Background: an optimization exercise with open tools, aiming at a short achievable clock period and few clock cycles. Do not read the settings as production practice.
Function was checked by simulation only, so behaviour that the tests miss may differ from the original.
Some runs may be left out. An edit can pass the tests and still lose a function that they never use.

$ cat flow/design.v
module register (
    a,
    b,
    clk,
    en,
    reset
);
  parameter n = 5;
  output reg [n-1:0] b;
  input wire [n-1:0] a;
  input wire clk;
  input wire en;
  input wire reset;
  always @(posedge clk, posedge reset) begin
    if (reset) b <= 0;
    else if (en == 1'b1) begin
      b <= a;
    end
  end
endmodule
module registerfile(c10,readselect1,readselect2,writeselect,inp,outp1,outp2,dbg_select,dbg_outp,clk,reset);
	input wire c10,clk,reset;input wire[1:0]readselect1,readselect2,writeselect;
	input wire [7:0]inp;
	output wire [7:0]outp1,outp2;
	input wire [1:0] dbg_select;
	output wire [7:0] dbg_outp;
	reg [7:0] c [0:3];
	integer i;
	always @(posedge clk , posedge reset) begin
		if (reset) begin
			for(i=0 ; i<4 ; i=i+1) begin
				c[i] <= 8'd0;
			end
		end
		else begin
			if (c10==1'b1)
				c[writeselect] <= inp;
		end
	end
	assign outp1 = c[readselect1];
	assign outp2 = c[readselect2];
	assign dbg_outp = c[dbg_select];
endmodule
module flag_calculator (
    output wire negative,
    output wire zero,
    input wire [7:0] ALU_RESULT
);
  assign negative = ALU_RESULT[7];
  assign zero = ~|ALU_RESULT;
endmodule
module full_adder (
    output wire s,
    output wire cout,
    input  wire a,
    input  wire b,
    input  wire c
);
  assign s = a ^ b ^ c;
  assign cout = (a & b) | (b & c) | (a & c);
endmodule
module adder_sub (
    output wire [7:0] result,
    output wire carry,
    output wire overflow,
    input wire [7:0] X,
    input wire [7:0] Y,
    input wire sub
);
  wire [8:0] carrys;
  assign carrys[0] = sub;
  full_adder FA0 (
      .s(result[0]),
      .cout(carrys[1]),
      .a(X[0]),
      .b(Y[0] ^ sub),
      .c(carrys[0])
  );
  full_adder FA1 (
      .s(result[1]),
      .cout(carrys[2]),
      .a(X[1]),
      .b(Y[1] ^ sub),
      .c(carrys[1])
  );
  full_adder FA2 (
      .s(result[2]),
      .cout(carrys[3]),
      .a(X[2]),
      .b(Y[2] ^ sub),
      .c(carrys[2])
  );
  full_adder FA3 (
      .s(result[3]),
      .cout(carrys[4]),
      .a(X[3]),
      .b(Y[3] ^ sub),
      .c(carrys[3])
  );
  full_adder FA4 (
      .s(result[4]),
      .cout(carrys[5]),
      .a(X[4]),
      .b(Y[4] ^ sub),
      .c(carrys[4])
  );
  full_adder FA5 (
      .s(result[5]),
      .cout(carrys[6]),
      .a(X[5]),
      .b(Y[5] ^ sub),
      .c(carrys[5])
  );
  full_adder FA6 (
      .s(result[6]),
      .cout(carrys[7]),
      .a(X[6]),
      .b(Y[6] ^ sub),
      .c(carrys[6])
  );
  full_adder FA7 (
      .s(result[7]),
      .cout(carrys[8]),
      .a(X[7]),
      .b(Y[7] ^ sub),
      .c(carrys[7])
  );
  assign carry = carrys[8];
  assign overflow = carrys[7] ^ carrys[8];
endmodule
module shifter (
    output reg [7:0] result,
    output reg shiftout,
    input wire [7:0] X,
    input wire R
);
  always @(*) begin
    if (R == 1'b0) begin
      result   <= X << 1;
      shiftout <= X[7];
    end else begin
      result   <= X >> 1;
      shiftout <= X[0];
    end
  end
endmodule
module ALU (
    output reg [7:0] ALU_RESULT,
    output reg [3:0] ALU_FLAGS,
    input wire [7:0] X,
    input wire [7:0] Y,
    input wire ALU_SELECT1,
    input wire ALU_SELECT0
);
  wire [7:0] s1, s2;
  wire s3, s4, s5;
  shifter SH (
      .result(s1),
      .shiftout(s3),
      .X(X),
      .R(ALU_SELECT0)
  );
  adder_sub AS (
      .result(s2),
      .carry(s4),
      .overflow(s5),
      .X(X),
      .Y(Y),
      .sub(ALU_SELECT0)
  );
  wire flag_negative, flag_zero;
  flag_calculator FC (
      .negative(flag_negative),
      .zero(flag_zero),
      .ALU_RESULT(ALU_RESULT)
  );
  always @(*) begin
    ALU_RESULT = 8'b0;
    ALU_FLAGS  = 4'b0000;
    case (ALU_SELECT1)
      1'b0: begin
        ALU_RESULT   = s1;   
        ALU_FLAGS[3] = s3;   
        ALU_FLAGS[2] = 1'b0;   
      end
      1'b1: begin
        ALU_RESULT   = s2;   
        ALU_FLAGS[3] = s4;   
        ALU_FLAGS[2] = s5;   
      end
    endcase
    ALU_FLAGS[1] = flag_negative;
    ALU_FLAGS[0] = flag_zero;
  end
endmodule
module opCodeDecoder(
   Y,
   Inp,
   En
);
	output wire [26:0]Y;
   input wire [7:0] Inp;
   wire [15:0]I;
   input wire En;
   reg [26:0]reg_Y;
	assign I[15:0] = {Inp,8'b00000000} ;
   assign Y = reg_Y;
   always @(I or En)
	begin
      reg_Y = 23'b0;  
      if (En == 1'b1)
		begin
			reg_Y[23] = I[11];
			reg_Y[24] = I[10];
			reg_Y[25] = I[9];
			reg_Y[26] = I[8];
         case (I[15:12])
            4'b0000: reg_Y[0] = 1'b1;
				4'b0001: begin
               case (I[9:8])
						2'b00: reg_Y[1] = 1'b1;
                  2'b01: reg_Y[2] = 1'b1;
                  2'b10: reg_Y[3] = 1'b1;
                  2'b11: reg_Y[4] = 1'b1;
               endcase
            end
            4'b0010: reg_Y[5] = 1'b1;
            4'b0011: reg_Y[6] = 1'b1;
            4'b0100: reg_Y[7] = 1'b1;
            4'b0101: reg_Y[8] = 1'b1;
            4'b0110: reg_Y[9] = 1'b1;
            4'b0111: reg_Y[10] = 1'b1;
            4'b1000: reg_Y[11] = 1'b1;
            4'b1001: reg_Y[12] = 1'b1;
            4'b1010: reg_Y[13] = 1'b1;
            4'b1011: reg_Y[14] = 1'b1;
				4'b1100: begin
               case (I[9:8])
                  2'b00: reg_Y[15] = 1'b1;
                  2'b01: reg_Y[16] = 1'b1;
                  default: ;
               endcase
            end
            4'b1101: reg_Y[17] = 1'b1;
            4'b1110: reg_Y[18] = 1'b1;
            4'b1111: begin
               case (I[9:8])
                  2'b00: reg_Y[19] = 1'b1;
                  2'b01: reg_Y[20] = 1'b1;
                  2'b10: reg_Y[21] = 1'b1;
                  2'b11: reg_Y[22] = 1'b1;
               endcase
            end
            default: ;
         endcase
      end
   end
endmodule
module control(
	output reg c1,    
	output reg c2,    
	output reg c3,    
	output reg c4,    
	output reg c5,    
	output reg c6,    
	output reg c7,    
	output reg c8,   
	output reg c9,    
	output reg c10,   
	output reg c11,   
	output reg c12,   
	output reg c13,   
	output reg c14,   
	output reg c15,   
	output reg c16,   
	output reg c17,   
	output reg c18,   
	input wire [26:0]inp,  
	input wire [3:0]flags  
);
	localparam NOOP = 23'b00000000000000000000001;
	localparam INPUTC = 23'b00000000000000000000010;
	localparam INPUTCF = 23'b00000000000000000000100;
	localparam INPUTD = 23'b00000000000000000001000;
	localparam INPUTDF = 23'b00000000000000000010000;
	localparam MOVE = 23'b00000000000000000100000;
	localparam LOADI_LOADP = 23'b00000000000000001000000;
	localparam ADD = 23'b00000000000000010000000;
	localparam ADDI = 23'b00000000000000100000000;
	localparam SUB = 23'b00000000000001000000000;
	localparam SUBI = 23'b00000000000010000000000;
	localparam LOAD = 23'b00000000000100000000000;
	localparam LOADF = 23'b00000000001000000000000;
	localparam STORE = 23'b00000000010000000000000;
	localparam STOREF = 23'b00000000100000000000000;
	localparam SHIFTL = 23'b00000001000000000000000;
	localparam SHIFTR = 23'b00000010000000000000000;
	localparam CMP = 23'b00000100000000000000000;
	localparam JUMP = 23'b00001000000000000000000;
	localparam BRE_BRZ = 23'b00010000000000000000000;
	localparam BRNE_BRNZ = 23'b00100000000000000000000;
	localparam BRG = 23'b01000000000000000000000;
	localparam BRGE = 23'b10000000000000000000000;
	reg B1, B2, B3, B4;
	always@(inp, flags)
	begin
		{c1, c2, c3, c4, c5, c6, c7, c8, c9, c10, c11, c12, c13, c14, c15, c16, c17, c18} = 18'b0;
		B1 = flags[0];
		B2 = ~flags[0];
		B3 = (~flags[0])&(flags[1] ~^ flags[2]);
		B4 = flags[1] ~^ flags[2];
		case(inp[22:0])
			NOOP : c3 = 1'b1;
			INPUTC : begin
				c1 = 1'b1;
				c3 = 1'b1;
				c15 = 1'b1;
			end
			INPUTCF : begin
				c1 = 1'b1;
				c3 = 1'b1;
				c4 = inp[23];
				c5 = inp[24];
				c11 = 1'b1;
				c12 = 1'b1;
			end
			INPUTD : begin
				c3 = 1'b1;
				c15 = 1'b1;
				c16 = 1'b1;
				c17 = 1'b1;
			end
			INPUTDF : begin
				c3 = 1'b1;
				c4 = inp[23];
				c5 = inp[24];
				c11 = 1'b1;
				c12 = 1'b1;
				c16 = 1'b1;
				c17 = 1'b1;
			end
			MOVE : begin
				c3 = 1'b1;
				c4 = inp[25];
				c5 = inp[26];
				c8 = inp[23];
				c9 = inp[24];
				c10 = 1'b1;
				c11 = 1'b1;
				c12 = 1'b1;
			end
			LOADI_LOADP : begin
				c3 = 1'b1;
				c8 = inp[23];
				c9 = inp[24];
				c10 = 1'b1;
				c15 = 1'b1;
			end
			ADD : begin
				c3 = 1'b1;
				c4 = inp[23];
				c5 = inp[24];
				c6 = inp[25];
				c7 = inp[26];
				c8 = inp[23];
				c9 = inp[24];
				c10 = 1'b1;
				c12 = 1'b1;
				c14 = 1'b1;
			end
			ADDI : begin
				c3 = 1'b1;
				c4 = inp[23];
				c5 = inp[24];
				c8 = inp[23];
				c9 = inp[24];
				c10 = 1'b1;
				c11 = 1'b1;
				c12 = 1'b1;
				c14 = 1'b1;
			end
			SUB : begin
				c3 = 1'b1;
				c4 = inp[23];
				c5 = inp[24];
				c6 = inp[25];
				c7 = inp[26];
				c8 = inp[23];
				c9 = inp[24];
				c10 = 1'b1;
				c12 = 1'b1;
				c13 = 1'b1;
				c14 = 1'b1;
			end
			SUBI : begin
				c3 = 1'b1;
				c4 = inp[23];
				c5 = inp[24];
				c8 = inp[23];
				c9 = inp[24];
				c10 = 1'b1;
				c11 = 1'b1;
				c12 = 1'b1;
				c13 = 1'b1;
				c14 = 1'b1;
			end
			LOAD : begin
				c3 = 1'b1;
				c8 = inp[23];
				c9 = inp[24];
				c10 = 1'b1;
				c15 = 1'b1;
				c18 = 1'b1;
			end
			LOADF : begin
				c3 = 1'b1;
				c4 = inp[25];
				c5 = inp[26];
				c8 = inp[23];
				c9 = inp[24];
				c10 = 1'b1;
				c11 = 1'b1;
				c12 = 1'b1;
				c18 = 1'b1;
			end
			STORE : begin
				c3 = 1'b1;
				c6 = inp[23];
				c7 = inp[24];
				c15 = 1'b1;
				c17 = 1'b1;
			end
			STOREF : begin
				c3 = 1'b1;
				c4 = inp[25];
				c5 = inp[26];
				c6 = inp[23];
				c7 = inp[24];
				c11 = 1'b1;
				c12 = 1'b1;
				c17 = 1'b1;
			end
			SHIFTL : begin
				c3 = 1'b1;
				c4 = inp[23];
				c5 = inp[24];
				c8 = inp[23];
				c9 = inp[24];
				c10 = 1'b1;
				c14 = 1'b1;
			end
			SHIFTR : begin
				c3 = 1'b1;
				c4 = inp[23];
				c5 = inp[24];
				c8 = inp[23];
				c9 = inp[24];
				c10 = 1'b1;
				c13 = 1'b1;
				c14 = 1'b1;
			end
			CMP : begin
				c3 = 1'b1;
				c4 = inp[23];
				c5 = inp[24];
				c6 = inp[25];
				c7 = inp[26];
				c12 = 1'b1;
				c13 = 1'b1;
				c14 = 1'b1;
			end
			JUMP : begin
				c2 = 1'b1;
				c3 = 1'b1;
			end
			BRE_BRZ : begin
				c2 = B1;
				c3 = 1'b1;
			end
			BRNE_BRNZ : begin
				c2 = B2;
				c3 = 1'b1;
			end
			BRG : begin
				c2 = B3;
				c3 = 1'b1;
			end
			BRGE : begin
				c2 = B4;
				c3 = 1'b1;
			end
			default : begin
				c1 = 1'b0;
				c2 = 1'b0;
				c3 = 1'b0;
				c4 = 1'b0;
				c5 = 1'b0;
				c6 = 1'b0;
				c7 = 1'b0;
				c8 = 1'b0;
				c9 = 1'b0;
				c10 = 1'b0;
				c11 = 1'b0;
				c12 = 1'b0;
				c13 = 1'b0;
				c14 = 1'b0;
				c15 = 1'b0;
				c16 = 1'b0;
				c17 = 1'b0;
				c18 = 1'b0;
			end
		endcase
	end
endmodule
module PC_updatelogic(currentaddress,offset,outp0,outp1);
	input wire [5:0] currentaddress,offset;
	output wire [5:0] outp0,outp1;
	assign outp0 = currentaddress + 5'b00001 ;
	assign outp1 = currentaddress + 5'b00001 + offset;
endmodule
module codememory_sort(c1,readselect,writeselect,inp,outp,clk,reset,ld_we,ld_addr,ld_data);
	input wire c1,clk,reset;input wire[5:0]readselect,writeselect;
	input wire [15:0]inp;
	output wire [15:0]outp;
	input wire ld_we;
	input wire [5:0] ld_addr;
	input wire [15:0] ld_data;
	reg [15:0] c [0:63];
	always @(posedge clk) begin
		if (reset) begin
			if (ld_we == 1'b1)
				c[ld_addr] <= ld_data;
		end
		else begin
			if(c1==1'b1)
				c[writeselect] <= inp;
		end
	end
	assign outp = c[readselect];
endmodule
module datamemory_sort(c17,readselect,writeselect,inp,outp,clk,reset,ld_we,ld_addr,ld_data,dbg_addr,dbg_outp);
	input wire c17,clk,reset;input wire[3:0]readselect,writeselect;
	input wire [7:0]inp;
	output wire [7:0]outp;
	input wire ld_we;
	input wire [3:0] ld_addr;
	input wire [7:0] ld_data;
	input wire [3:0] dbg_addr;
	output wire [7:0] dbg_outp;
	reg [7:0] c_o [0:15];
	always @(posedge clk) begin
		if (reset) begin
			if (ld_we == 1'b1)
				c_o[ld_addr] <= ld_data;
		end
		else begin
			if (c17==1'b1)
				c_o[writeselect] <= inp;
		end
	end
	assign outp = c_o[readselect];
	assign dbg_outp = c_o[dbg_addr];
endmodule
module CPU (
    input wire clk,
    input wire [15:0] switches,
    input wire reset,
    input wire ld_we,
    input wire ld_code,
    input wire [5:0] ld_addr,
    input wire [15:0] ld_data,
    input wire [4:0] rd_addr,
    output wire [7:0] rd_data,
    output wire halted
);
  wire [7:0] datamem_outp;
  wire [7:0] datamem_dbg;
  wire c1, c2, c3, c4, c5, c6, c7, c8, c9, c10, c11, c12, c13, c14, c15, c16, c17, c18;
  wire [15:0] instruction;
  wire [ 5:0] cm_writeselect;
  wire [ 5:0] pc;
  codememory_sort cm (
      .c1(c1),
      .readselect(pc),
      .writeselect(cm_writeselect),
      .inp(switches),
      .outp(instruction),
      .clk(clk),
      .reset(reset),
      .ld_we(ld_we & ld_code),
      .ld_addr(ld_addr),
      .ld_data(ld_data)
  );
  wire [26:0] control_in;
  opCodeDecoder op (
      .Y (control_in),
      .Inp (instruction[15:8]),
      .En(1'b1)
  );
  wire [3:0] ALU_flags;
  control ctrl (
      .inp(control_in),
      .flags(ALU_flags),
      .c1(c1),
      .c2(c2),
      .c3(c3),
      .c4(c4),
      .c5(c5),
      .c6(c6),
      .c7(c7),
      .c8(c8),
      .c9(c9),
      .c10(c10),
      .c11(c11),
      .c12(c12),
      .c13(c13),
      .c14(c14),
      .c15(c15),
      .c16(c16),
      .c17(c17),
      .c18(c18)
  );
  wire [7:0] regfile_inp;
  wire [7:0] regfile_outp1, regfile_outp2, regfile_dbg;
  registerfile rf (
      .c10(c10),
      .readselect1({c4, c5}),
      .readselect2({c6, c7}),
      .writeselect({c8, c9}),
      .inp(regfile_inp),
      .outp1(regfile_outp1),
      .outp2(regfile_outp2),
      .dbg_select(rd_addr[1:0]),
      .dbg_outp(regfile_dbg),
      .clk(clk),
      .reset(reset)
  );
  wire [7:0] ALU_outp;
  wire [3:0] ALU_f;
  ALU alu (
      .X(regfile_outp1),
      .Y((c11) ? instruction[7:0] : regfile_outp2),
      .ALU_SELECT1(c12),
      .ALU_SELECT0(c13),
      .ALU_RESULT(ALU_outp),
      .ALU_FLAGS(ALU_f)
  );
  register fr (
      .a(ALU_f),
      .b(ALU_flags),
      .clk(clk),
      .en(c14),
      .reset(reset)
  );
  defparam fr.n=4;
  wire [7:0] ALU_res_MUX;
  assign ALU_res_MUX = (c15) ? instruction[7:0] : ALU_outp;
  assign cm_writeselect = ALU_res_MUX[5:0];
  assign regfile_inp = (c18) ? datamem_outp : ALU_res_MUX;
  datamemory_sort dm (
      .c17(c17),
      .readselect(ALU_res_MUX[3:0]),
      .writeselect(ALU_res_MUX[3:0]),
      .inp((c16) ? switches[7:0] : regfile_outp2),
      .outp(datamem_outp),
      .clk(clk),
      .reset(reset),
      .ld_we(ld_we & ~ld_code),
      .ld_addr(ld_addr[3:0]),
      .ld_data(ld_data[7:0]),
      .dbg_addr(rd_addr[3:0]),
      .dbg_outp(datamem_dbg)
  );
  wire [5:0] pc_out1, pc_out2;
  PC_updatelogic pcu (
      .currentaddress(pc),
      .offset(instruction[5:0]),
      .outp0(pc_out1),
      .outp1(pc_out2)
  );
  register pcr (
      .a((c2) ? pc_out2 : pc_out1),
      .b(pc),
      .clk(clk),
      .en(c3),
      .reset(reset)
  );
  defparam pcr.n=6;
  assign halted = c2 & (instruction[5:0] == 6'b111111);
  assign rd_data = (rd_addr[4] == 1'b0) ? datamem_dbg :
                   (rd_addr[3:2] == 2'b00) ? regfile_dbg :
                   (rd_addr[3:0] == 4'b0100) ? {4'b0000, ALU_flags} : 8'b00000000;
endmodule
$ cat flow/run.sh
#!/bin/bash
# synth_recipe.tcl (not shown) runs the flow's synth.tcl, then flattens the netlist and writes it again
# the make line also repeats each setting of config.mk as NAME=value (left out here)
make -C /OpenROAD-flow-scripts/flow DESIGN_CONFIG=/design/flow/config.mk WORK_HOME=/design/flow/orfs CLKGATE_MAP_FILE= SYNTH_SCRIPT=/design/flow/synth_recipe.tcl finish
$ cat flow/config.mk
export PLATFORM = sky130hd
export DESIGN_NAME = CPU
export DESIGN_NICKNAME = CPU
export VERILOG_FILES = /design/flow/design.v
export SDC_FILE = /design/flow/constraint.sdc
export NUM_CORES = 4
export LEC_CHECK = 0
export CAP_MARGIN = 20
export CORE_MARGIN = 2
export CORE_UTILIZATION = 40
export PLACE_DENSITY = 0.6
export SLEW_MARGIN = 20
$ cat flow/constraint.sdc
create_clock -name core_clock -period 9.0 [get_ports {clk}]
set_input_delay 1.8000 -clock core_clock [delete_from_list [all_inputs] [get_ports {clk}]]
set_output_delay 1.8000 -clock core_clock [all_outputs]
set_load 0.01 [all_outputs]
Run 1, routed clock nets over the placement:
Scale bar: 100 um.
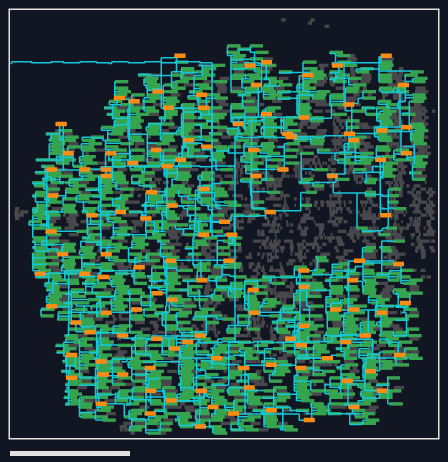
[orange] clock drivers | count: 120
[cyan] clock wires | length: 13400 um
[green] flip-flops | count: 1194
routed clock nets: 121
flops lie: spread over the die
worst clock skew: 0.0298 ns
clk latency of the worst-skew pair: 0.72 ns

Run 1, the routed nets:
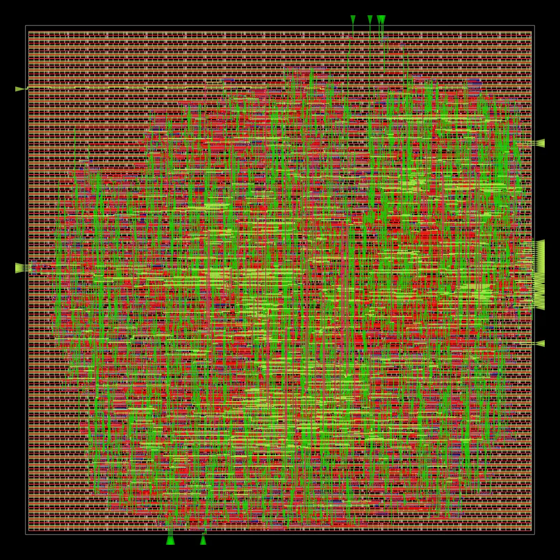
top layer in use: met4
gr usage total: 21.3%
Metal-1 WL: 56600 um
Vias: 26721

==> summary.txt, run 1 <==
Cells and area
  • Diode count: 3
  • NumNets Final: 2864
  • Post-Layout Cell Count: approximately 4500
  • Non-CTS buffers: 268
  • Commonest cells after routing, fill and taps aside: edfxtp_1 (1152), mux4_2 (348), buf_4 (200)
  • Buffering overhead: approximately 4.0%
  • Commonest non-fill, non-tap cell in the layout: edfxtp_1
  • Final-layout clock buffer total: approximately 140
  • Design Area, Final: ~0.058 mm^2
  • Sequential cell count: 1194
  • Inverters: 21
  • Fill cell count: 10296
  • Clk tree area frac: 6.81%
  • Area growth syn-to-layout: 15.3%
  • Multi-input gates: 1198

Place
  • Gp weighted congestion: 0.965
  • DP Wirelength: 89200 um

Floorplanning
  • Num rows: around 130
  • Die Footprint: 0.128 mm^2
  • Total I/O pin count: 56
  • Initial core utilization: 40.4%

Hold path
  • WHS Path Cells: 1
  • Min-delay src: rf.c[1][5]

Setup path
  • R2R depth: 27
  • Worst r2r dst: cm.c[28][6]
  • Kind of start point of the critical path: flop
  • Critical path capture point type: flop
  • CP startpoint: pcr.b[0]
  • Worst R2R Start: pcr.b[0]

Timing
  • Sum of negative setup slack: 0 ns
  • Post-route clock period utilization: a little over nine tenths
  • Slew HR: about a fifth
  • Post-layout min period: 8.58 ns
  • # setup viols final: 0
  • Setup slack after layout: about 0.42 ns
  • Final-report max-slew violation count: 0
  • F_max: 117 MHz
  • Final-report hold violation count: 0
  • Slew at the pin with the worst max-slew slack: roughly 1.2 ns

Clocking
  • CTS clock-pin slew for the worst setup and hold paths: ~0.06 ns
  • CTS resizes: 0
  • Root Buffer: clkbuf_16

Synthesis
  • Post-synthesis sequential area ratio: 71.2%
  • Synthesized-area fraction occupied by and/or/nand/nor cells: 3.37%
  • Top cells by area, synth: edfxtp_1 (69%), mux4_2 (16%), mux2i_1 (2.1%)
  • Mapped Cells: 2546
  • Main combinational cell family by area after synthesis: multiplexers
  • Net count after synthesis: 2607
  • Synth Area in XOR/XNOR: 0.315%
  • Post-synth top area cell: edfxtp_1
  • Compound-Gate Fraction of Synth Area: 3.64%
  • Yosys warning count: 10
  • Post-synthesis mux area share: 19.4%

GRT
  • Vias in the first global route: 26953
  • Antenna violations before repair: 3
  • Largest net degree at the start of global routing: 65

Detailed routing
  • Drt pass-1 iters: 7
  • Remaining DRCs: 0
  • ANT nets after route: 0
  • WL met2: roughly 64000 um
  • Vias per cell: 5.88

Outcome
  • Status: complete, no violations
Testbench counts for the RTL of run 1, summed over its fixed seeds: cycles 37,776.
Run 1, floorplan with the power grid:
Scale bar: 100 um. Pins as bars on the die edge. Tap cells in grey.
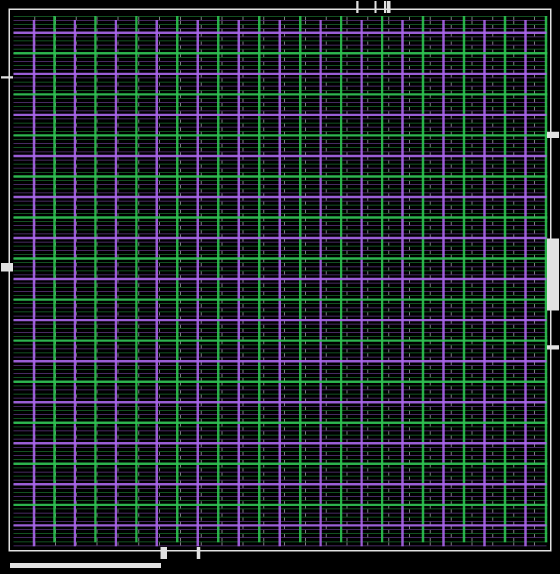
| colour | net |
|---|---|
| purple | VSS |
| green | VDD |
met5 straps: 25
met4 straps: 26
tap cells: 1637
core area: 0.124 mm^2
chip height: 358 um
die width: 358 um

Run 1, wiring by layer:
Scale bar: 100 um.
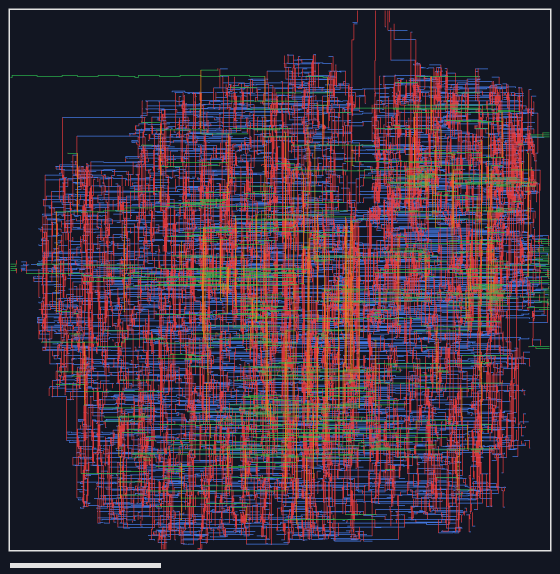
| colour | layer | wire length |
|---|---|---|
| red | metal 2 | 64.2 mm |
| blue | metal 1 | 56.6 mm |
| orange | metal 4 | 4780 um |
| green | metal 3 | 11000 um |
Routed WL: 137000 um
DR WL/cell: 30.1 um

==> run 1: metal layers <==
metal | vias to the layer above | global-route usage [%]
met5 | - | 0
met4 | 0 | 6.82
met3 | 217 | 3.71
met2 | 1232 | 33.6
met1 | 14184 | 30.3
li1 | 11088 | -
==> run 1: cells in the mapped netlist, types with 3 or more instances <==
library cell / n
ha_1: 6
o211a_1: 4
a221o_1: 3
nor3b_1: 3
a21o_1: 6
a31oi_1: 13
a211o_1: 6
edfxtp_1: 1152
mux2i_1: 106
nor4_1: 4
inv_1: 19
buf_6: 13
mux4_2: 348
fa_1: 8
and2_1: 11
mux2_2: 67
buf_1: 16
and3_1: 5
clkbuf_1: 44
a21oi_1: 55
nor3_1: 17
a211oi_1: 4
o21ai_0: 51
a221oi_2: 5
o211ai_1: 7
dfrtp_1: 42
a22oi_1: 44
a2bb2oi_1: 3
nand3_1: 27
o2111ai_1: 5
buf_4: 20
nand2_1: 105
o22a_1: 3
nand2b_1: 7
nor2_1: 163
xnor2_1: 15
a221oi_1: 7
o21a_1: 5
o221ai_1: 3
nand4_1: 5
nor2b_1: 13
buf_2: 38
xor2_1: 3
or2_2: 3
o22ai_1: 10
==> run 1: registers in the layout, indices dropped and copies added (netlist names) <==
| signal | cells |
|---|---|
| fr.b | 4 |
| cm.c | 1024 |
| dm.c_o | 128 |
| rf.c | 32 |
| pcr.b | 6 |
==> run 1: critical path, cell delays in order, from the launching register on <==
cell	delay [ns]
dfrtp_4	0.60
buf_12	0.25
buf_4	0.38
mux4_2	0.57
mux4_2	0.55
o21ai_0	0.52
o21a_1	0.36
o22a_1	0.23
buf_4	0.23
a211oi_1	0.11
nor3b_1	0.27
a21oi_1	0.15
fa_1	0.44
inv_1	0.10
fa_1	0.17
inv_1	0.06
fa_1	0.45
fa_1	0.42
inv_1	0.08
fa_1	0.38
nand2_1	0.07
o221a_2	0.21
a21oi_1	0.09
mux2_2	0.29
nor2_1	0.24
nand2_1	0.31
nor2_1	0.39
buf_4	0.31
==> run 1: logic make-up after synthesis <==
group / after synthesis
AO/OA/AOI/OAI: 261
AND/OR/NAND/NOR: 379
flip-flops: 1194
XOR/XNOR: 18
adder cells (fa/ha/maj): 14
buffers and inverters: 154
multiplexers: 526
Run 1, placement by cell class:
Scale bar: 100 um.
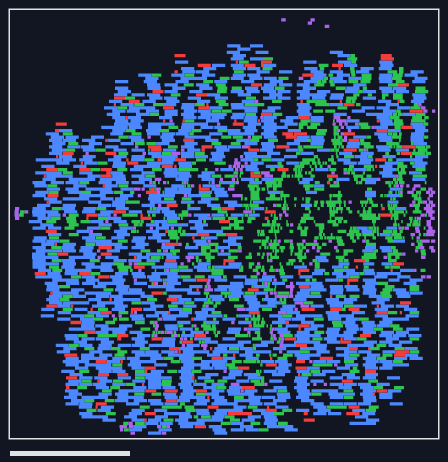

--- run 2 (changed files replaced; the others as in run 1) ---
==> flow/design.v <==
module i281_form (
    input  wire [15:0] c0,   
    input  wire [15:0] c1,   
    input  wire [ 5:0] a1,   
    output wire [62:0] b
);
  wire [5:0] a2 = a1 + 6'd1;
  wire [5:0] a3 = a1 + 6'd2;
  wire [3:0] op0 = c0[15:12];
  wire [3:0] op1 = c1[15:12];
  wire ctl0 = &c0[15:13];
  wire ctl1 = &c1[15:13];
  wire cw0 = (op0 == 4'h1) & ~c0[9];
  wire cw1 = (op1 == 4'h1) & ~c1[9];
  wire wreg0 = ((op0 >= 4'h2) & (op0 <= 4'h9)) | (op0 == 4'hC);
  wire base1_used = (op1 == 4'h9) | (op1 == 4'hB) | ((op1 == 4'h1) & (c1[9:8] == 2'b11));
  wire [1:0] base1 = (op1 == 4'h1) ? c1[11:10] : c1[9:8];
  wire dwr0 = (op0 == 4'hA) | (op0 == 4'hB) | ((op0 == 4'h1) & c0[9]);
  wire drd1 = (op1 == 4'h8) | (op1 == 4'h9);
  wire pair = ~cw1 & ~(wreg0 & base1_used & (c0[11:10] == base1)) & ~(dwr0 & drd1);
  reg v0, v1, hb, bj, bhalt;
  reg [1:0] by;
  reg [5:0] ft, ft1, tg, tg1;
  always @(*) begin
    v0 = 1'b1;
    v1 = 1'b0;
    hb = 1'b0;
    bj = 1'b0;
    by = 2'b00;
    bhalt = 1'b0;
    ft = a1;
    ft1 = a2;
    tg = a2 + c1[5:0];
    tg1 = a3 + c1[5:0];
    if (ctl0) begin
      v0 = 1'b0;
      hb = 1'b1;
      bj = ~c0[12];
      by = c0[9:8];
      bhalt = &c0[5:0];
      tg = a1 + c0[5:0];
      tg1 = a2 + c0[5:0];
    end else if (cw0) begin
    end else if (ctl1) begin
      hb = 1'b1;
      bj = ~c1[12];
      by = c1[9:8];
      bhalt = &c1[5:0];
      ft = a2;
      ft1 = a3;
    end else if (pair) begin
      v1 = 1'b1;
      ft = a2;
      ft1 = a3;
    end
  end
  assign b = {v0, v1, hb, bj, by, bhalt, c0, c1, ft, ft1, tg, tg1};
endmodule
module i281_slot (
    input  wire        v,
    input  wire [15:0] w,
    input  wire [ 7:0] rx,      
    input  wire [ 7:0] ry,      
    input  wire [ 7:0] base,    
    input  wire [ 7:0] mrd,     
    input  wire [ 7:0] sw,
    output wire [ 3:0] daddr,
    output wire        dwe,
    output wire [ 7:0] ddata,
    output wire        cwe,
    output wire [ 5:0] caddr,
    output wire        wen,
    output wire [ 7:0] wdata,
    output wire        sets,
    output wire [ 3:0] flags
);
  wire [3:0] op = w[15:12];
  wire [7:0] imm = w[7:0];
  wire is_sub = (op == 4'h6) | (op == 4'h7) | (op == 4'hD);
  wire [7:0] A = (op == 4'h2) ? ry : rx;
  wire [7:0] B = ((op == 4'h4) | (op == 4'h6) | (op == 4'hD)) ? ry : imm;
  wire [7:0] Bx = B ^ {8{is_sub}};
  wire [7:0] lo = {1'b0, A[6:0]} + {1'b0, Bx[6:0]} + {7'd0, is_sub};
  wire [8:0] sum = {1'b0, A} + {1'b0, Bx} + {8'd0, is_sub};
  wire is_sh = (op == 4'hC);
  wire [7:0] shr = w[8] ? {1'b0, rx[7:1]} : {rx[6:0], 1'b0};
  wire shc = w[8] ? rx[0] : rx[7];
  wire [7:0] res = is_sh ? shr : sum[7:0];
  assign flags = {is_sh ? shc : sum[8], is_sh ? 1'b0 : (lo[7] ^ sum[8]), res[7], ~|res};
  assign sets = v & ((op == 4'h4) | (op == 4'h5) | (op == 4'h6) | (op == 4'h7) | is_sh | (op == 4'hD));
  assign wen = v & (((op >= 4'h2) & (op <= 4'h9)) | is_sh);
  assign wdata = ((op == 4'h8) | (op == 4'h9)) ? mrd : (op == 4'h3) ? imm : res;
  wire dimm = (op == 4'h8) | (op == 4'hA) | ((op == 4'h1) & ~w[8]);
  assign daddr = dimm ? imm[3:0] : (base[3:0] + imm[3:0]);
  assign dwe = v & ((op == 4'hA) | (op == 4'hB) | ((op == 4'h1) & w[9]));
  assign ddata = (op == 4'h1) ? sw[7:0] : rx;
  assign cwe = v & (op == 4'h1) & ~w[9];
  assign caddr = w[8] ? (base[5:0] + imm[5:0]) : imm[5:0];
endmodule
module CPU (
    input wire clk,
    input wire [15:0] switches,
    input wire reset,
    input wire ld_we,
    input wire ld_code,
    input wire [5:0] ld_addr,
    input wire [15:0] ld_data,
    input wire [4:0] rd_addr,
    output wire [7:0] rd_data,
    output wire halted
);
  reg [1023:0] cm;   
  reg [127:0] dm;   
  reg [7:0] R0, R1, R2, R3;
  reg [3:0] FL;   
  reg halt_r;
  reg [62:0] ir;   
  wire run = ~halt_r;
  wire v0 = ir[62], v1 = ir[61], hb = ir[60], bj = ir[59];
  wire [1:0] by = ir[58:57];
  wire bhalt = ir[56];
  wire [15:0] w0 = ir[55:40], w1 = ir[39:24];
  wire [5:0] ft = ir[23:18], ft1 = ir[17:12], tg = ir[11:6], tg1 = ir[5:0];
  function [7:0] rsel(input [1:0] s, input [7:0] a, input [7:0] b, input [7:0] c, input [7:0] d);
    rsel = s[1] ? (s[0] ? d : c) : (s[0] ? b : a);
  endfunction
  wire [7:0] rx0 = rsel(w0[11:10], R0, R1, R2, R3);
  wire [7:0] ry0 = rsel(w0[9:8], R0, R1, R2, R3);
  wire [3:0] daddr0, daddr1;
  wire dwe0, dwe1, cwe0, cwe1, wen0, wen1, sets0, sets1;
  wire [7:0] ddata0, ddata1, wdata0, wdata1;
  wire [5:0] caddr0, caddr1;
  wire [3:0] flags0, flags1;
  wire [7:0] mrd0 = dm[8*daddr0+:8];
  wire [7:0] mrd1 = dm[8*daddr1+:8];
  i281_slot s0 (
      .v(v0),
      .w(w0),
      .rx(rx0),
      .ry(ry0),
      .base((w0[15:12] == 4'h1) ? rx0 : ry0),
      .mrd(mrd0),
      .sw(switches),
      .daddr(daddr0),
      .dwe(dwe0),
      .ddata(ddata0),
      .cwe(cwe0),
      .caddr(caddr0),
      .wen(wen0),
      .wdata(wdata0),
      .sets(sets0),
      .flags(flags0)
  );
  wire [1:0] wr0 = w0[11:10];
  wire [7:0] F0 = (wen0 & (wr0 == 2'd0)) ? wdata0 : R0;
  wire [7:0] F1 = (wen0 & (wr0 == 2'd1)) ? wdata0 : R1;
  wire [7:0] F2 = (wen0 & (wr0 == 2'd2)) ? wdata0 : R2;
  wire [7:0] F3 = (wen0 & (wr0 == 2'd3)) ? wdata0 : R3;
  wire [7:0] rx1 = rsel(w1[11:10], F0, F1, F2, F3);
  wire [7:0] ry1 = rsel(w1[9:8], F0, F1, F2, F3);
  wire [7:0] base1 = rsel((w1[15:12] == 4'h1) ? w1[11:10] : w1[9:8], R0, R1, R2, R3);
  i281_slot s1 (
      .v(v1),
      .w(w1),
      .rx(rx1),
      .ry(ry1),
      .base(base1),
      .mrd(mrd1),
      .sw(switches),
      .daddr(daddr1),
      .dwe(dwe1),
      .ddata(ddata1),
      .cwe(cwe1),
      .caddr(caddr1),
      .wen(wen1),
      .wdata(wdata1),
      .sets(sets1),
      .flags(flags1)
  );
  wire [3:0] flags_br = sets0 ? flags0 : FL;
  wire [3:0] flags_end = sets1 ? flags1 : flags_br;
  function cond(input j, input [1:0] y, input [3:0] f);
    cond = j | (y == 2'd0 ? f[0] : y == 2'd1 ? ~f[0] : y == 2'd2 ? (~f[0] & (f[1] == f[2])) : (f[1] == f[2]));
  endfunction
  wire taken = hb & cond(bj, by, flags_br);
  wire [62:0] bft, btg;
  i281_form fft (
      .c0(cm[16*ft+:16]),
      .c1(cm[16*ft1+:16]),
      .a1(ft1),
      .b (bft)
  );
  i281_form ftg (
      .c0(cm[16*tg+:16]),
      .c1(cm[16*tg1+:16]),
      .a1(tg1),
      .b (btg)
  );
  wire [62:0] bnext = taken ? btg : bft;
  wire nhalt = ~bnext[62] & bnext[60] & bnext[56] & cond(bnext[59], bnext[58:57], flags_end);
  wire [62:0] bempty = {3'b000, 4'b0000, 32'd0, ft, ft1, 12'd0};
  always @(posedge clk or posedge reset) begin
    if (reset) begin
      ir <= {39'd0, 6'd0, 6'd1, 12'd0};
      halt_r <= 1'b0;
    end else if (run) begin
      ir <= cwe0 ? bempty : bnext;
      halt_r <= (taken & bhalt) | (~cwe0 & nhalt);
    end
  end
  always @(posedge clk or posedge reset) begin
    if (reset) begin
      R0 <= 8'd0;
      R1 <= 8'd0;
      R2 <= 8'd0;
      R3 <= 8'd0;
      FL <= 4'd0;
    end else if (run) begin
      if (wen1 & (w1[11:10] == 2'd0)) R0 <= wdata1;
      else if (wen0 & (wr0 == 2'd0)) R0 <= wdata0;
      if (wen1 & (w1[11:10] == 2'd1)) R1 <= wdata1;
      else if (wen0 & (wr0 == 2'd1)) R1 <= wdata0;
      if (wen1 & (w1[11:10] == 2'd2)) R2 <= wdata1;
      else if (wen0 & (wr0 == 2'd2)) R2 <= wdata0;
      if (wen1 & (w1[11:10] == 2'd3)) R3 <= wdata1;
      else if (wen0 & (wr0 == 2'd3)) R3 <= wdata0;
      FL <= flags_end;
    end
  end
  integer k;
  always @(posedge clk) begin
    for (k = 0; k < 16; k = k + 1) begin
      if (reset) begin
        if (ld_we & ~ld_code & (ld_addr[3:0] == k)) dm[8*k+:8] <= ld_data[7:0];
      end else if (run) begin
        if (dwe1 & (daddr1 == k)) dm[8*k+:8] <= ddata1;
        else if (dwe0 & (daddr0 == k)) dm[8*k+:8] <= ddata0;
      end
    end
  end
  always @(posedge clk) begin
    for (k = 0; k < 64; k = k + 1) begin
      if (reset) begin
        if (ld_we & ld_code & (ld_addr == k)) cm[16*k+:16] <= ld_data;
      end else if (run) begin
        if (cwe0 & (caddr0 == k)) cm[16*k+:16] <= switches;
      end
    end
  end
  assign halted = halt_r;
  wire [7:0] rsel_dbg = rsel(rd_addr[1:0], R0, R1, R2, R3);
  assign rd_data = (rd_addr[4] == 1'b0) ? dm[8*rd_addr[3:0]+:8] :
                   (rd_addr[3:2] == 2'b00) ? rsel_dbg :
                   (rd_addr[3:0] == 4'b0100) ? {4'b0000, FL} : 8'b00000000;
endmodule
Run 2, placement by cell class:
Scale bar: 100 um.
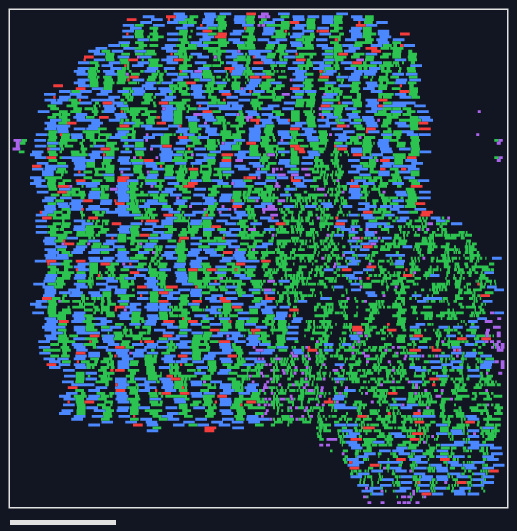
| colour | class | cells | share of their area |
|---|---|---|---|
| blue | flops | 1252 | 40% |
| green | combinational and other logic | 4328 | 52% |
| red | clock drivers and dummy loads | 271 | 5.2% |
| purple | other buffers and delay cells | 306 | 2.9% |
Seq/total area: 38.6%
Design Area, Final: 0.0962 mm^2
core area: 0.217 mm^2

Run 2, routed clock nets over the placement:
Scale bar: 100 um.
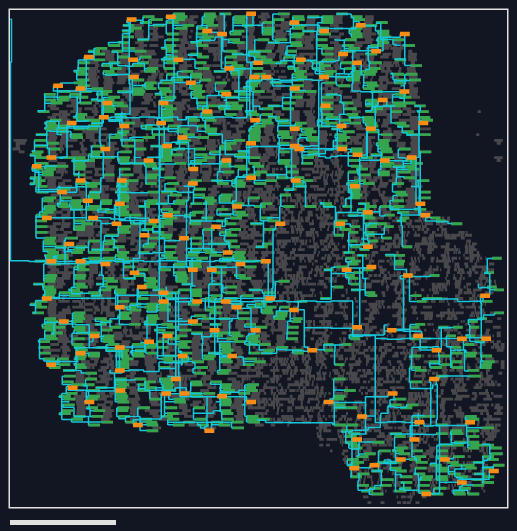
[orange] clock drivers | count: 150
[cyan] clock wires | length: 18100 um
[green] flip-flops | count: 1252
routed clock nets: 151

Run 2, floorplan with the power grid:
Scale bar: 100 um. Pins as bars on the die edge. Tap cells in grey.
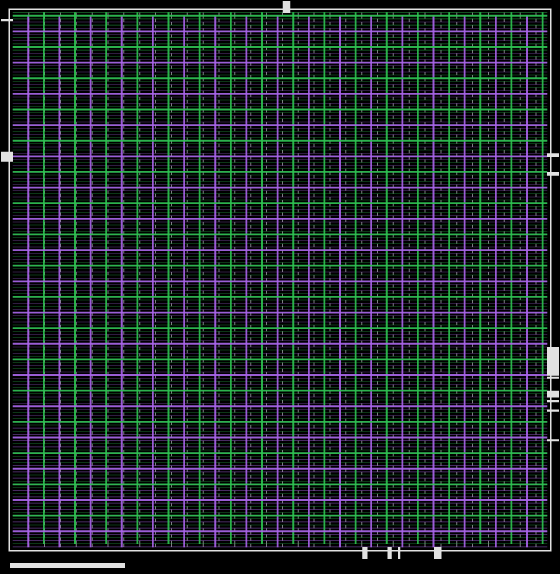
| colour | net |
|---|---|
| green | VDD |
| purple | VSS |
rows: 171
met4 straps: 34
tap cells: 2854
chip height: 470 um
die width: 470 um

==> summary.txt, run 2 <==
Outcome
  • Status: complete, no violations

Synthesis
  • Main synth FF type: edfxtp_1
  • Most frequent cells after synthesis: mux4_2 (1180), edfxtp_1 (1152), o21ai_0 (473), clkbuf_1 (378), nand2_1 (370)
  • Main combinational cell family by area after synthesis: multiplexers
  • Net count after synthesis: 6308
  • Post-synthesis mux area share: 36.1%
  • Compound-Gate Fraction of Synth Area: 10.4%
  • Post-synthesis sequential area ratio: 42.7%
  • Yosys warning count: 4
  • Synth Area in XOR/XNOR: under 10%
  • Top cells by area, synth: edfxtp_1 (40%), mux4_2 (31%), mux2i_1 (4.2%)
  • Most frequent cell after synthesis: mux4_2
  • Post-synth top area cell: edfxtp_1
  • Mapped Cells: 6181
  • Synthesized-area fraction occupied by and/or/nand/nor cells: approximately 5.2%

Floorplanning
  • Num rows: 171
  • Die Footprint: 0.221 mm^2
  • Total I/O pin count: 56
  • Initial core utilization: 40.1%

Cells and area
  • Top Registers: cm: 1024 flops, dm: 128 flops, ir: 62 flops
  • Commonest non-fill, non-tap cell in the layout: mux4_2
  • Share of layout cells above drive strength 1: roughly 31%
  • Area growth syn-to-layout: 10.7%
  • NumNets Final: 6165
  • Max reg flops: 1024
  • Top reg by flops: cm
  • Commonest cells after routing, fill and taps aside: mux4_2 (1180), edfxtp_1 (1152), o21ai_0 (464)

Clocking
  • Clk latency of the worst-skew pair: roughly 0.86 ns
  • Post-CTS Setup Repair Bufs: 0
  • CTS tree: done
  • CTS Buf Count: 150
  • CTS resizes: 0
  • Root Buffer: clkbuf_16
  • CTS clock-pin slew for the worst setup and hold paths: 0.07 ns

Timing
  • # setup viols final: 0
  • Slew at the pin with the worst max-slew slack: 1.17 ns
  • F_max: 119 MHz
  • Sum of negative setup slack: 0 ns
  • Final-report max-slew violation count: 0
  • Setup slack after layout: 0.615 ns
  • Final-report hold violation count: 0
  • Worst clock skew: 0.0718 ns
  • Post-route clock period utilization: approximately 93%
  • Slew HR: between 20% and 30%
  • Post-layout min period: 8.38 ns

GRT
  • Vias in the first global route: 62321
  • Antenna violations before repair: 14
  • Gr usage total: 30.6%
  • Gr ovfl total: 0
  • Largest net degree at the start of global routing: 121

Setup path
  • Worst R2R Start: ir[52]
  • Crit-path slowest cell: fa_1
  • Max stage delay on crit path: 0.68 ns
  • Kind of start point of the critical path: flop
  • Worst r2r dst: halt_r
  • R2R depth: 29

Detailed routing
  • ANT nets after route: 0
  • Vias: 65140
  • Remaining DRCs: 0
  • DR WL/cell: 38.2 um
  • Drt pass-1 iters: 7
  • Vias per cell: 7.22
  • Routed WL: around 340000 um

Hold path
  • WHS Path Cells: 2
  • Min-delay src: ir[56]
  • Worst Hold Class: flop to flop

Place
  • Gp weighted congestion: 0.967
  • DP Wirelength: around 220000 um
  • Number of buffers added on ports: 55
Testbench counts for the RTL of run 2, summed over its fixed seeds: cycles 19,464.
## run 2: how the worst max path moves through the flow
stage | to | cells after the start | start | slack (ns)
after floorplan | halt_r | 38 | ir[54] | 0.81
after global placement | halt_r | 30 | ir[48] | 0.79
after detailed placement | halt_r | 30 | ir[48] | 0.75
after CTS | halt_r | 29 | ir[52] | 0.77
after global routing | halt_r | 30 | ir[52] | 0.02
final | halt_r | 29 | ir[52] | 0.62
## run 2: area by class of cell
type                    instances  area, um^2
multi-input cells            4260       47700
well taps                    2854        3570
clock buffers                 188        3930
inverters                      68         258
flip-flops and latches       1252       37200
clock inverters                83         900
repair buffers                306        2700
fillers                     18995      120000
diodes                          6        15.0
## run 2: kinds of logic (layout without fill, tap and decap cells)
group,after synthesis,in the layout
flops,1252,1252
mux,1649,1649
fa+ha+maj,80,80
xor+xnor,110,110
compound gates,1443,1443
other cells,0,6
simple gates,978,978
buf+inv,669,645
## run 2: worst max-delay path: cells and delay by family, from the launching register on
| family | cells | cell delay (ns) |
|---|---|---|
| compound gates | 13 | 2.70 |
| simple gates | 8 | 2.22 |
| fa+ha+maj | 2 | 1.12 |
| mux | 2 | 0.91 |
| flops | 1 | 0.64 |
| xor+xnor | 3 | 0.48 |
| buf+inv | 1 | 0.29 |
## run 2: stage by stage
stage	std cells	utilization, %
2_1_floorplan	6181	-
3_3_place_gp	8737	42.2
3_5_place_dp	8739	42.2
4_1_cts	9010	44.4
5_1_grt	9012	44.4
6_report	9017	44.4
## run 2: metal layers
metal / wire length (um) / vias to the layer above / GRT usage (%)
li1: - / 25517 / -
met1: 124000 / 33522 / 39.8
met2: 151000 / 5098 / 45.2
met3: 49300 / 989 / 11.2
met4: 19600 / 14 / 14.8
met5: 109 / - / 0
Run 2, the routed nets:
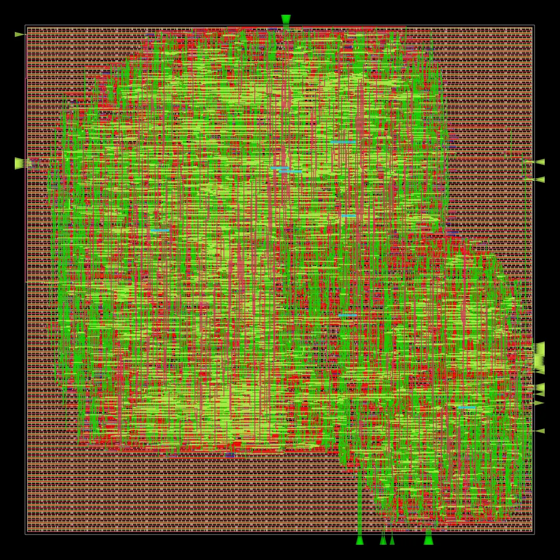

==> run 3, diff against run 2 <==
--- a/flow/design.v
+++ b/flow/design.v
@@ -199,14 +199,21 @@
   wire [62:0] bnext = taken ? btg : bft;
   wire nhalt = ~bnext[62] & bnext[60] & bnext[56] & cond(bnext[59], bnext[58:57], flags_end);
   wire [62:0] bempty = {3'b000, 4'b0000, 32'd0, ft, ft1, 12'd0};
+  wire [62:0] b0;
+  i281_form f0 (
+      .c0(cm[15:0]),
+      .c1(cm[31:16]),
+      .a1(6'd1),
+      .b (b0)
+  );
+  wire ld01 = ld_we & ld_code & (ld_addr[5:1] == 5'd0);
+  always @(posedge clk) begin
+    if (reset) ir <= ld01 ? {39'd0, 6'd0, 6'd1, 12'd0} : b0;
+    else if (run) ir <= cwe0 ? bempty : bnext;
+  end
   always @(posedge clk or posedge reset) begin
-    if (reset) begin
-      ir <= {39'd0, 6'd0, 6'd1, 12'd0};
-      halt_r <= 1'b0;
-    end else if (run) begin
-      ir <= cwe0 ? bempty : bnext;
-      halt_r <= (taken & bhalt) | (~cwe0 & nhalt);
-    end
+    if (reset) halt_r <= 1'b0;
+    else if (run) halt_r <= (taken & bhalt) | (~cwe0 & nhalt);
   end
   always @(posedge clk or posedge reset) begin
     if (reset) begin
==> flow/config.mk (replaced) <==
export PLATFORM = sky130hd
export DESIGN_NAME = CPU
export DESIGN_NICKNAME = CPU
export VERILOG_FILES = /design/flow/design.v
export SDC_FILE = /design/flow/constraint.sdc
export NUM_CORES = 4
export LEC_CHECK = 0
export ABC_CLOCK_PERIOD_IN_PS = 5000
export CAP_MARGIN = 20
export CORE_MARGIN = 2
export CORE_UTILIZATION = 35
export PLACE_DENSITY = 0.55
export SETUP_SLACK_MARGIN = 3.8
export SLEW_MARGIN = 20
export TNS_END_PERCENT = 100
Run 3, the routed nets:
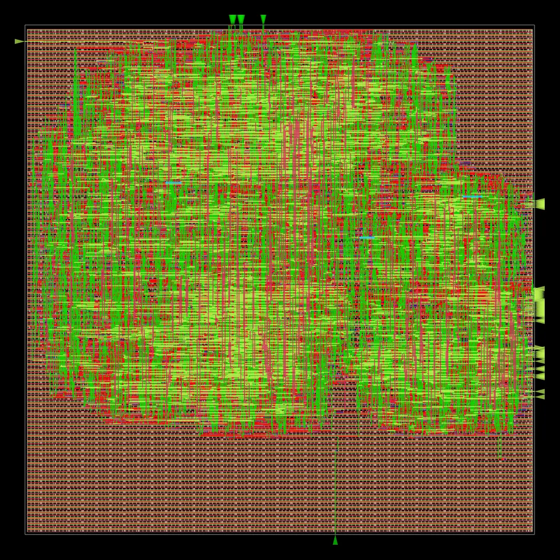
met3 WL post-DR: 51800 um
gr usage total: 28.1%
DR WL/cell: 37.8 um

Run 3, routed clock nets over the placement:
Scale bar: 200 um.
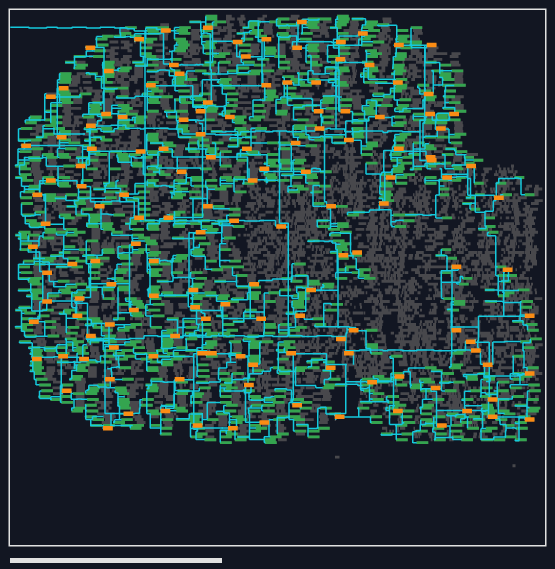
[cyan] clock wires | length: 18600 um
[green] flip-flops | count: 1252
[orange] clock drivers | count: 145
flops lie: spread over the die
clk latency of the worst-skew pair: 0.87 ns
worst clock skew: 0.0761 ns

Run 3, wiring by layer:
Scale bar: 200 um.
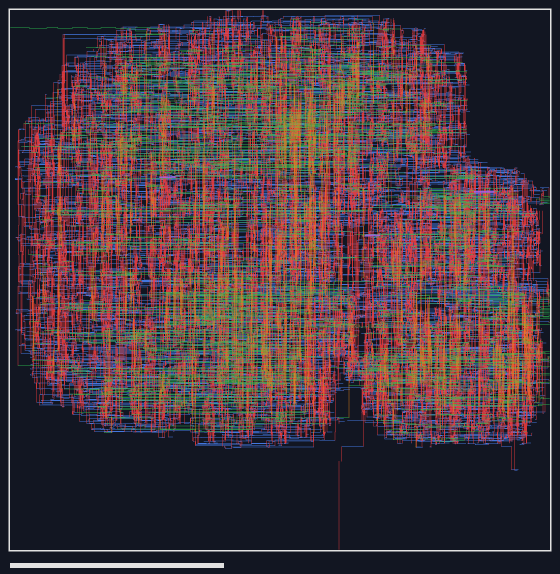
| colour | layer | wire length |
|---|---|---|
| purple | metal 5 | 44.2 um |
| orange | metal 4 | 20.1 mm |
| blue | metal 1 | 136 mm |
| red | metal 2 | 161 mm |
| green | metal 3 | 51.8 mm |
Routed WL: 369000 um
Vias: 67655

==> summary.txt, run 3 <==
Outcome
  • Status: complete, no violations

Detailed routing
  • Vias per cell: 6.92
  • Metal-1 WL: 136000 um
  • DRT iter0 DRCs: ~10000
  • WL met2: 161000 um
  • Top layer in use: met5
  • ANT nets after route: 0
  • Remaining DRCs: 0
  • Drt pass-1 iters: 8

Cells and area
  • Fill cell count: roughly 23000
  • Commonest cells after routing, fill and taps aside: edfxtp_1 (1215), mux4_2 (1179), nand2_1 (364)
  • Post-Layout Cell Count: 9770
  • NumNets Final: 6463
  • Commonest non-fill, non-tap cell in the layout: edfxtp_1
  • Max reg flops: 1024
  • Area growth syn-to-layout: 17.1%
  • Share of layout cells above drive strength 1: roughly 39%
  • Top Registers: cm: 1024 flops, dm: 128 flops, ir: 63 flops
  • Top reg by flops: cm

Setup path
  • Kind of start point of the critical path: flop
  • CP endpoint: R0[7]
  • Critical path required time: 9.68 ns
  • R2R depth: 29
  • Crit path max fanout: 8
  • CP startpoint: ir[50]
  • Worst R2R Start: ir[50]
  • Worst r2r dst: R0[7]
  • Critical path capture point type: flop
  • Most frequent CP cell: buf_6
  • Max stage delay on crit path: 0.61 ns
  • Crit-path slowest cell: mux4_2
  • R2R setup slack: 2.42 ns
  • Critical path arrival: 7.26 ns

Clocking
  • CTS tree: done
  • Clk buf depth: 3
  • CTS clock-pin slew for the worst setup and hold paths: 0.07 ns
  • CTS resizes: 459
  • Post-CTS Setup Repair Bufs: 174
  • Clock sinks: between 1000 and 1500
  • Hold-fix buffers, CTS: 0
  • CTS Buf Count: 145
  • H-tree depth: 4
  • Root Buffer: clkbuf_16

Timing
  • Slew HR: 10.8%
  • Final-report max-slew violation count: 0
  • Post-layout min period: 6.58 ns
  • Final-report hold violation count: 0
  • # setup viols final: 0
  • Slew at the pin with the worst max-slew slack: 1.32 ns
  • Post-route clock period utilization: 73.1%
  • RSZ-0062 raised after global routing: yes
  • Sum of negative setup slack: 0 ns
  • F_max: 152 MHz

Floorplanning
  • Initial core utilization: 35.2%
  • Die Footprint: about 0.25 mm^2
  • Core area: 0.249 mm^2
  • Num rows: 183
  • Total I/O pin count: 56
  • Chip height: just over 500 um
  • Die width: 505 um

Synthesis
  • Flops & latches, synth: 1252
  • Main combinational cell family by area after synthesis: multiplexers
  • Main synth FF type: edfxtp_1
  • Post-synth top area cell: edfxtp_1
  • Most frequent cells after synthesis: edfxtp_1 (1215), mux4_2 (1179), o21ai_0 (483), nand2_1 (389), mux2i_1 (350)
  • Most frequent cell after synthesis: edfxtp_1
  • Top cells by area, synth: edfxtp_1 (42%), mux4_2 (30%), mux2i_1 (4.0%)
  • Post-synthesis mux area share: 35.7%
  • Post-synthesis sequential area ratio: 42.6%
  • Distinct cells, synth: 111
  • Synthesized-area fraction occupied by and/or/nand/nor cells: about 5.4%
  • Post-synth top area share: 41.5%
  • Mean Syn Cell Area: 14.2 um^2
  • Number of synthesized flops with an enable pin: approximately 1200
  • Mapped Cells: 6195
  • Yosys warning count: 4
  • Synth Area in XOR/XNOR: 1.22%
  • Net count after synthesis: ~6300
  • Syn Std Cell Area: 0.0878 mm^2
  • Async set or reset register ratio after synthesis: 2.96%
  • Post-synthesis adder-cell area fraction: 1.34%
  • Compound-Gate Fraction of Synth Area: 10.5%

GRT
  • Grt met3 use: 9.66%
  • First-pass GRT wire length: roughly 510000 um
  • Largest net degree at the start of global routing: 101
  • Antenna violations before repair: 13
  • Vias in the first global route: around 65000
  • Gr ovfl total: 0
  • Met1 track demand over resource: 37.4%
  • Busiest grt layer: met2
  • Met2 Track Usage GR: 41.3%

Hold path
  • Worst Hold Class: flop to flop

Place
  • Inst Count DP: between 9000 and 10000
  • DP Wirelength: 231000 um
  • Number of buffers added on ports: 55
  • Gp weighted congestion: 0.972

Flow run
  • Max cap viols: 0
Testbench counts for the RTL of run 3, summed over its fixed seeds: cycles 19,368.
run 3: changes by cell type in the layout (fill, tap and decap cells not counted), moves of 48 or more:
cell,change
o21ai_1,+91
edfxtp_1,+63
buf_4,+132
o21ai_0,-115
a22oi_1,+55
o22ai_1,+48
buf_6,+59
o21ai_2,+49
a21oi_1,-233
run 3: layout make-up:
cell class	count	area (um^2)	share of cell area, %
tap	3330	4170	4.05
sequential	1252	37400	36.4
timing repair buffer	569	5980	5.82
clock buffer	185	3820	3.72
inverter	85	323	0.314
multi-input combinational	4276	50300	48.9
antenna	4	10.0	0.00974
clock inverter	69	786	0.764
run 3: critical path, delay by kind of cell (launching register included):
| kind | cells | cell delay, ns |
|---|---|---|
| muxes | 5 | 1.87 |
| AOI/OAI and AO/OA | 10 | 1.58 |
| adders and majority gates | 3 | 0.89 |
| buffers and inverters | 7 | 0.88 |
| and+or+nand+nor | 4 | 0.78 |
| DFF | 1 | 0.42 |
run 3: cells by family (layout without fill, tap and decap cells):
group                      Yosys count  after routing
and+or+nand+nor                   1012           1019
muxes                             1645           1647
xor gates and xnor gates           122            122
buffers and inverters              676            908
adders and majority gates           87             87
DFF                               1252           1252
AOI/OAI and AO/OA                 1401           1401
other                                0              4
run 3: how the worst min path moves through the flow:
stage	depth (start not counted)	startpoint	to	slack, ns
floorplan	1	FL[3]	FL[3]	0.46
global placement	2	R0[2]	R0[2]	0.57
detailed placement	1	FL[3]	FL[3]	0.59
CTS	2	R0[2]	R0[2]	0.60
global route	2	R0[2]	R0[2]	0.63
finish	2	R0[2]	R0[2]	0.62
run 3: per-stage QoR:
| step | setup WS [ns] | instance area [um^2] | util, % | hold slack (ns) |
|---|---|---|---|---|
| 3_3_place_gp | 1.32 | 92700 | 37.2 | 0.567 |
| 5_1_grt | 2.25 | 103000 | 41.3 | 0.634 |
| 3_5_place_dp | 1.21 | 92700 | 37.2 | 0.591 |
| 6_report | 2.42 | 103000 | 41.3 | 0.623 |
| 4_1_cts | 2.56 | 101000 | 40.6 | 0.604 |
| 2_1_floorplan | 2.46 | 88000 | - | 0.461 |
Run 3, floorplan with the power grid:
Scale bar: 200 um. Pins as bars on the die edge. Tap cells in grey.
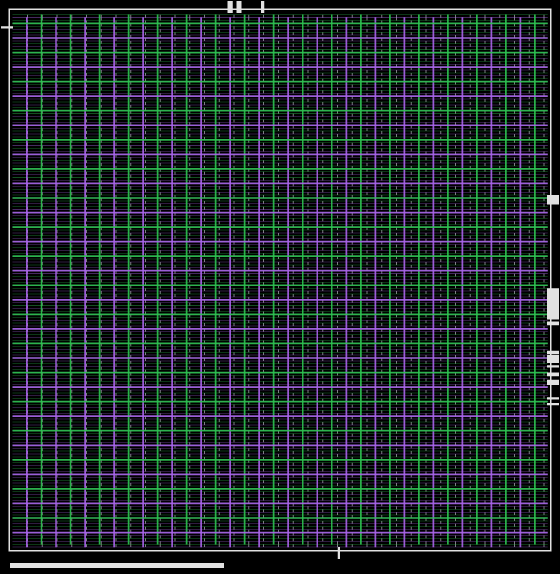

==> run 4: too many edits to list; what changed since run 3 <==
flow/design.v: 262 -> 711 lines; modules unchanged: 0
  i281_dec: new, 27 lines
  i281_form: edited, 58 -> 305 lines
  i281_slot: edited, 41 -> 49 lines
  CPU: edited, 163 -> 330 lines
==> module i281_dec as of run 4 <==
module i281_dec (
    input  wire [15:0] c,
    output wire        ctl,     
    output wire        cw,      
    output wire        plain,   
    output wire        wreg,    
    output wire        rdx,     
    output wire        rdy,     
    output wire        bu,      
    output wire [1:0]  bs,      
    output wire        drd,     
    output wire        dwr,     
    output wire        sets     
);
  wire [3:0] op = c[15:12];
  assign ctl = &c[15:13];
  assign cw = (op == 4'h1) & ~c[9];
  assign plain = ~ctl & ~cw;
  assign wreg = ((op >= 4'h2) & (op <= 4'h9)) | (op == 4'hC);
  assign rdx = (op >= 4'h4) & (op <= 4'hD) & (op != 4'h8) & (op != 4'h9);
  assign rdy = (op == 4'h2) | (op == 4'h4) | (op == 4'h6) | (op == 4'hD);
  assign bu = (op == 4'h9) | (op == 4'hB) | ((op == 4'h1) & (c[9:8] == 2'b11));
  assign bs = (op == 4'h1) ? c[11:10] : c[9:8];
  assign drd = (op == 4'h8) | (op == 4'h9);
  assign dwr = (op == 4'hA) | (op == 4'hB) | ((op == 4'h1) & c[9]);
  assign sets = ((op >= 4'h4) & (op <= 4'h7)) | (op == 4'hC) | (op == 4'hD);
endmodule
==> module CPU as of run 4 <==
module CPU (
    input wire clk,
    input wire [15:0] switches,
    input wire reset,
    input wire ld_we,
    input wire ld_code,
    input wire [5:0] ld_addr,
    input wire [15:0] ld_data,
    input wire [4:0] rd_addr,
    output wire [7:0] rd_data,
    output wire halted
);
  reg [1023:0] cm;   
  reg [2431:0] bt;   
  reg [127:0] dm;   
  reg [7:0] R0, R1, R2, R3;
  reg [3:0] FL;   
  reg halt_r;
  reg [3:0] iv, is;   
  reg [15:0] w0, w1, w2, w3;
  reg hb, bhalt, tin, fcmp;
  reg [1:0] by;
  reg [3:0] pxy;
  reg [29:0] ftv, tgv;   
  wire run = ~halt_r;
  wire v0 = iv[0], v1 = iv[1], v2 = iv[2], v3 = iv[3];
  wire s0 = is[0], s1 = is[1], s2 = is[2], s3 = is[3];
  function [7:0] rsel(input [1:0] s, input [7:0] a, input [7:0] b, input [7:0] c, input [7:0] d);
    rsel = s[1] ? (s[0] ? d : c) : (s[0] ? b : a);
  endfunction
  wire [3:0] daddr0, daddr1, daddr2, daddr3, daddr1n;
  wire dwe0, dwe1, dwe2, dwe3, cwe0, cwe1, cwe2, cwe3;
  wire wen0, wen1, wen2, wen3, sets0, sets1, sets2, sets3;
  wire [7:0] ddata0, ddata1, ddata2, ddata3, wdata0, wdata1, wdata2, wdata3;
  wire [5:0] caddr0, caddr1, caddr2, caddr3;
  wire [3:0] flags0, flags1, flags2, flags3, flags1n;
  wire [7:0] mrd0 = dm[8*daddr0+:8];
  wire [7:0] mrd1 = dm[8*daddr1+:8];
  wire [7:0] mrd2 = dm[8*daddr2+:8];
  wire [7:0] mrd3 = dm[8*daddr3+:8];
  wire [7:0] rx0 = rsel(w0[11:10], R0, R1, R2, R3);
  wire [7:0] ry0 = rsel(w0[9:8], R0, R1, R2, R3);
  i281_slot u_s0 (
      .v(v0),
      .w(w0),
      .rx(rx0),
      .ry(ry0),
      .base((w0[15:12] == 4'h1) ? rx0 : ry0),
      .mrd(mrd0),
      .sw(switches),
      .daddr(daddr0),
      .dwe(dwe0),
      .ddata(ddata0),
      .cwe(cwe0),
      .caddr(caddr0),
      .wen(wen0),
      .wdata(wdata0),
      .sets(sets0),
      .flags(flags0)
  );
  wire [1:0] wr0 = w0[11:10], wr1 = w1[11:10], wr2 = w2[11:10], wr3 = w3[11:10];
  wire fwd0 = v0 & ((w0[15:12] == 4'h8) | (w0[15:12] == 4'h3));
  wire [7:0] fwdv = w0[15] ? dm[8*w0[3:0]+:8] : w0[7:0];
  wire [7:0] rx1n = rsel(w1[11:10], R0, R1, R2, R3);
  wire [7:0] ry1n = rsel(w1[9:8], R0, R1, R2, R3);
  wire [7:0] rx1 = (fwd0 & (wr0 == w1[11:10])) ? fwdv : rx1n;
  wire [7:0] ry1 = (fwd0 & (wr0 == w1[9:8])) ? fwdv : ry1n;
  wire [7:0] base1 = (w1[15:12] == 4'h1) ? rx1n : ry1n;
  i281_slot u_s1 (
      .v(v1),
      .w(w1),
      .rx(rx1),
      .ry(ry1),
      .base(base1),
      .mrd(mrd1),
      .sw(switches),
      .daddr(daddr1),
      .dwe(dwe1),
      .ddata(ddata1),
      .cwe(cwe1),
      .caddr(caddr1),
      .wen(wen1),
      .wdata(wdata1),
      .sets(sets1),
      .flags(flags1)
  );
  i281_slot u_s1n (
      .v(v1),
      .w(w1),
      .rx(rx1n),
      .ry(ry1n),
      .base(base1),
      .mrd(mrd1),
      .sw(switches),
      .daddr(daddr1n),
      .dwe(),
      .ddata(),
      .cwe(),
      .caddr(),
      .wen(),
      .wdata(),
      .sets(),
      .flags(flags1n)
  );
  wire [7:0] rx2 = rsel(w2[11:10], R0, R1, R2, R3);
  wire [7:0] ry2 = rsel(w2[9:8], R0, R1, R2, R3);
  i281_slot u_s2 (
      .v(v2),
      .w(w2),
      .rx(rx2),
      .ry(ry2),
      .base((w2[15:12] == 4'h1) ? rx2 : ry2),
      .mrd(mrd2),
      .sw(switches),
      .daddr(daddr2),
      .dwe(dwe2),
      .ddata(ddata2),
      .cwe(cwe2),
      .caddr(caddr2),
      .wen(wen2),
      .wdata(wdata2),
      .sets(sets2),
      .flags(flags2)
  );
  wire [7:0] rx3 = rsel(w3[11:10], R0, R1, R2, R3);
  wire [7:0] ry3 = rsel(w3[9:8], R0, R1, R2, R3);
  i281_slot u_s3 (
      .v(v3),
      .w(w3),
      .rx(rx3),
      .ry(ry3),
      .base((w3[15:12] == 4'h1) ? rx3 : ry3),
      .mrd(mrd3),
      .sw(switches),
      .daddr(daddr3),
      .dwe(dwe3),
      .ddata(ddata3),
      .cwe(cwe3),
      .caddr(caddr3),
      .wen(wen3),
      .wdata(wdata3),
      .sets(sets3),
      .flags(flags3)
  );
  function cond(input j, input [1:0] y, input [3:0] f);
    cond = j | (y == 2'd0 ? f[0] : y == 2'd1 ? ~f[0] : y == 2'd2 ? (~f[0] & (f[1] == f[2])) : (f[1] == f[2]));
  endfunction
  function sge(input [7:0] a, input [7:0] b);   
    reg [7:0] gt, eq;
    reg g1, g2, g3, g4, e1, e2, e3, e4, gh, eh, gl, el;
    begin
      gt = {~a[7] & b[7], a[6:0] & ~b[6:0]};
      eq = ~(a ^ b);
      g1 = gt[7] | (eq[7] & gt[6]);
      e1 = eq[7] & eq[6];
      g2 = gt[5] | (eq[5] & gt[4]);
      e2 = eq[5] & eq[4];
      g3 = gt[3] | (eq[3] & gt[2]);
      e3 = eq[3] & eq[2];
      g4 = gt[1] | (eq[1] & gt[0]);
      e4 = eq[1] & eq[0];
      gh = g1 | (e1 & g2);
      eh = e1 & e2;
      gl = g3 | (e3 & g4);
      el = e3 & e4;
      sge = gh | (eh & (gl | el));
    end
  endfunction
  reg [15:0] cz, cge;   
  integer ci;
  always @(*) begin
    for (ci = 0; ci < 16; ci = ci + 1) begin
      cz[ci] = rsel(ci[3:2], R0, R1, R2, R3) == rsel(ci[1:0], R0, R1, R2, R3);
      cge[ci] = sge(rsel(ci[3:2], R0, R1, R2, R3), rsel(ci[1:0], R0, R1, R2, R3));
    end
  end
  wire bz = fcmp ? cz[pxy] : FL[0];
  wire bnv = fcmp ? cge[pxy] : (FL[1] == FL[2]);
  wire [3:0] flags_br = {1'b0, ~bnv, 1'b0, bz};
  wire taken = hb & cond(1'b0, by, flags_br);
  wire [3:0] flags_nt = sets3 ? flags3 : sets2 ? flags2 : sets1 ? flags1 : sets0 ? flags0 : FL;
  wire [3:0] flags_tk = (~s3 & sets3) ? flags3 : (~s2 & sets2) ? flags2 :
                        (~s1 & sets1) ? flags1 : (~s0 & sets0) ? flags0 : FL;
  function [141:0] cand(input [37:0] e, input [79:0] c);   
    reg [5:0] f, t;
    begin
      f = e[11:6];
      t = e[5:0];
      cand = {e[28], e[31], e[34], e[37], e[27], e[30], e[33], e[36],
              e[26] ? c[63:48] : c[79:64], e[29] ? c[47:32] : c[63:48],
              e[32] ? c[31:16] : c[47:32], e[35] ? c[15:0] : c[31:16],
              e[25:16],
              f, f + 6'd1, f + 6'd2, f + 6'd3, f + 6'd4,
              t, t + 6'd1, t + 6'd2, t + 6'd3, t + 6'd4};
    end
  endfunction
  function [141:0] empty(input [29:0] av);
    empty = {82'd0, av, 30'd0};
  endfunction
  function [79:0] win(input [1023:0] m, input [29:0] av);
    integer q;
    for (q = 0; q < 5; q = q + 1) win[16*q+:16] = m[16*av[24-6*q+:6]+:16];
  endfunction
  wire [37:0] eft = bt[38*ftv[29:24]+:38];
  wire [37:0] etg = bt[38*tgv[29:24]+:38];
  wire [5:0] se1 = sb_e + 6'd1, se2 = sb_e + 6'd2, se3 = sb_e + 6'd3, se4 = sb_e + 6'd4, se5 = sb_e + 6'd5;
  wire [29:0] fa = sb_v ? {sb_e, se1, se2, se3, se4} : ftv;
  wire [29:0] ta = sb_v ? {se5, tgv[23:0]} : tgv;
  wire [79:0] wft = win(cm, fa);
  wire [79:0] wtg = win(cm, ta);
  wire [141:0] cft = cand(eft, wft);
  wire [141:0] ctg = cand(etg, wtg);
  wire busy;
  reg sb_v, sc_v, sd_v;
  reg [5:0] sb_e, sc_e, sd_e;
  wire ldc = ld_we & ld_code;
  wire [141:0] ir_nt = (busy | cwe0) ? empty(ftv) : cft;
  wire [141:0] ir_tk = busy ? empty(tin ? ftv : tgv) : tin ? cft : ctg;
  wire halt_nt = ~busy & ~cwe0 & eft[15] & eft[14];
  wire halt_tk = bhalt | (~busy & (tin ? (eft[15] & eft[14]) : (etg[15] & etg[14])));
  wire [141:0] ir_rst = (busy | ldc) ? empty({6'd0, 6'd1, 6'd2, 6'd3, 6'd4}) : cand(bt[37:0], cm[79:0]);
  always @(posedge clk) begin
    if (reset) {iv, is, w3, w2, w1, w0, hb, by, bhalt, tin, fcmp, pxy, ftv, tgv} <= ir_rst;
    else if (run) {iv, is, w3, w2, w1, w0, hb, by, bhalt, tin, fcmp, pxy, ftv, tgv} <= taken ? ir_tk : ir_nt;
  end
  always @(posedge clk or posedge reset) begin
    if (reset) halt_r <= 1'b0;
    else if (run) halt_r <= taken ? halt_tk : halt_nt;
  end
  function [7:0] rnext(input [1:0] r, input [7:0] cur, input t);
    rnext = (wen3 & ~(t & s3) & (wr3 == r)) ? wdata3 : (wen2 & ~(t & s2) & (wr2 == r)) ? wdata2 :
            (wen1 & ~(t & s1) & (wr1 == r)) ? wdata1 : (wen0 & ~(t & s0) & (wr0 == r)) ? wdata0 : cur;
  endfunction
  always @(posedge clk or posedge reset) begin
    if (reset) begin
      R0 <= 8'd0;
      R1 <= 8'd0;
      R2 <= 8'd0;
      R3 <= 8'd0;
      FL <= 4'd0;
    end else if (run) begin
      R0 <= taken ? rnext(2'd0, R0, 1'b1) : rnext(2'd0, R0, 1'b0);
      R1 <= taken ? rnext(2'd1, R1, 1'b1) : rnext(2'd1, R1, 1'b0);
      R2 <= taken ? rnext(2'd2, R2, 1'b1) : rnext(2'd2, R2, 1'b0);
      R3 <= taken ? rnext(2'd3, R3, 1'b1) : rnext(2'd3, R3, 1'b0);
      FL <= taken ? flags_tk : flags_nt;
    end
  end
  function [8:0] dnext(input [3:0] k, input t);   
    dnext = (dwe3 & ~(t & s3) & (daddr3 == k)) ? {1'b1, ddata3} :
            (dwe2 & ~(t & s2) & (daddr2 == k)) ? {1'b1, ddata2} :
            (dwe1 & ~(t & s1) & (daddr1 == k)) ? {1'b1, ddata1} :
            (dwe0 & ~(t & s0) & (daddr0 == k)) ? {1'b1, ddata0} : 9'd0;
  endfunction
  reg [8:0] dn;
  integer kd;
  always @(posedge clk) begin
    for (kd = 0; kd < 16; kd = kd + 1) begin
      if (reset) begin
        if (ld_we & ~ld_code & (ld_addr[3:0] == kd)) dm[8*kd+:8] <= ld_data[7:0];
      end else if (run) begin
        dn = taken ? dnext(kd, 1'b1) : dnext(kd, 1'b0);
        if (dn[8]) dm[8*kd+:8] <= dn[7:0];
      end
    end
  end
  wire cwr = reset ? ldc : (run & cwe0);
  wire [5:0] cwa = reset ? ld_addr : caddr0;
  assign busy = any_dirty | sb_v | sc_v | sd_v;
  integer kc;
  always @(posedge clk) begin
    for (kc = 0; kc < 64; kc = kc + 1) begin
      if (cwr & (cwa == kc)) cm[16*kc+:16] <= reset ? ld_data : switches;
    end
  end
  reg [63:0] dirty;
  reg [95:0] sc_c;
  reg [37:0] sd_b;
  function [2:0] ffs8(input [7:0] d);
    casez (d)
      8'b???????1: ffs8 = 3'd0;
      8'b??????10: ffs8 = 3'd1;
      8'b?????100: ffs8 = 3'd2;
      8'b????1000: ffs8 = 3'd3;
      8'b???10000: ffs8 = 3'd4;
      8'b??100000: ffs8 = 3'd5;
      8'b?1000000: ffs8 = 3'd6;
      default: ffs8 = 3'd7;
    endcase
  endfunction
  reg [7:0] dgrp;
  integer gi;
  always @(*) for (gi = 0; gi < 8; gi = gi + 1) dgrp[gi] = |dirty[8*gi+:8];
  wire [2:0] pg = ffs8(dgrp);
  wire [5:0] pick = {pg, ffs8(dirty[8*pg+:8])};
  wire any_dirty = |dgrp;
  reg [63:0] mark;
  reg [5:0] md;
  integer km;
  always @(*) begin
    for (km = 0; km < 64; km = km + 1) begin
      md = cwa - km;
      mark[km] = cwr & (md < 6);
    end
  end
  integer ks;
  always @(posedge clk) begin
    for (ks = 0; ks < 64; ks = ks + 1) dirty[ks] <= mark[ks] | (dirty[ks] & ~(any_dirty & (pick == ks)));
    sb_v <= any_dirty;
    sb_e <= pick;
    sc_v <= sb_v;
    sc_e <= sb_e;
    sc_c <= {wtg[15:0], wft};
    sd_v <= sc_v;
    sd_e <= sc_e;
    sd_b <= fe;
    for (ks = 0; ks < 64; ks = ks + 1) if (sd_v & (sd_e == ks)) bt[38*ks+:38] <= sd_b;
  end
  wire [37:0] fe;
  i281_form f_upd (
      .cwin(sc_c),
      .a(sc_e),
      .b(fe)
  );
  assign halted = halt_r;
  wire [7:0] rsel_dbg = rsel(rd_addr[1:0], R0, R1, R2, R3);
  assign rd_data = (rd_addr[4] == 1'b0) ? dm[8*rd_addr[3:0]+:8] :
                   (rd_addr[3:2] == 2'b00) ? rsel_dbg :
                   (rd_addr[3:0] == 4'b0100) ? {4'b0000, FL} : 8'b00000000;
endmodule
--- a/flow/config.mk
+++ b/flow/config.mk
@@ -6,10 +6,12 @@
 export NUM_CORES = 4
 export LEC_CHECK = 0
-export ABC_CLOCK_PERIOD_IN_PS = 5000
+export ABC_CLOCK_PERIOD_IN_PS = 4500
 export CAP_MARGIN = 20
+export CELL_PAD_IN_SITES_DETAIL_PLACEMENT = 1
+export CELL_PAD_IN_SITES_GLOBAL_PLACEMENT = 2
 export CORE_MARGIN = 2
 export CORE_UTILIZATION = 35
 export PLACE_DENSITY = 0.55
-export SETUP_SLACK_MARGIN = 3.8
+export SETUP_SLACK_MARGIN = 4.0
 export SLEW_MARGIN = 20
 export TNS_END_PERCENT = 100
Run 4, floorplan with the power grid:
Scale bar: 200 um. Pins as bars on the die edge. Tap cells in grey.
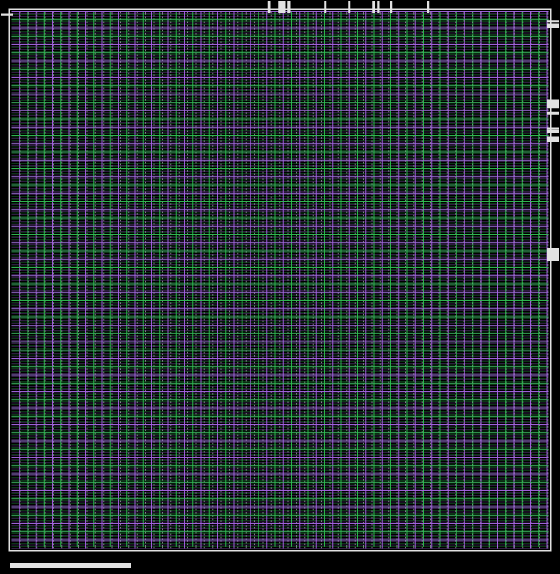
| colour | net |
|---|---|
| purple | VSS |
| green | VDD |
tap cells: 10464
met1 rails: 326
met5 straps: 65
die width: 889 um
chip height: 889 um

Run 4, placement by cell class:
Scale bar: 200 um.
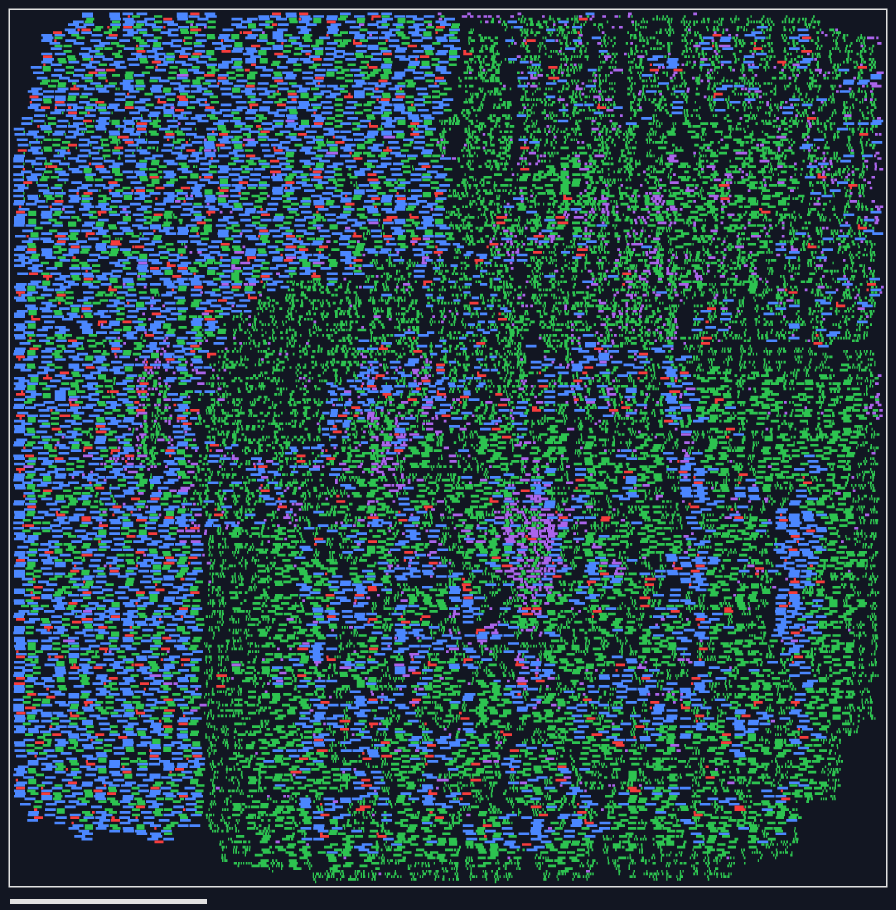
| colour | class | cells | share of their area |
|---|---|---|---|
| red | clock drivers and dummy loads | 835 | 4.8% |
| green | combinational and other logic | 15174 | 52% |
| blue | flops | 3828 | 37% |
| purple | other buffers and delay cells | 1588 | 5.7% |
final design utilization: 40.5%
num rows: 325

Run 4, the routed nets:
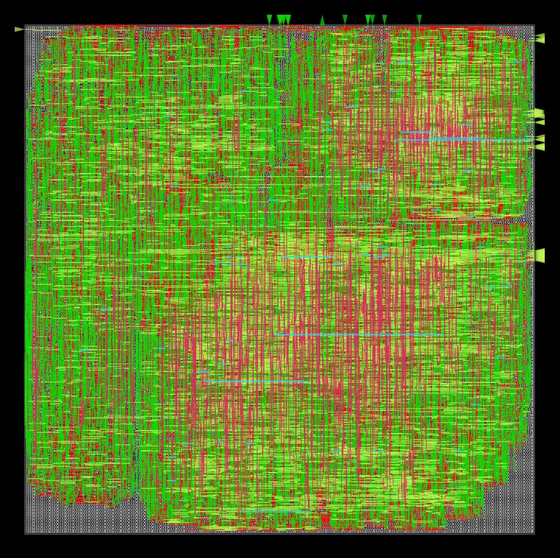
met3 WL post-DR: 168000 um
gr usage total: 39.1%

==> summary.txt, run 4 <==
Timing
  • Slew HR: 12.0%
  • WHS: 0.352 ns
  • Final-report hold violation count: 0
  • Post-layout min period: 5.37 ns
  • Post-route clock period utilization: between 50% and 60%
  • # setup viols final: 0
  • Final-report max-slew violation count: 0
  • Sum of negative setup slack: 0 ns
  • Worst clock skew: 0.162 ns
  • F_max: between 150 and 200 MHz
  • Slew at the pin with the worst max-slew slack: 1.32 ns
  • RSZ-0062 raised after global routing: yes

Flow run
  • Max cap viols: 0

Setup path
  • CP Cell Sequence: buf_16 -> buf_16 -> mux4_2 -> mux4_2 -> inv_2 -> o21ai_4 -> buf_6
  • R2R setup slack: 3.80 ns
  • Kind of start point of the critical path: primary input
  • Worst r2r dst: w3[11]
  • R2R depth: 15
  • Critical path capture point type: output pin
  • Crit-path slowest cell: mux4_2
  • Critical path arrival: around 3.6 ns
  • CP startpoint: rd_addr[0]
  • Max stage delay on crit path: 0.57 ns
  • Critical path required time: 7.20 ns
  • Worst R2R Start: sb_e[2]
  • CP endpoint: rd_data[7]

Cells and area
  • Post-Layout Cell Count: 31989
  • Max reg flops: approximately 2300
  • Commonest non-fill, non-tap cell in the layout: mux4_2
  • Area growth syn-to-layout: 15.5%
  • Commonest cells after routing, fill and taps aside: mux4_2 (3772), edfxtp_1 (3590), nand2_1 (3136)
  • Design Area, Final: about 0.32 mm^2
  • NumNets Final: around 21000
  • Top reg by flops: bt
  • Share of layout cells above drive strength 1: 33.1%
  • Top Registers: bt: 2304 flops, cm: 1024 flops, dm: 128 flops

Detailed routing
  • DR WL/cell: 50.0 um
  • Routed WL: between 1500000 and 2000000 um
  • DRT iter0 DRCs: 32930
  • Vias: 230456
  • Vias per cell: 7.20
  • Drt pass-1 iters: 7
  • ANT nets after route: 0
  • Remaining DRCs: 0

Floorplanning
  • Core area: 0.782 mm^2
  • Die Footprint: 0.791 mm^2
  • Total I/O pin count: 56
  • Initial core utilization: 35.1%

Place
  • Pre-CTS setup slack: between 2 and 2.5 ns
  • DP Area: 0.291 mm^2
  • DP Wirelength: between 1000000 and 1500000 um
  • Number of buffers added on ports: 55
  • Inst Count DP: between 30000 and 40000
  • Gp weighted congestion: 0.972

Synthesis
  • Flops & latches, synth: 3828
  • Async set or reset register ratio after synthesis: 0.967%
  • Most frequent cells after synthesis: mux4_2 (3779), edfxtp_1 (3590), nand2_1 (3190), clkbuf_1 (1579)
  • Number of synthesized flops with an enable pin: about 3600
  • Net count after synthesis: 21506
  • Post-synth top area share: 39.3%
  • Mapped Cells: 21183
  • Post-synthesis sequential area ratio: between 40% and 50%
  • Top cells by area, synth: edfxtp_1 (39%), mux4_2 (31%), nand2_1 (4.4%)
  • Post-synth top area cell: edfxtp_1
  • Mean Syn Cell Area: between 10 and 15 um^2
  • Syn Std Cell Area: approximately 0.27 mm^2
  • Yosys warning count: 6
  • Distinct cells, synth: 118
  • Most frequent cell after synthesis: mux4_2
  • Main synth FF type: edfxtp_1

GRT
  • First-pass GRT wire length: 2110000 um
  • Vias in the first global route: ~220k
  • Antenna violations before repair: around 170
  • Largest net degree at the start of global routing: between 100 and 150
  • Gr ovfl total: 0

Clocking
  • H-tree depth: 5
  • Hold-fix buffers, CTS: 0
  • CTS Buf Count: 449
  • CTS clock-pin slew for the worst setup and hold paths: approximately 0.06 ns
  • CTS tree: done
  • Root Buffer: clkbuf_16
  • Clock sinks: 3828
  • Clk buf depth: 4
  • Clk latency of the worst-skew pair: about 1.1 ns

Outcome
  • Status: complete, no violations

Hold path
  • Worst Hold Class: flop to flop
Testbench counts for the RTL of run 4, summed over its fixed seeds: cycles 12,576.
[run 4: cell count changes in the layout (fill, tap and decap cells not counted), sizes merged, moves of 367 or more]
cell	delta
nand3	+763
buf	+992
a311oi	+466
nand2	+2796
a21oi	+654
mux4	+2600
a211oi	+594
nor2	+367
clkbuf	+393
edfxtp	+2375
[run 4: cell families (layout without fill, tap and decap cells)]
group                      count (synthesis)  count (layout)  share of synthesized area, %
and+or+nand+nor                         5986            5989                          9.82
muxes                                   4460            4475                          33.6
DFF                                     3828            3828                          41.1
AOI/OAI and AO/OA                       3800            3805                          9.48
buffers and inverters                   2480            2699                          3.57
xor gates and xnor gates                 353             353                          1.13
adders and majority gates                276             276                          1.30
other                                      0             100                             0
[run 4: final cells by class]
class	count	area [um^2]
fill	79400	465000
inverter	276	1060
tap	10464	13100
clock inverter	273	2770
clock buffer	562	11900
antenna	100	250
sequential	3828	113000
timing repair buffer	1588	17400
multi-input combinational	14898	158000
[run 4: worst min path at each step]
stage                        from      end  slack, ns  depth (start not counted)
after CTS                    sc_v     sd_v       0.35                          0
after global placement       sc_v     sd_v       0.34                          0
after detailed placement     sc_v     sd_v       0.34                          0
after global routing         sc_v     sd_v       0.36                          0
final                        sc_v     sd_v       0.35                          0
after floorplan           sb_e[4]  sc_e[4]       0.33                          0
[run 4: timing repair]
action | CTS | global route
pin swaps | 136 | 95
setup buffers | 342 | 162
gates cloned | 36 | 24
gates resized for setup | 712 | 358
endpoints found under the hold margin | 0 | 0
setup endpoints to repair | 1573 | 844
[run 4: routing by layer]
layer | GRT usage, % | vias to the layer above | wire (um)
li1 | - | 86448 | -
met1 | 49.9 | 124218 | 599000
met2 | 59.4 | 15711 | 710000
met3 | 10.7 | 3965 | 168000
met4 | 23.6 | 114 | 121000
met5 | 0.571 | - | 1710
[run 4: critical path, delay by kind of cell]
| family | cells | cell delay [ns] |
|---|---|---|
| muxes | 2 | 1.09 |
| AOI/OAI and AO/OA | 1 | 0.08 |
| buffers and inverters | 4 | 0.55 |

## what the ideal ports hide
The results above use ideal ports. As a check the final layouts listed here were re-extracted and re-timed, cells and wires unchanged.
Step 1: set_driving_cell puts a clkbuf_16 on clk and a buf_2 on each other input, an assumption about the parent block.
Step 2, shift: input delay + t, output delay - t, t = (earliest + latest rising clock arrival at the registers) / 2. This alone moves slack from input paths to output paths.
a / b / c = no drivers / after step 1 / after step 2; a / b = the first two.
run | shift t [ns] | slack for setup (ns) | hold slack, ns
run 1 | 0.782 | 0.417 / 0.417 / 0.417 | 0.565 / 0.565 / 0.565
run 2 | 0.912 | 0.615 / 0.615 / 0.615 | 0.492 / 0.492 / 0.492
run 3 | 0.921 | 2.424 / 2.424 / 2.424 | 0.623 / 0.623 / 0.623
run 4 | 1.224 | 3.625 / 3.514 / 3.141 | 0.352 / 0.352 / 0.352
After both steps every run listed still meets setup and hold. The setup slack of run 4, which loses most, moves by -0.111 ns with the drivers and by -0.484 ns with both steps.
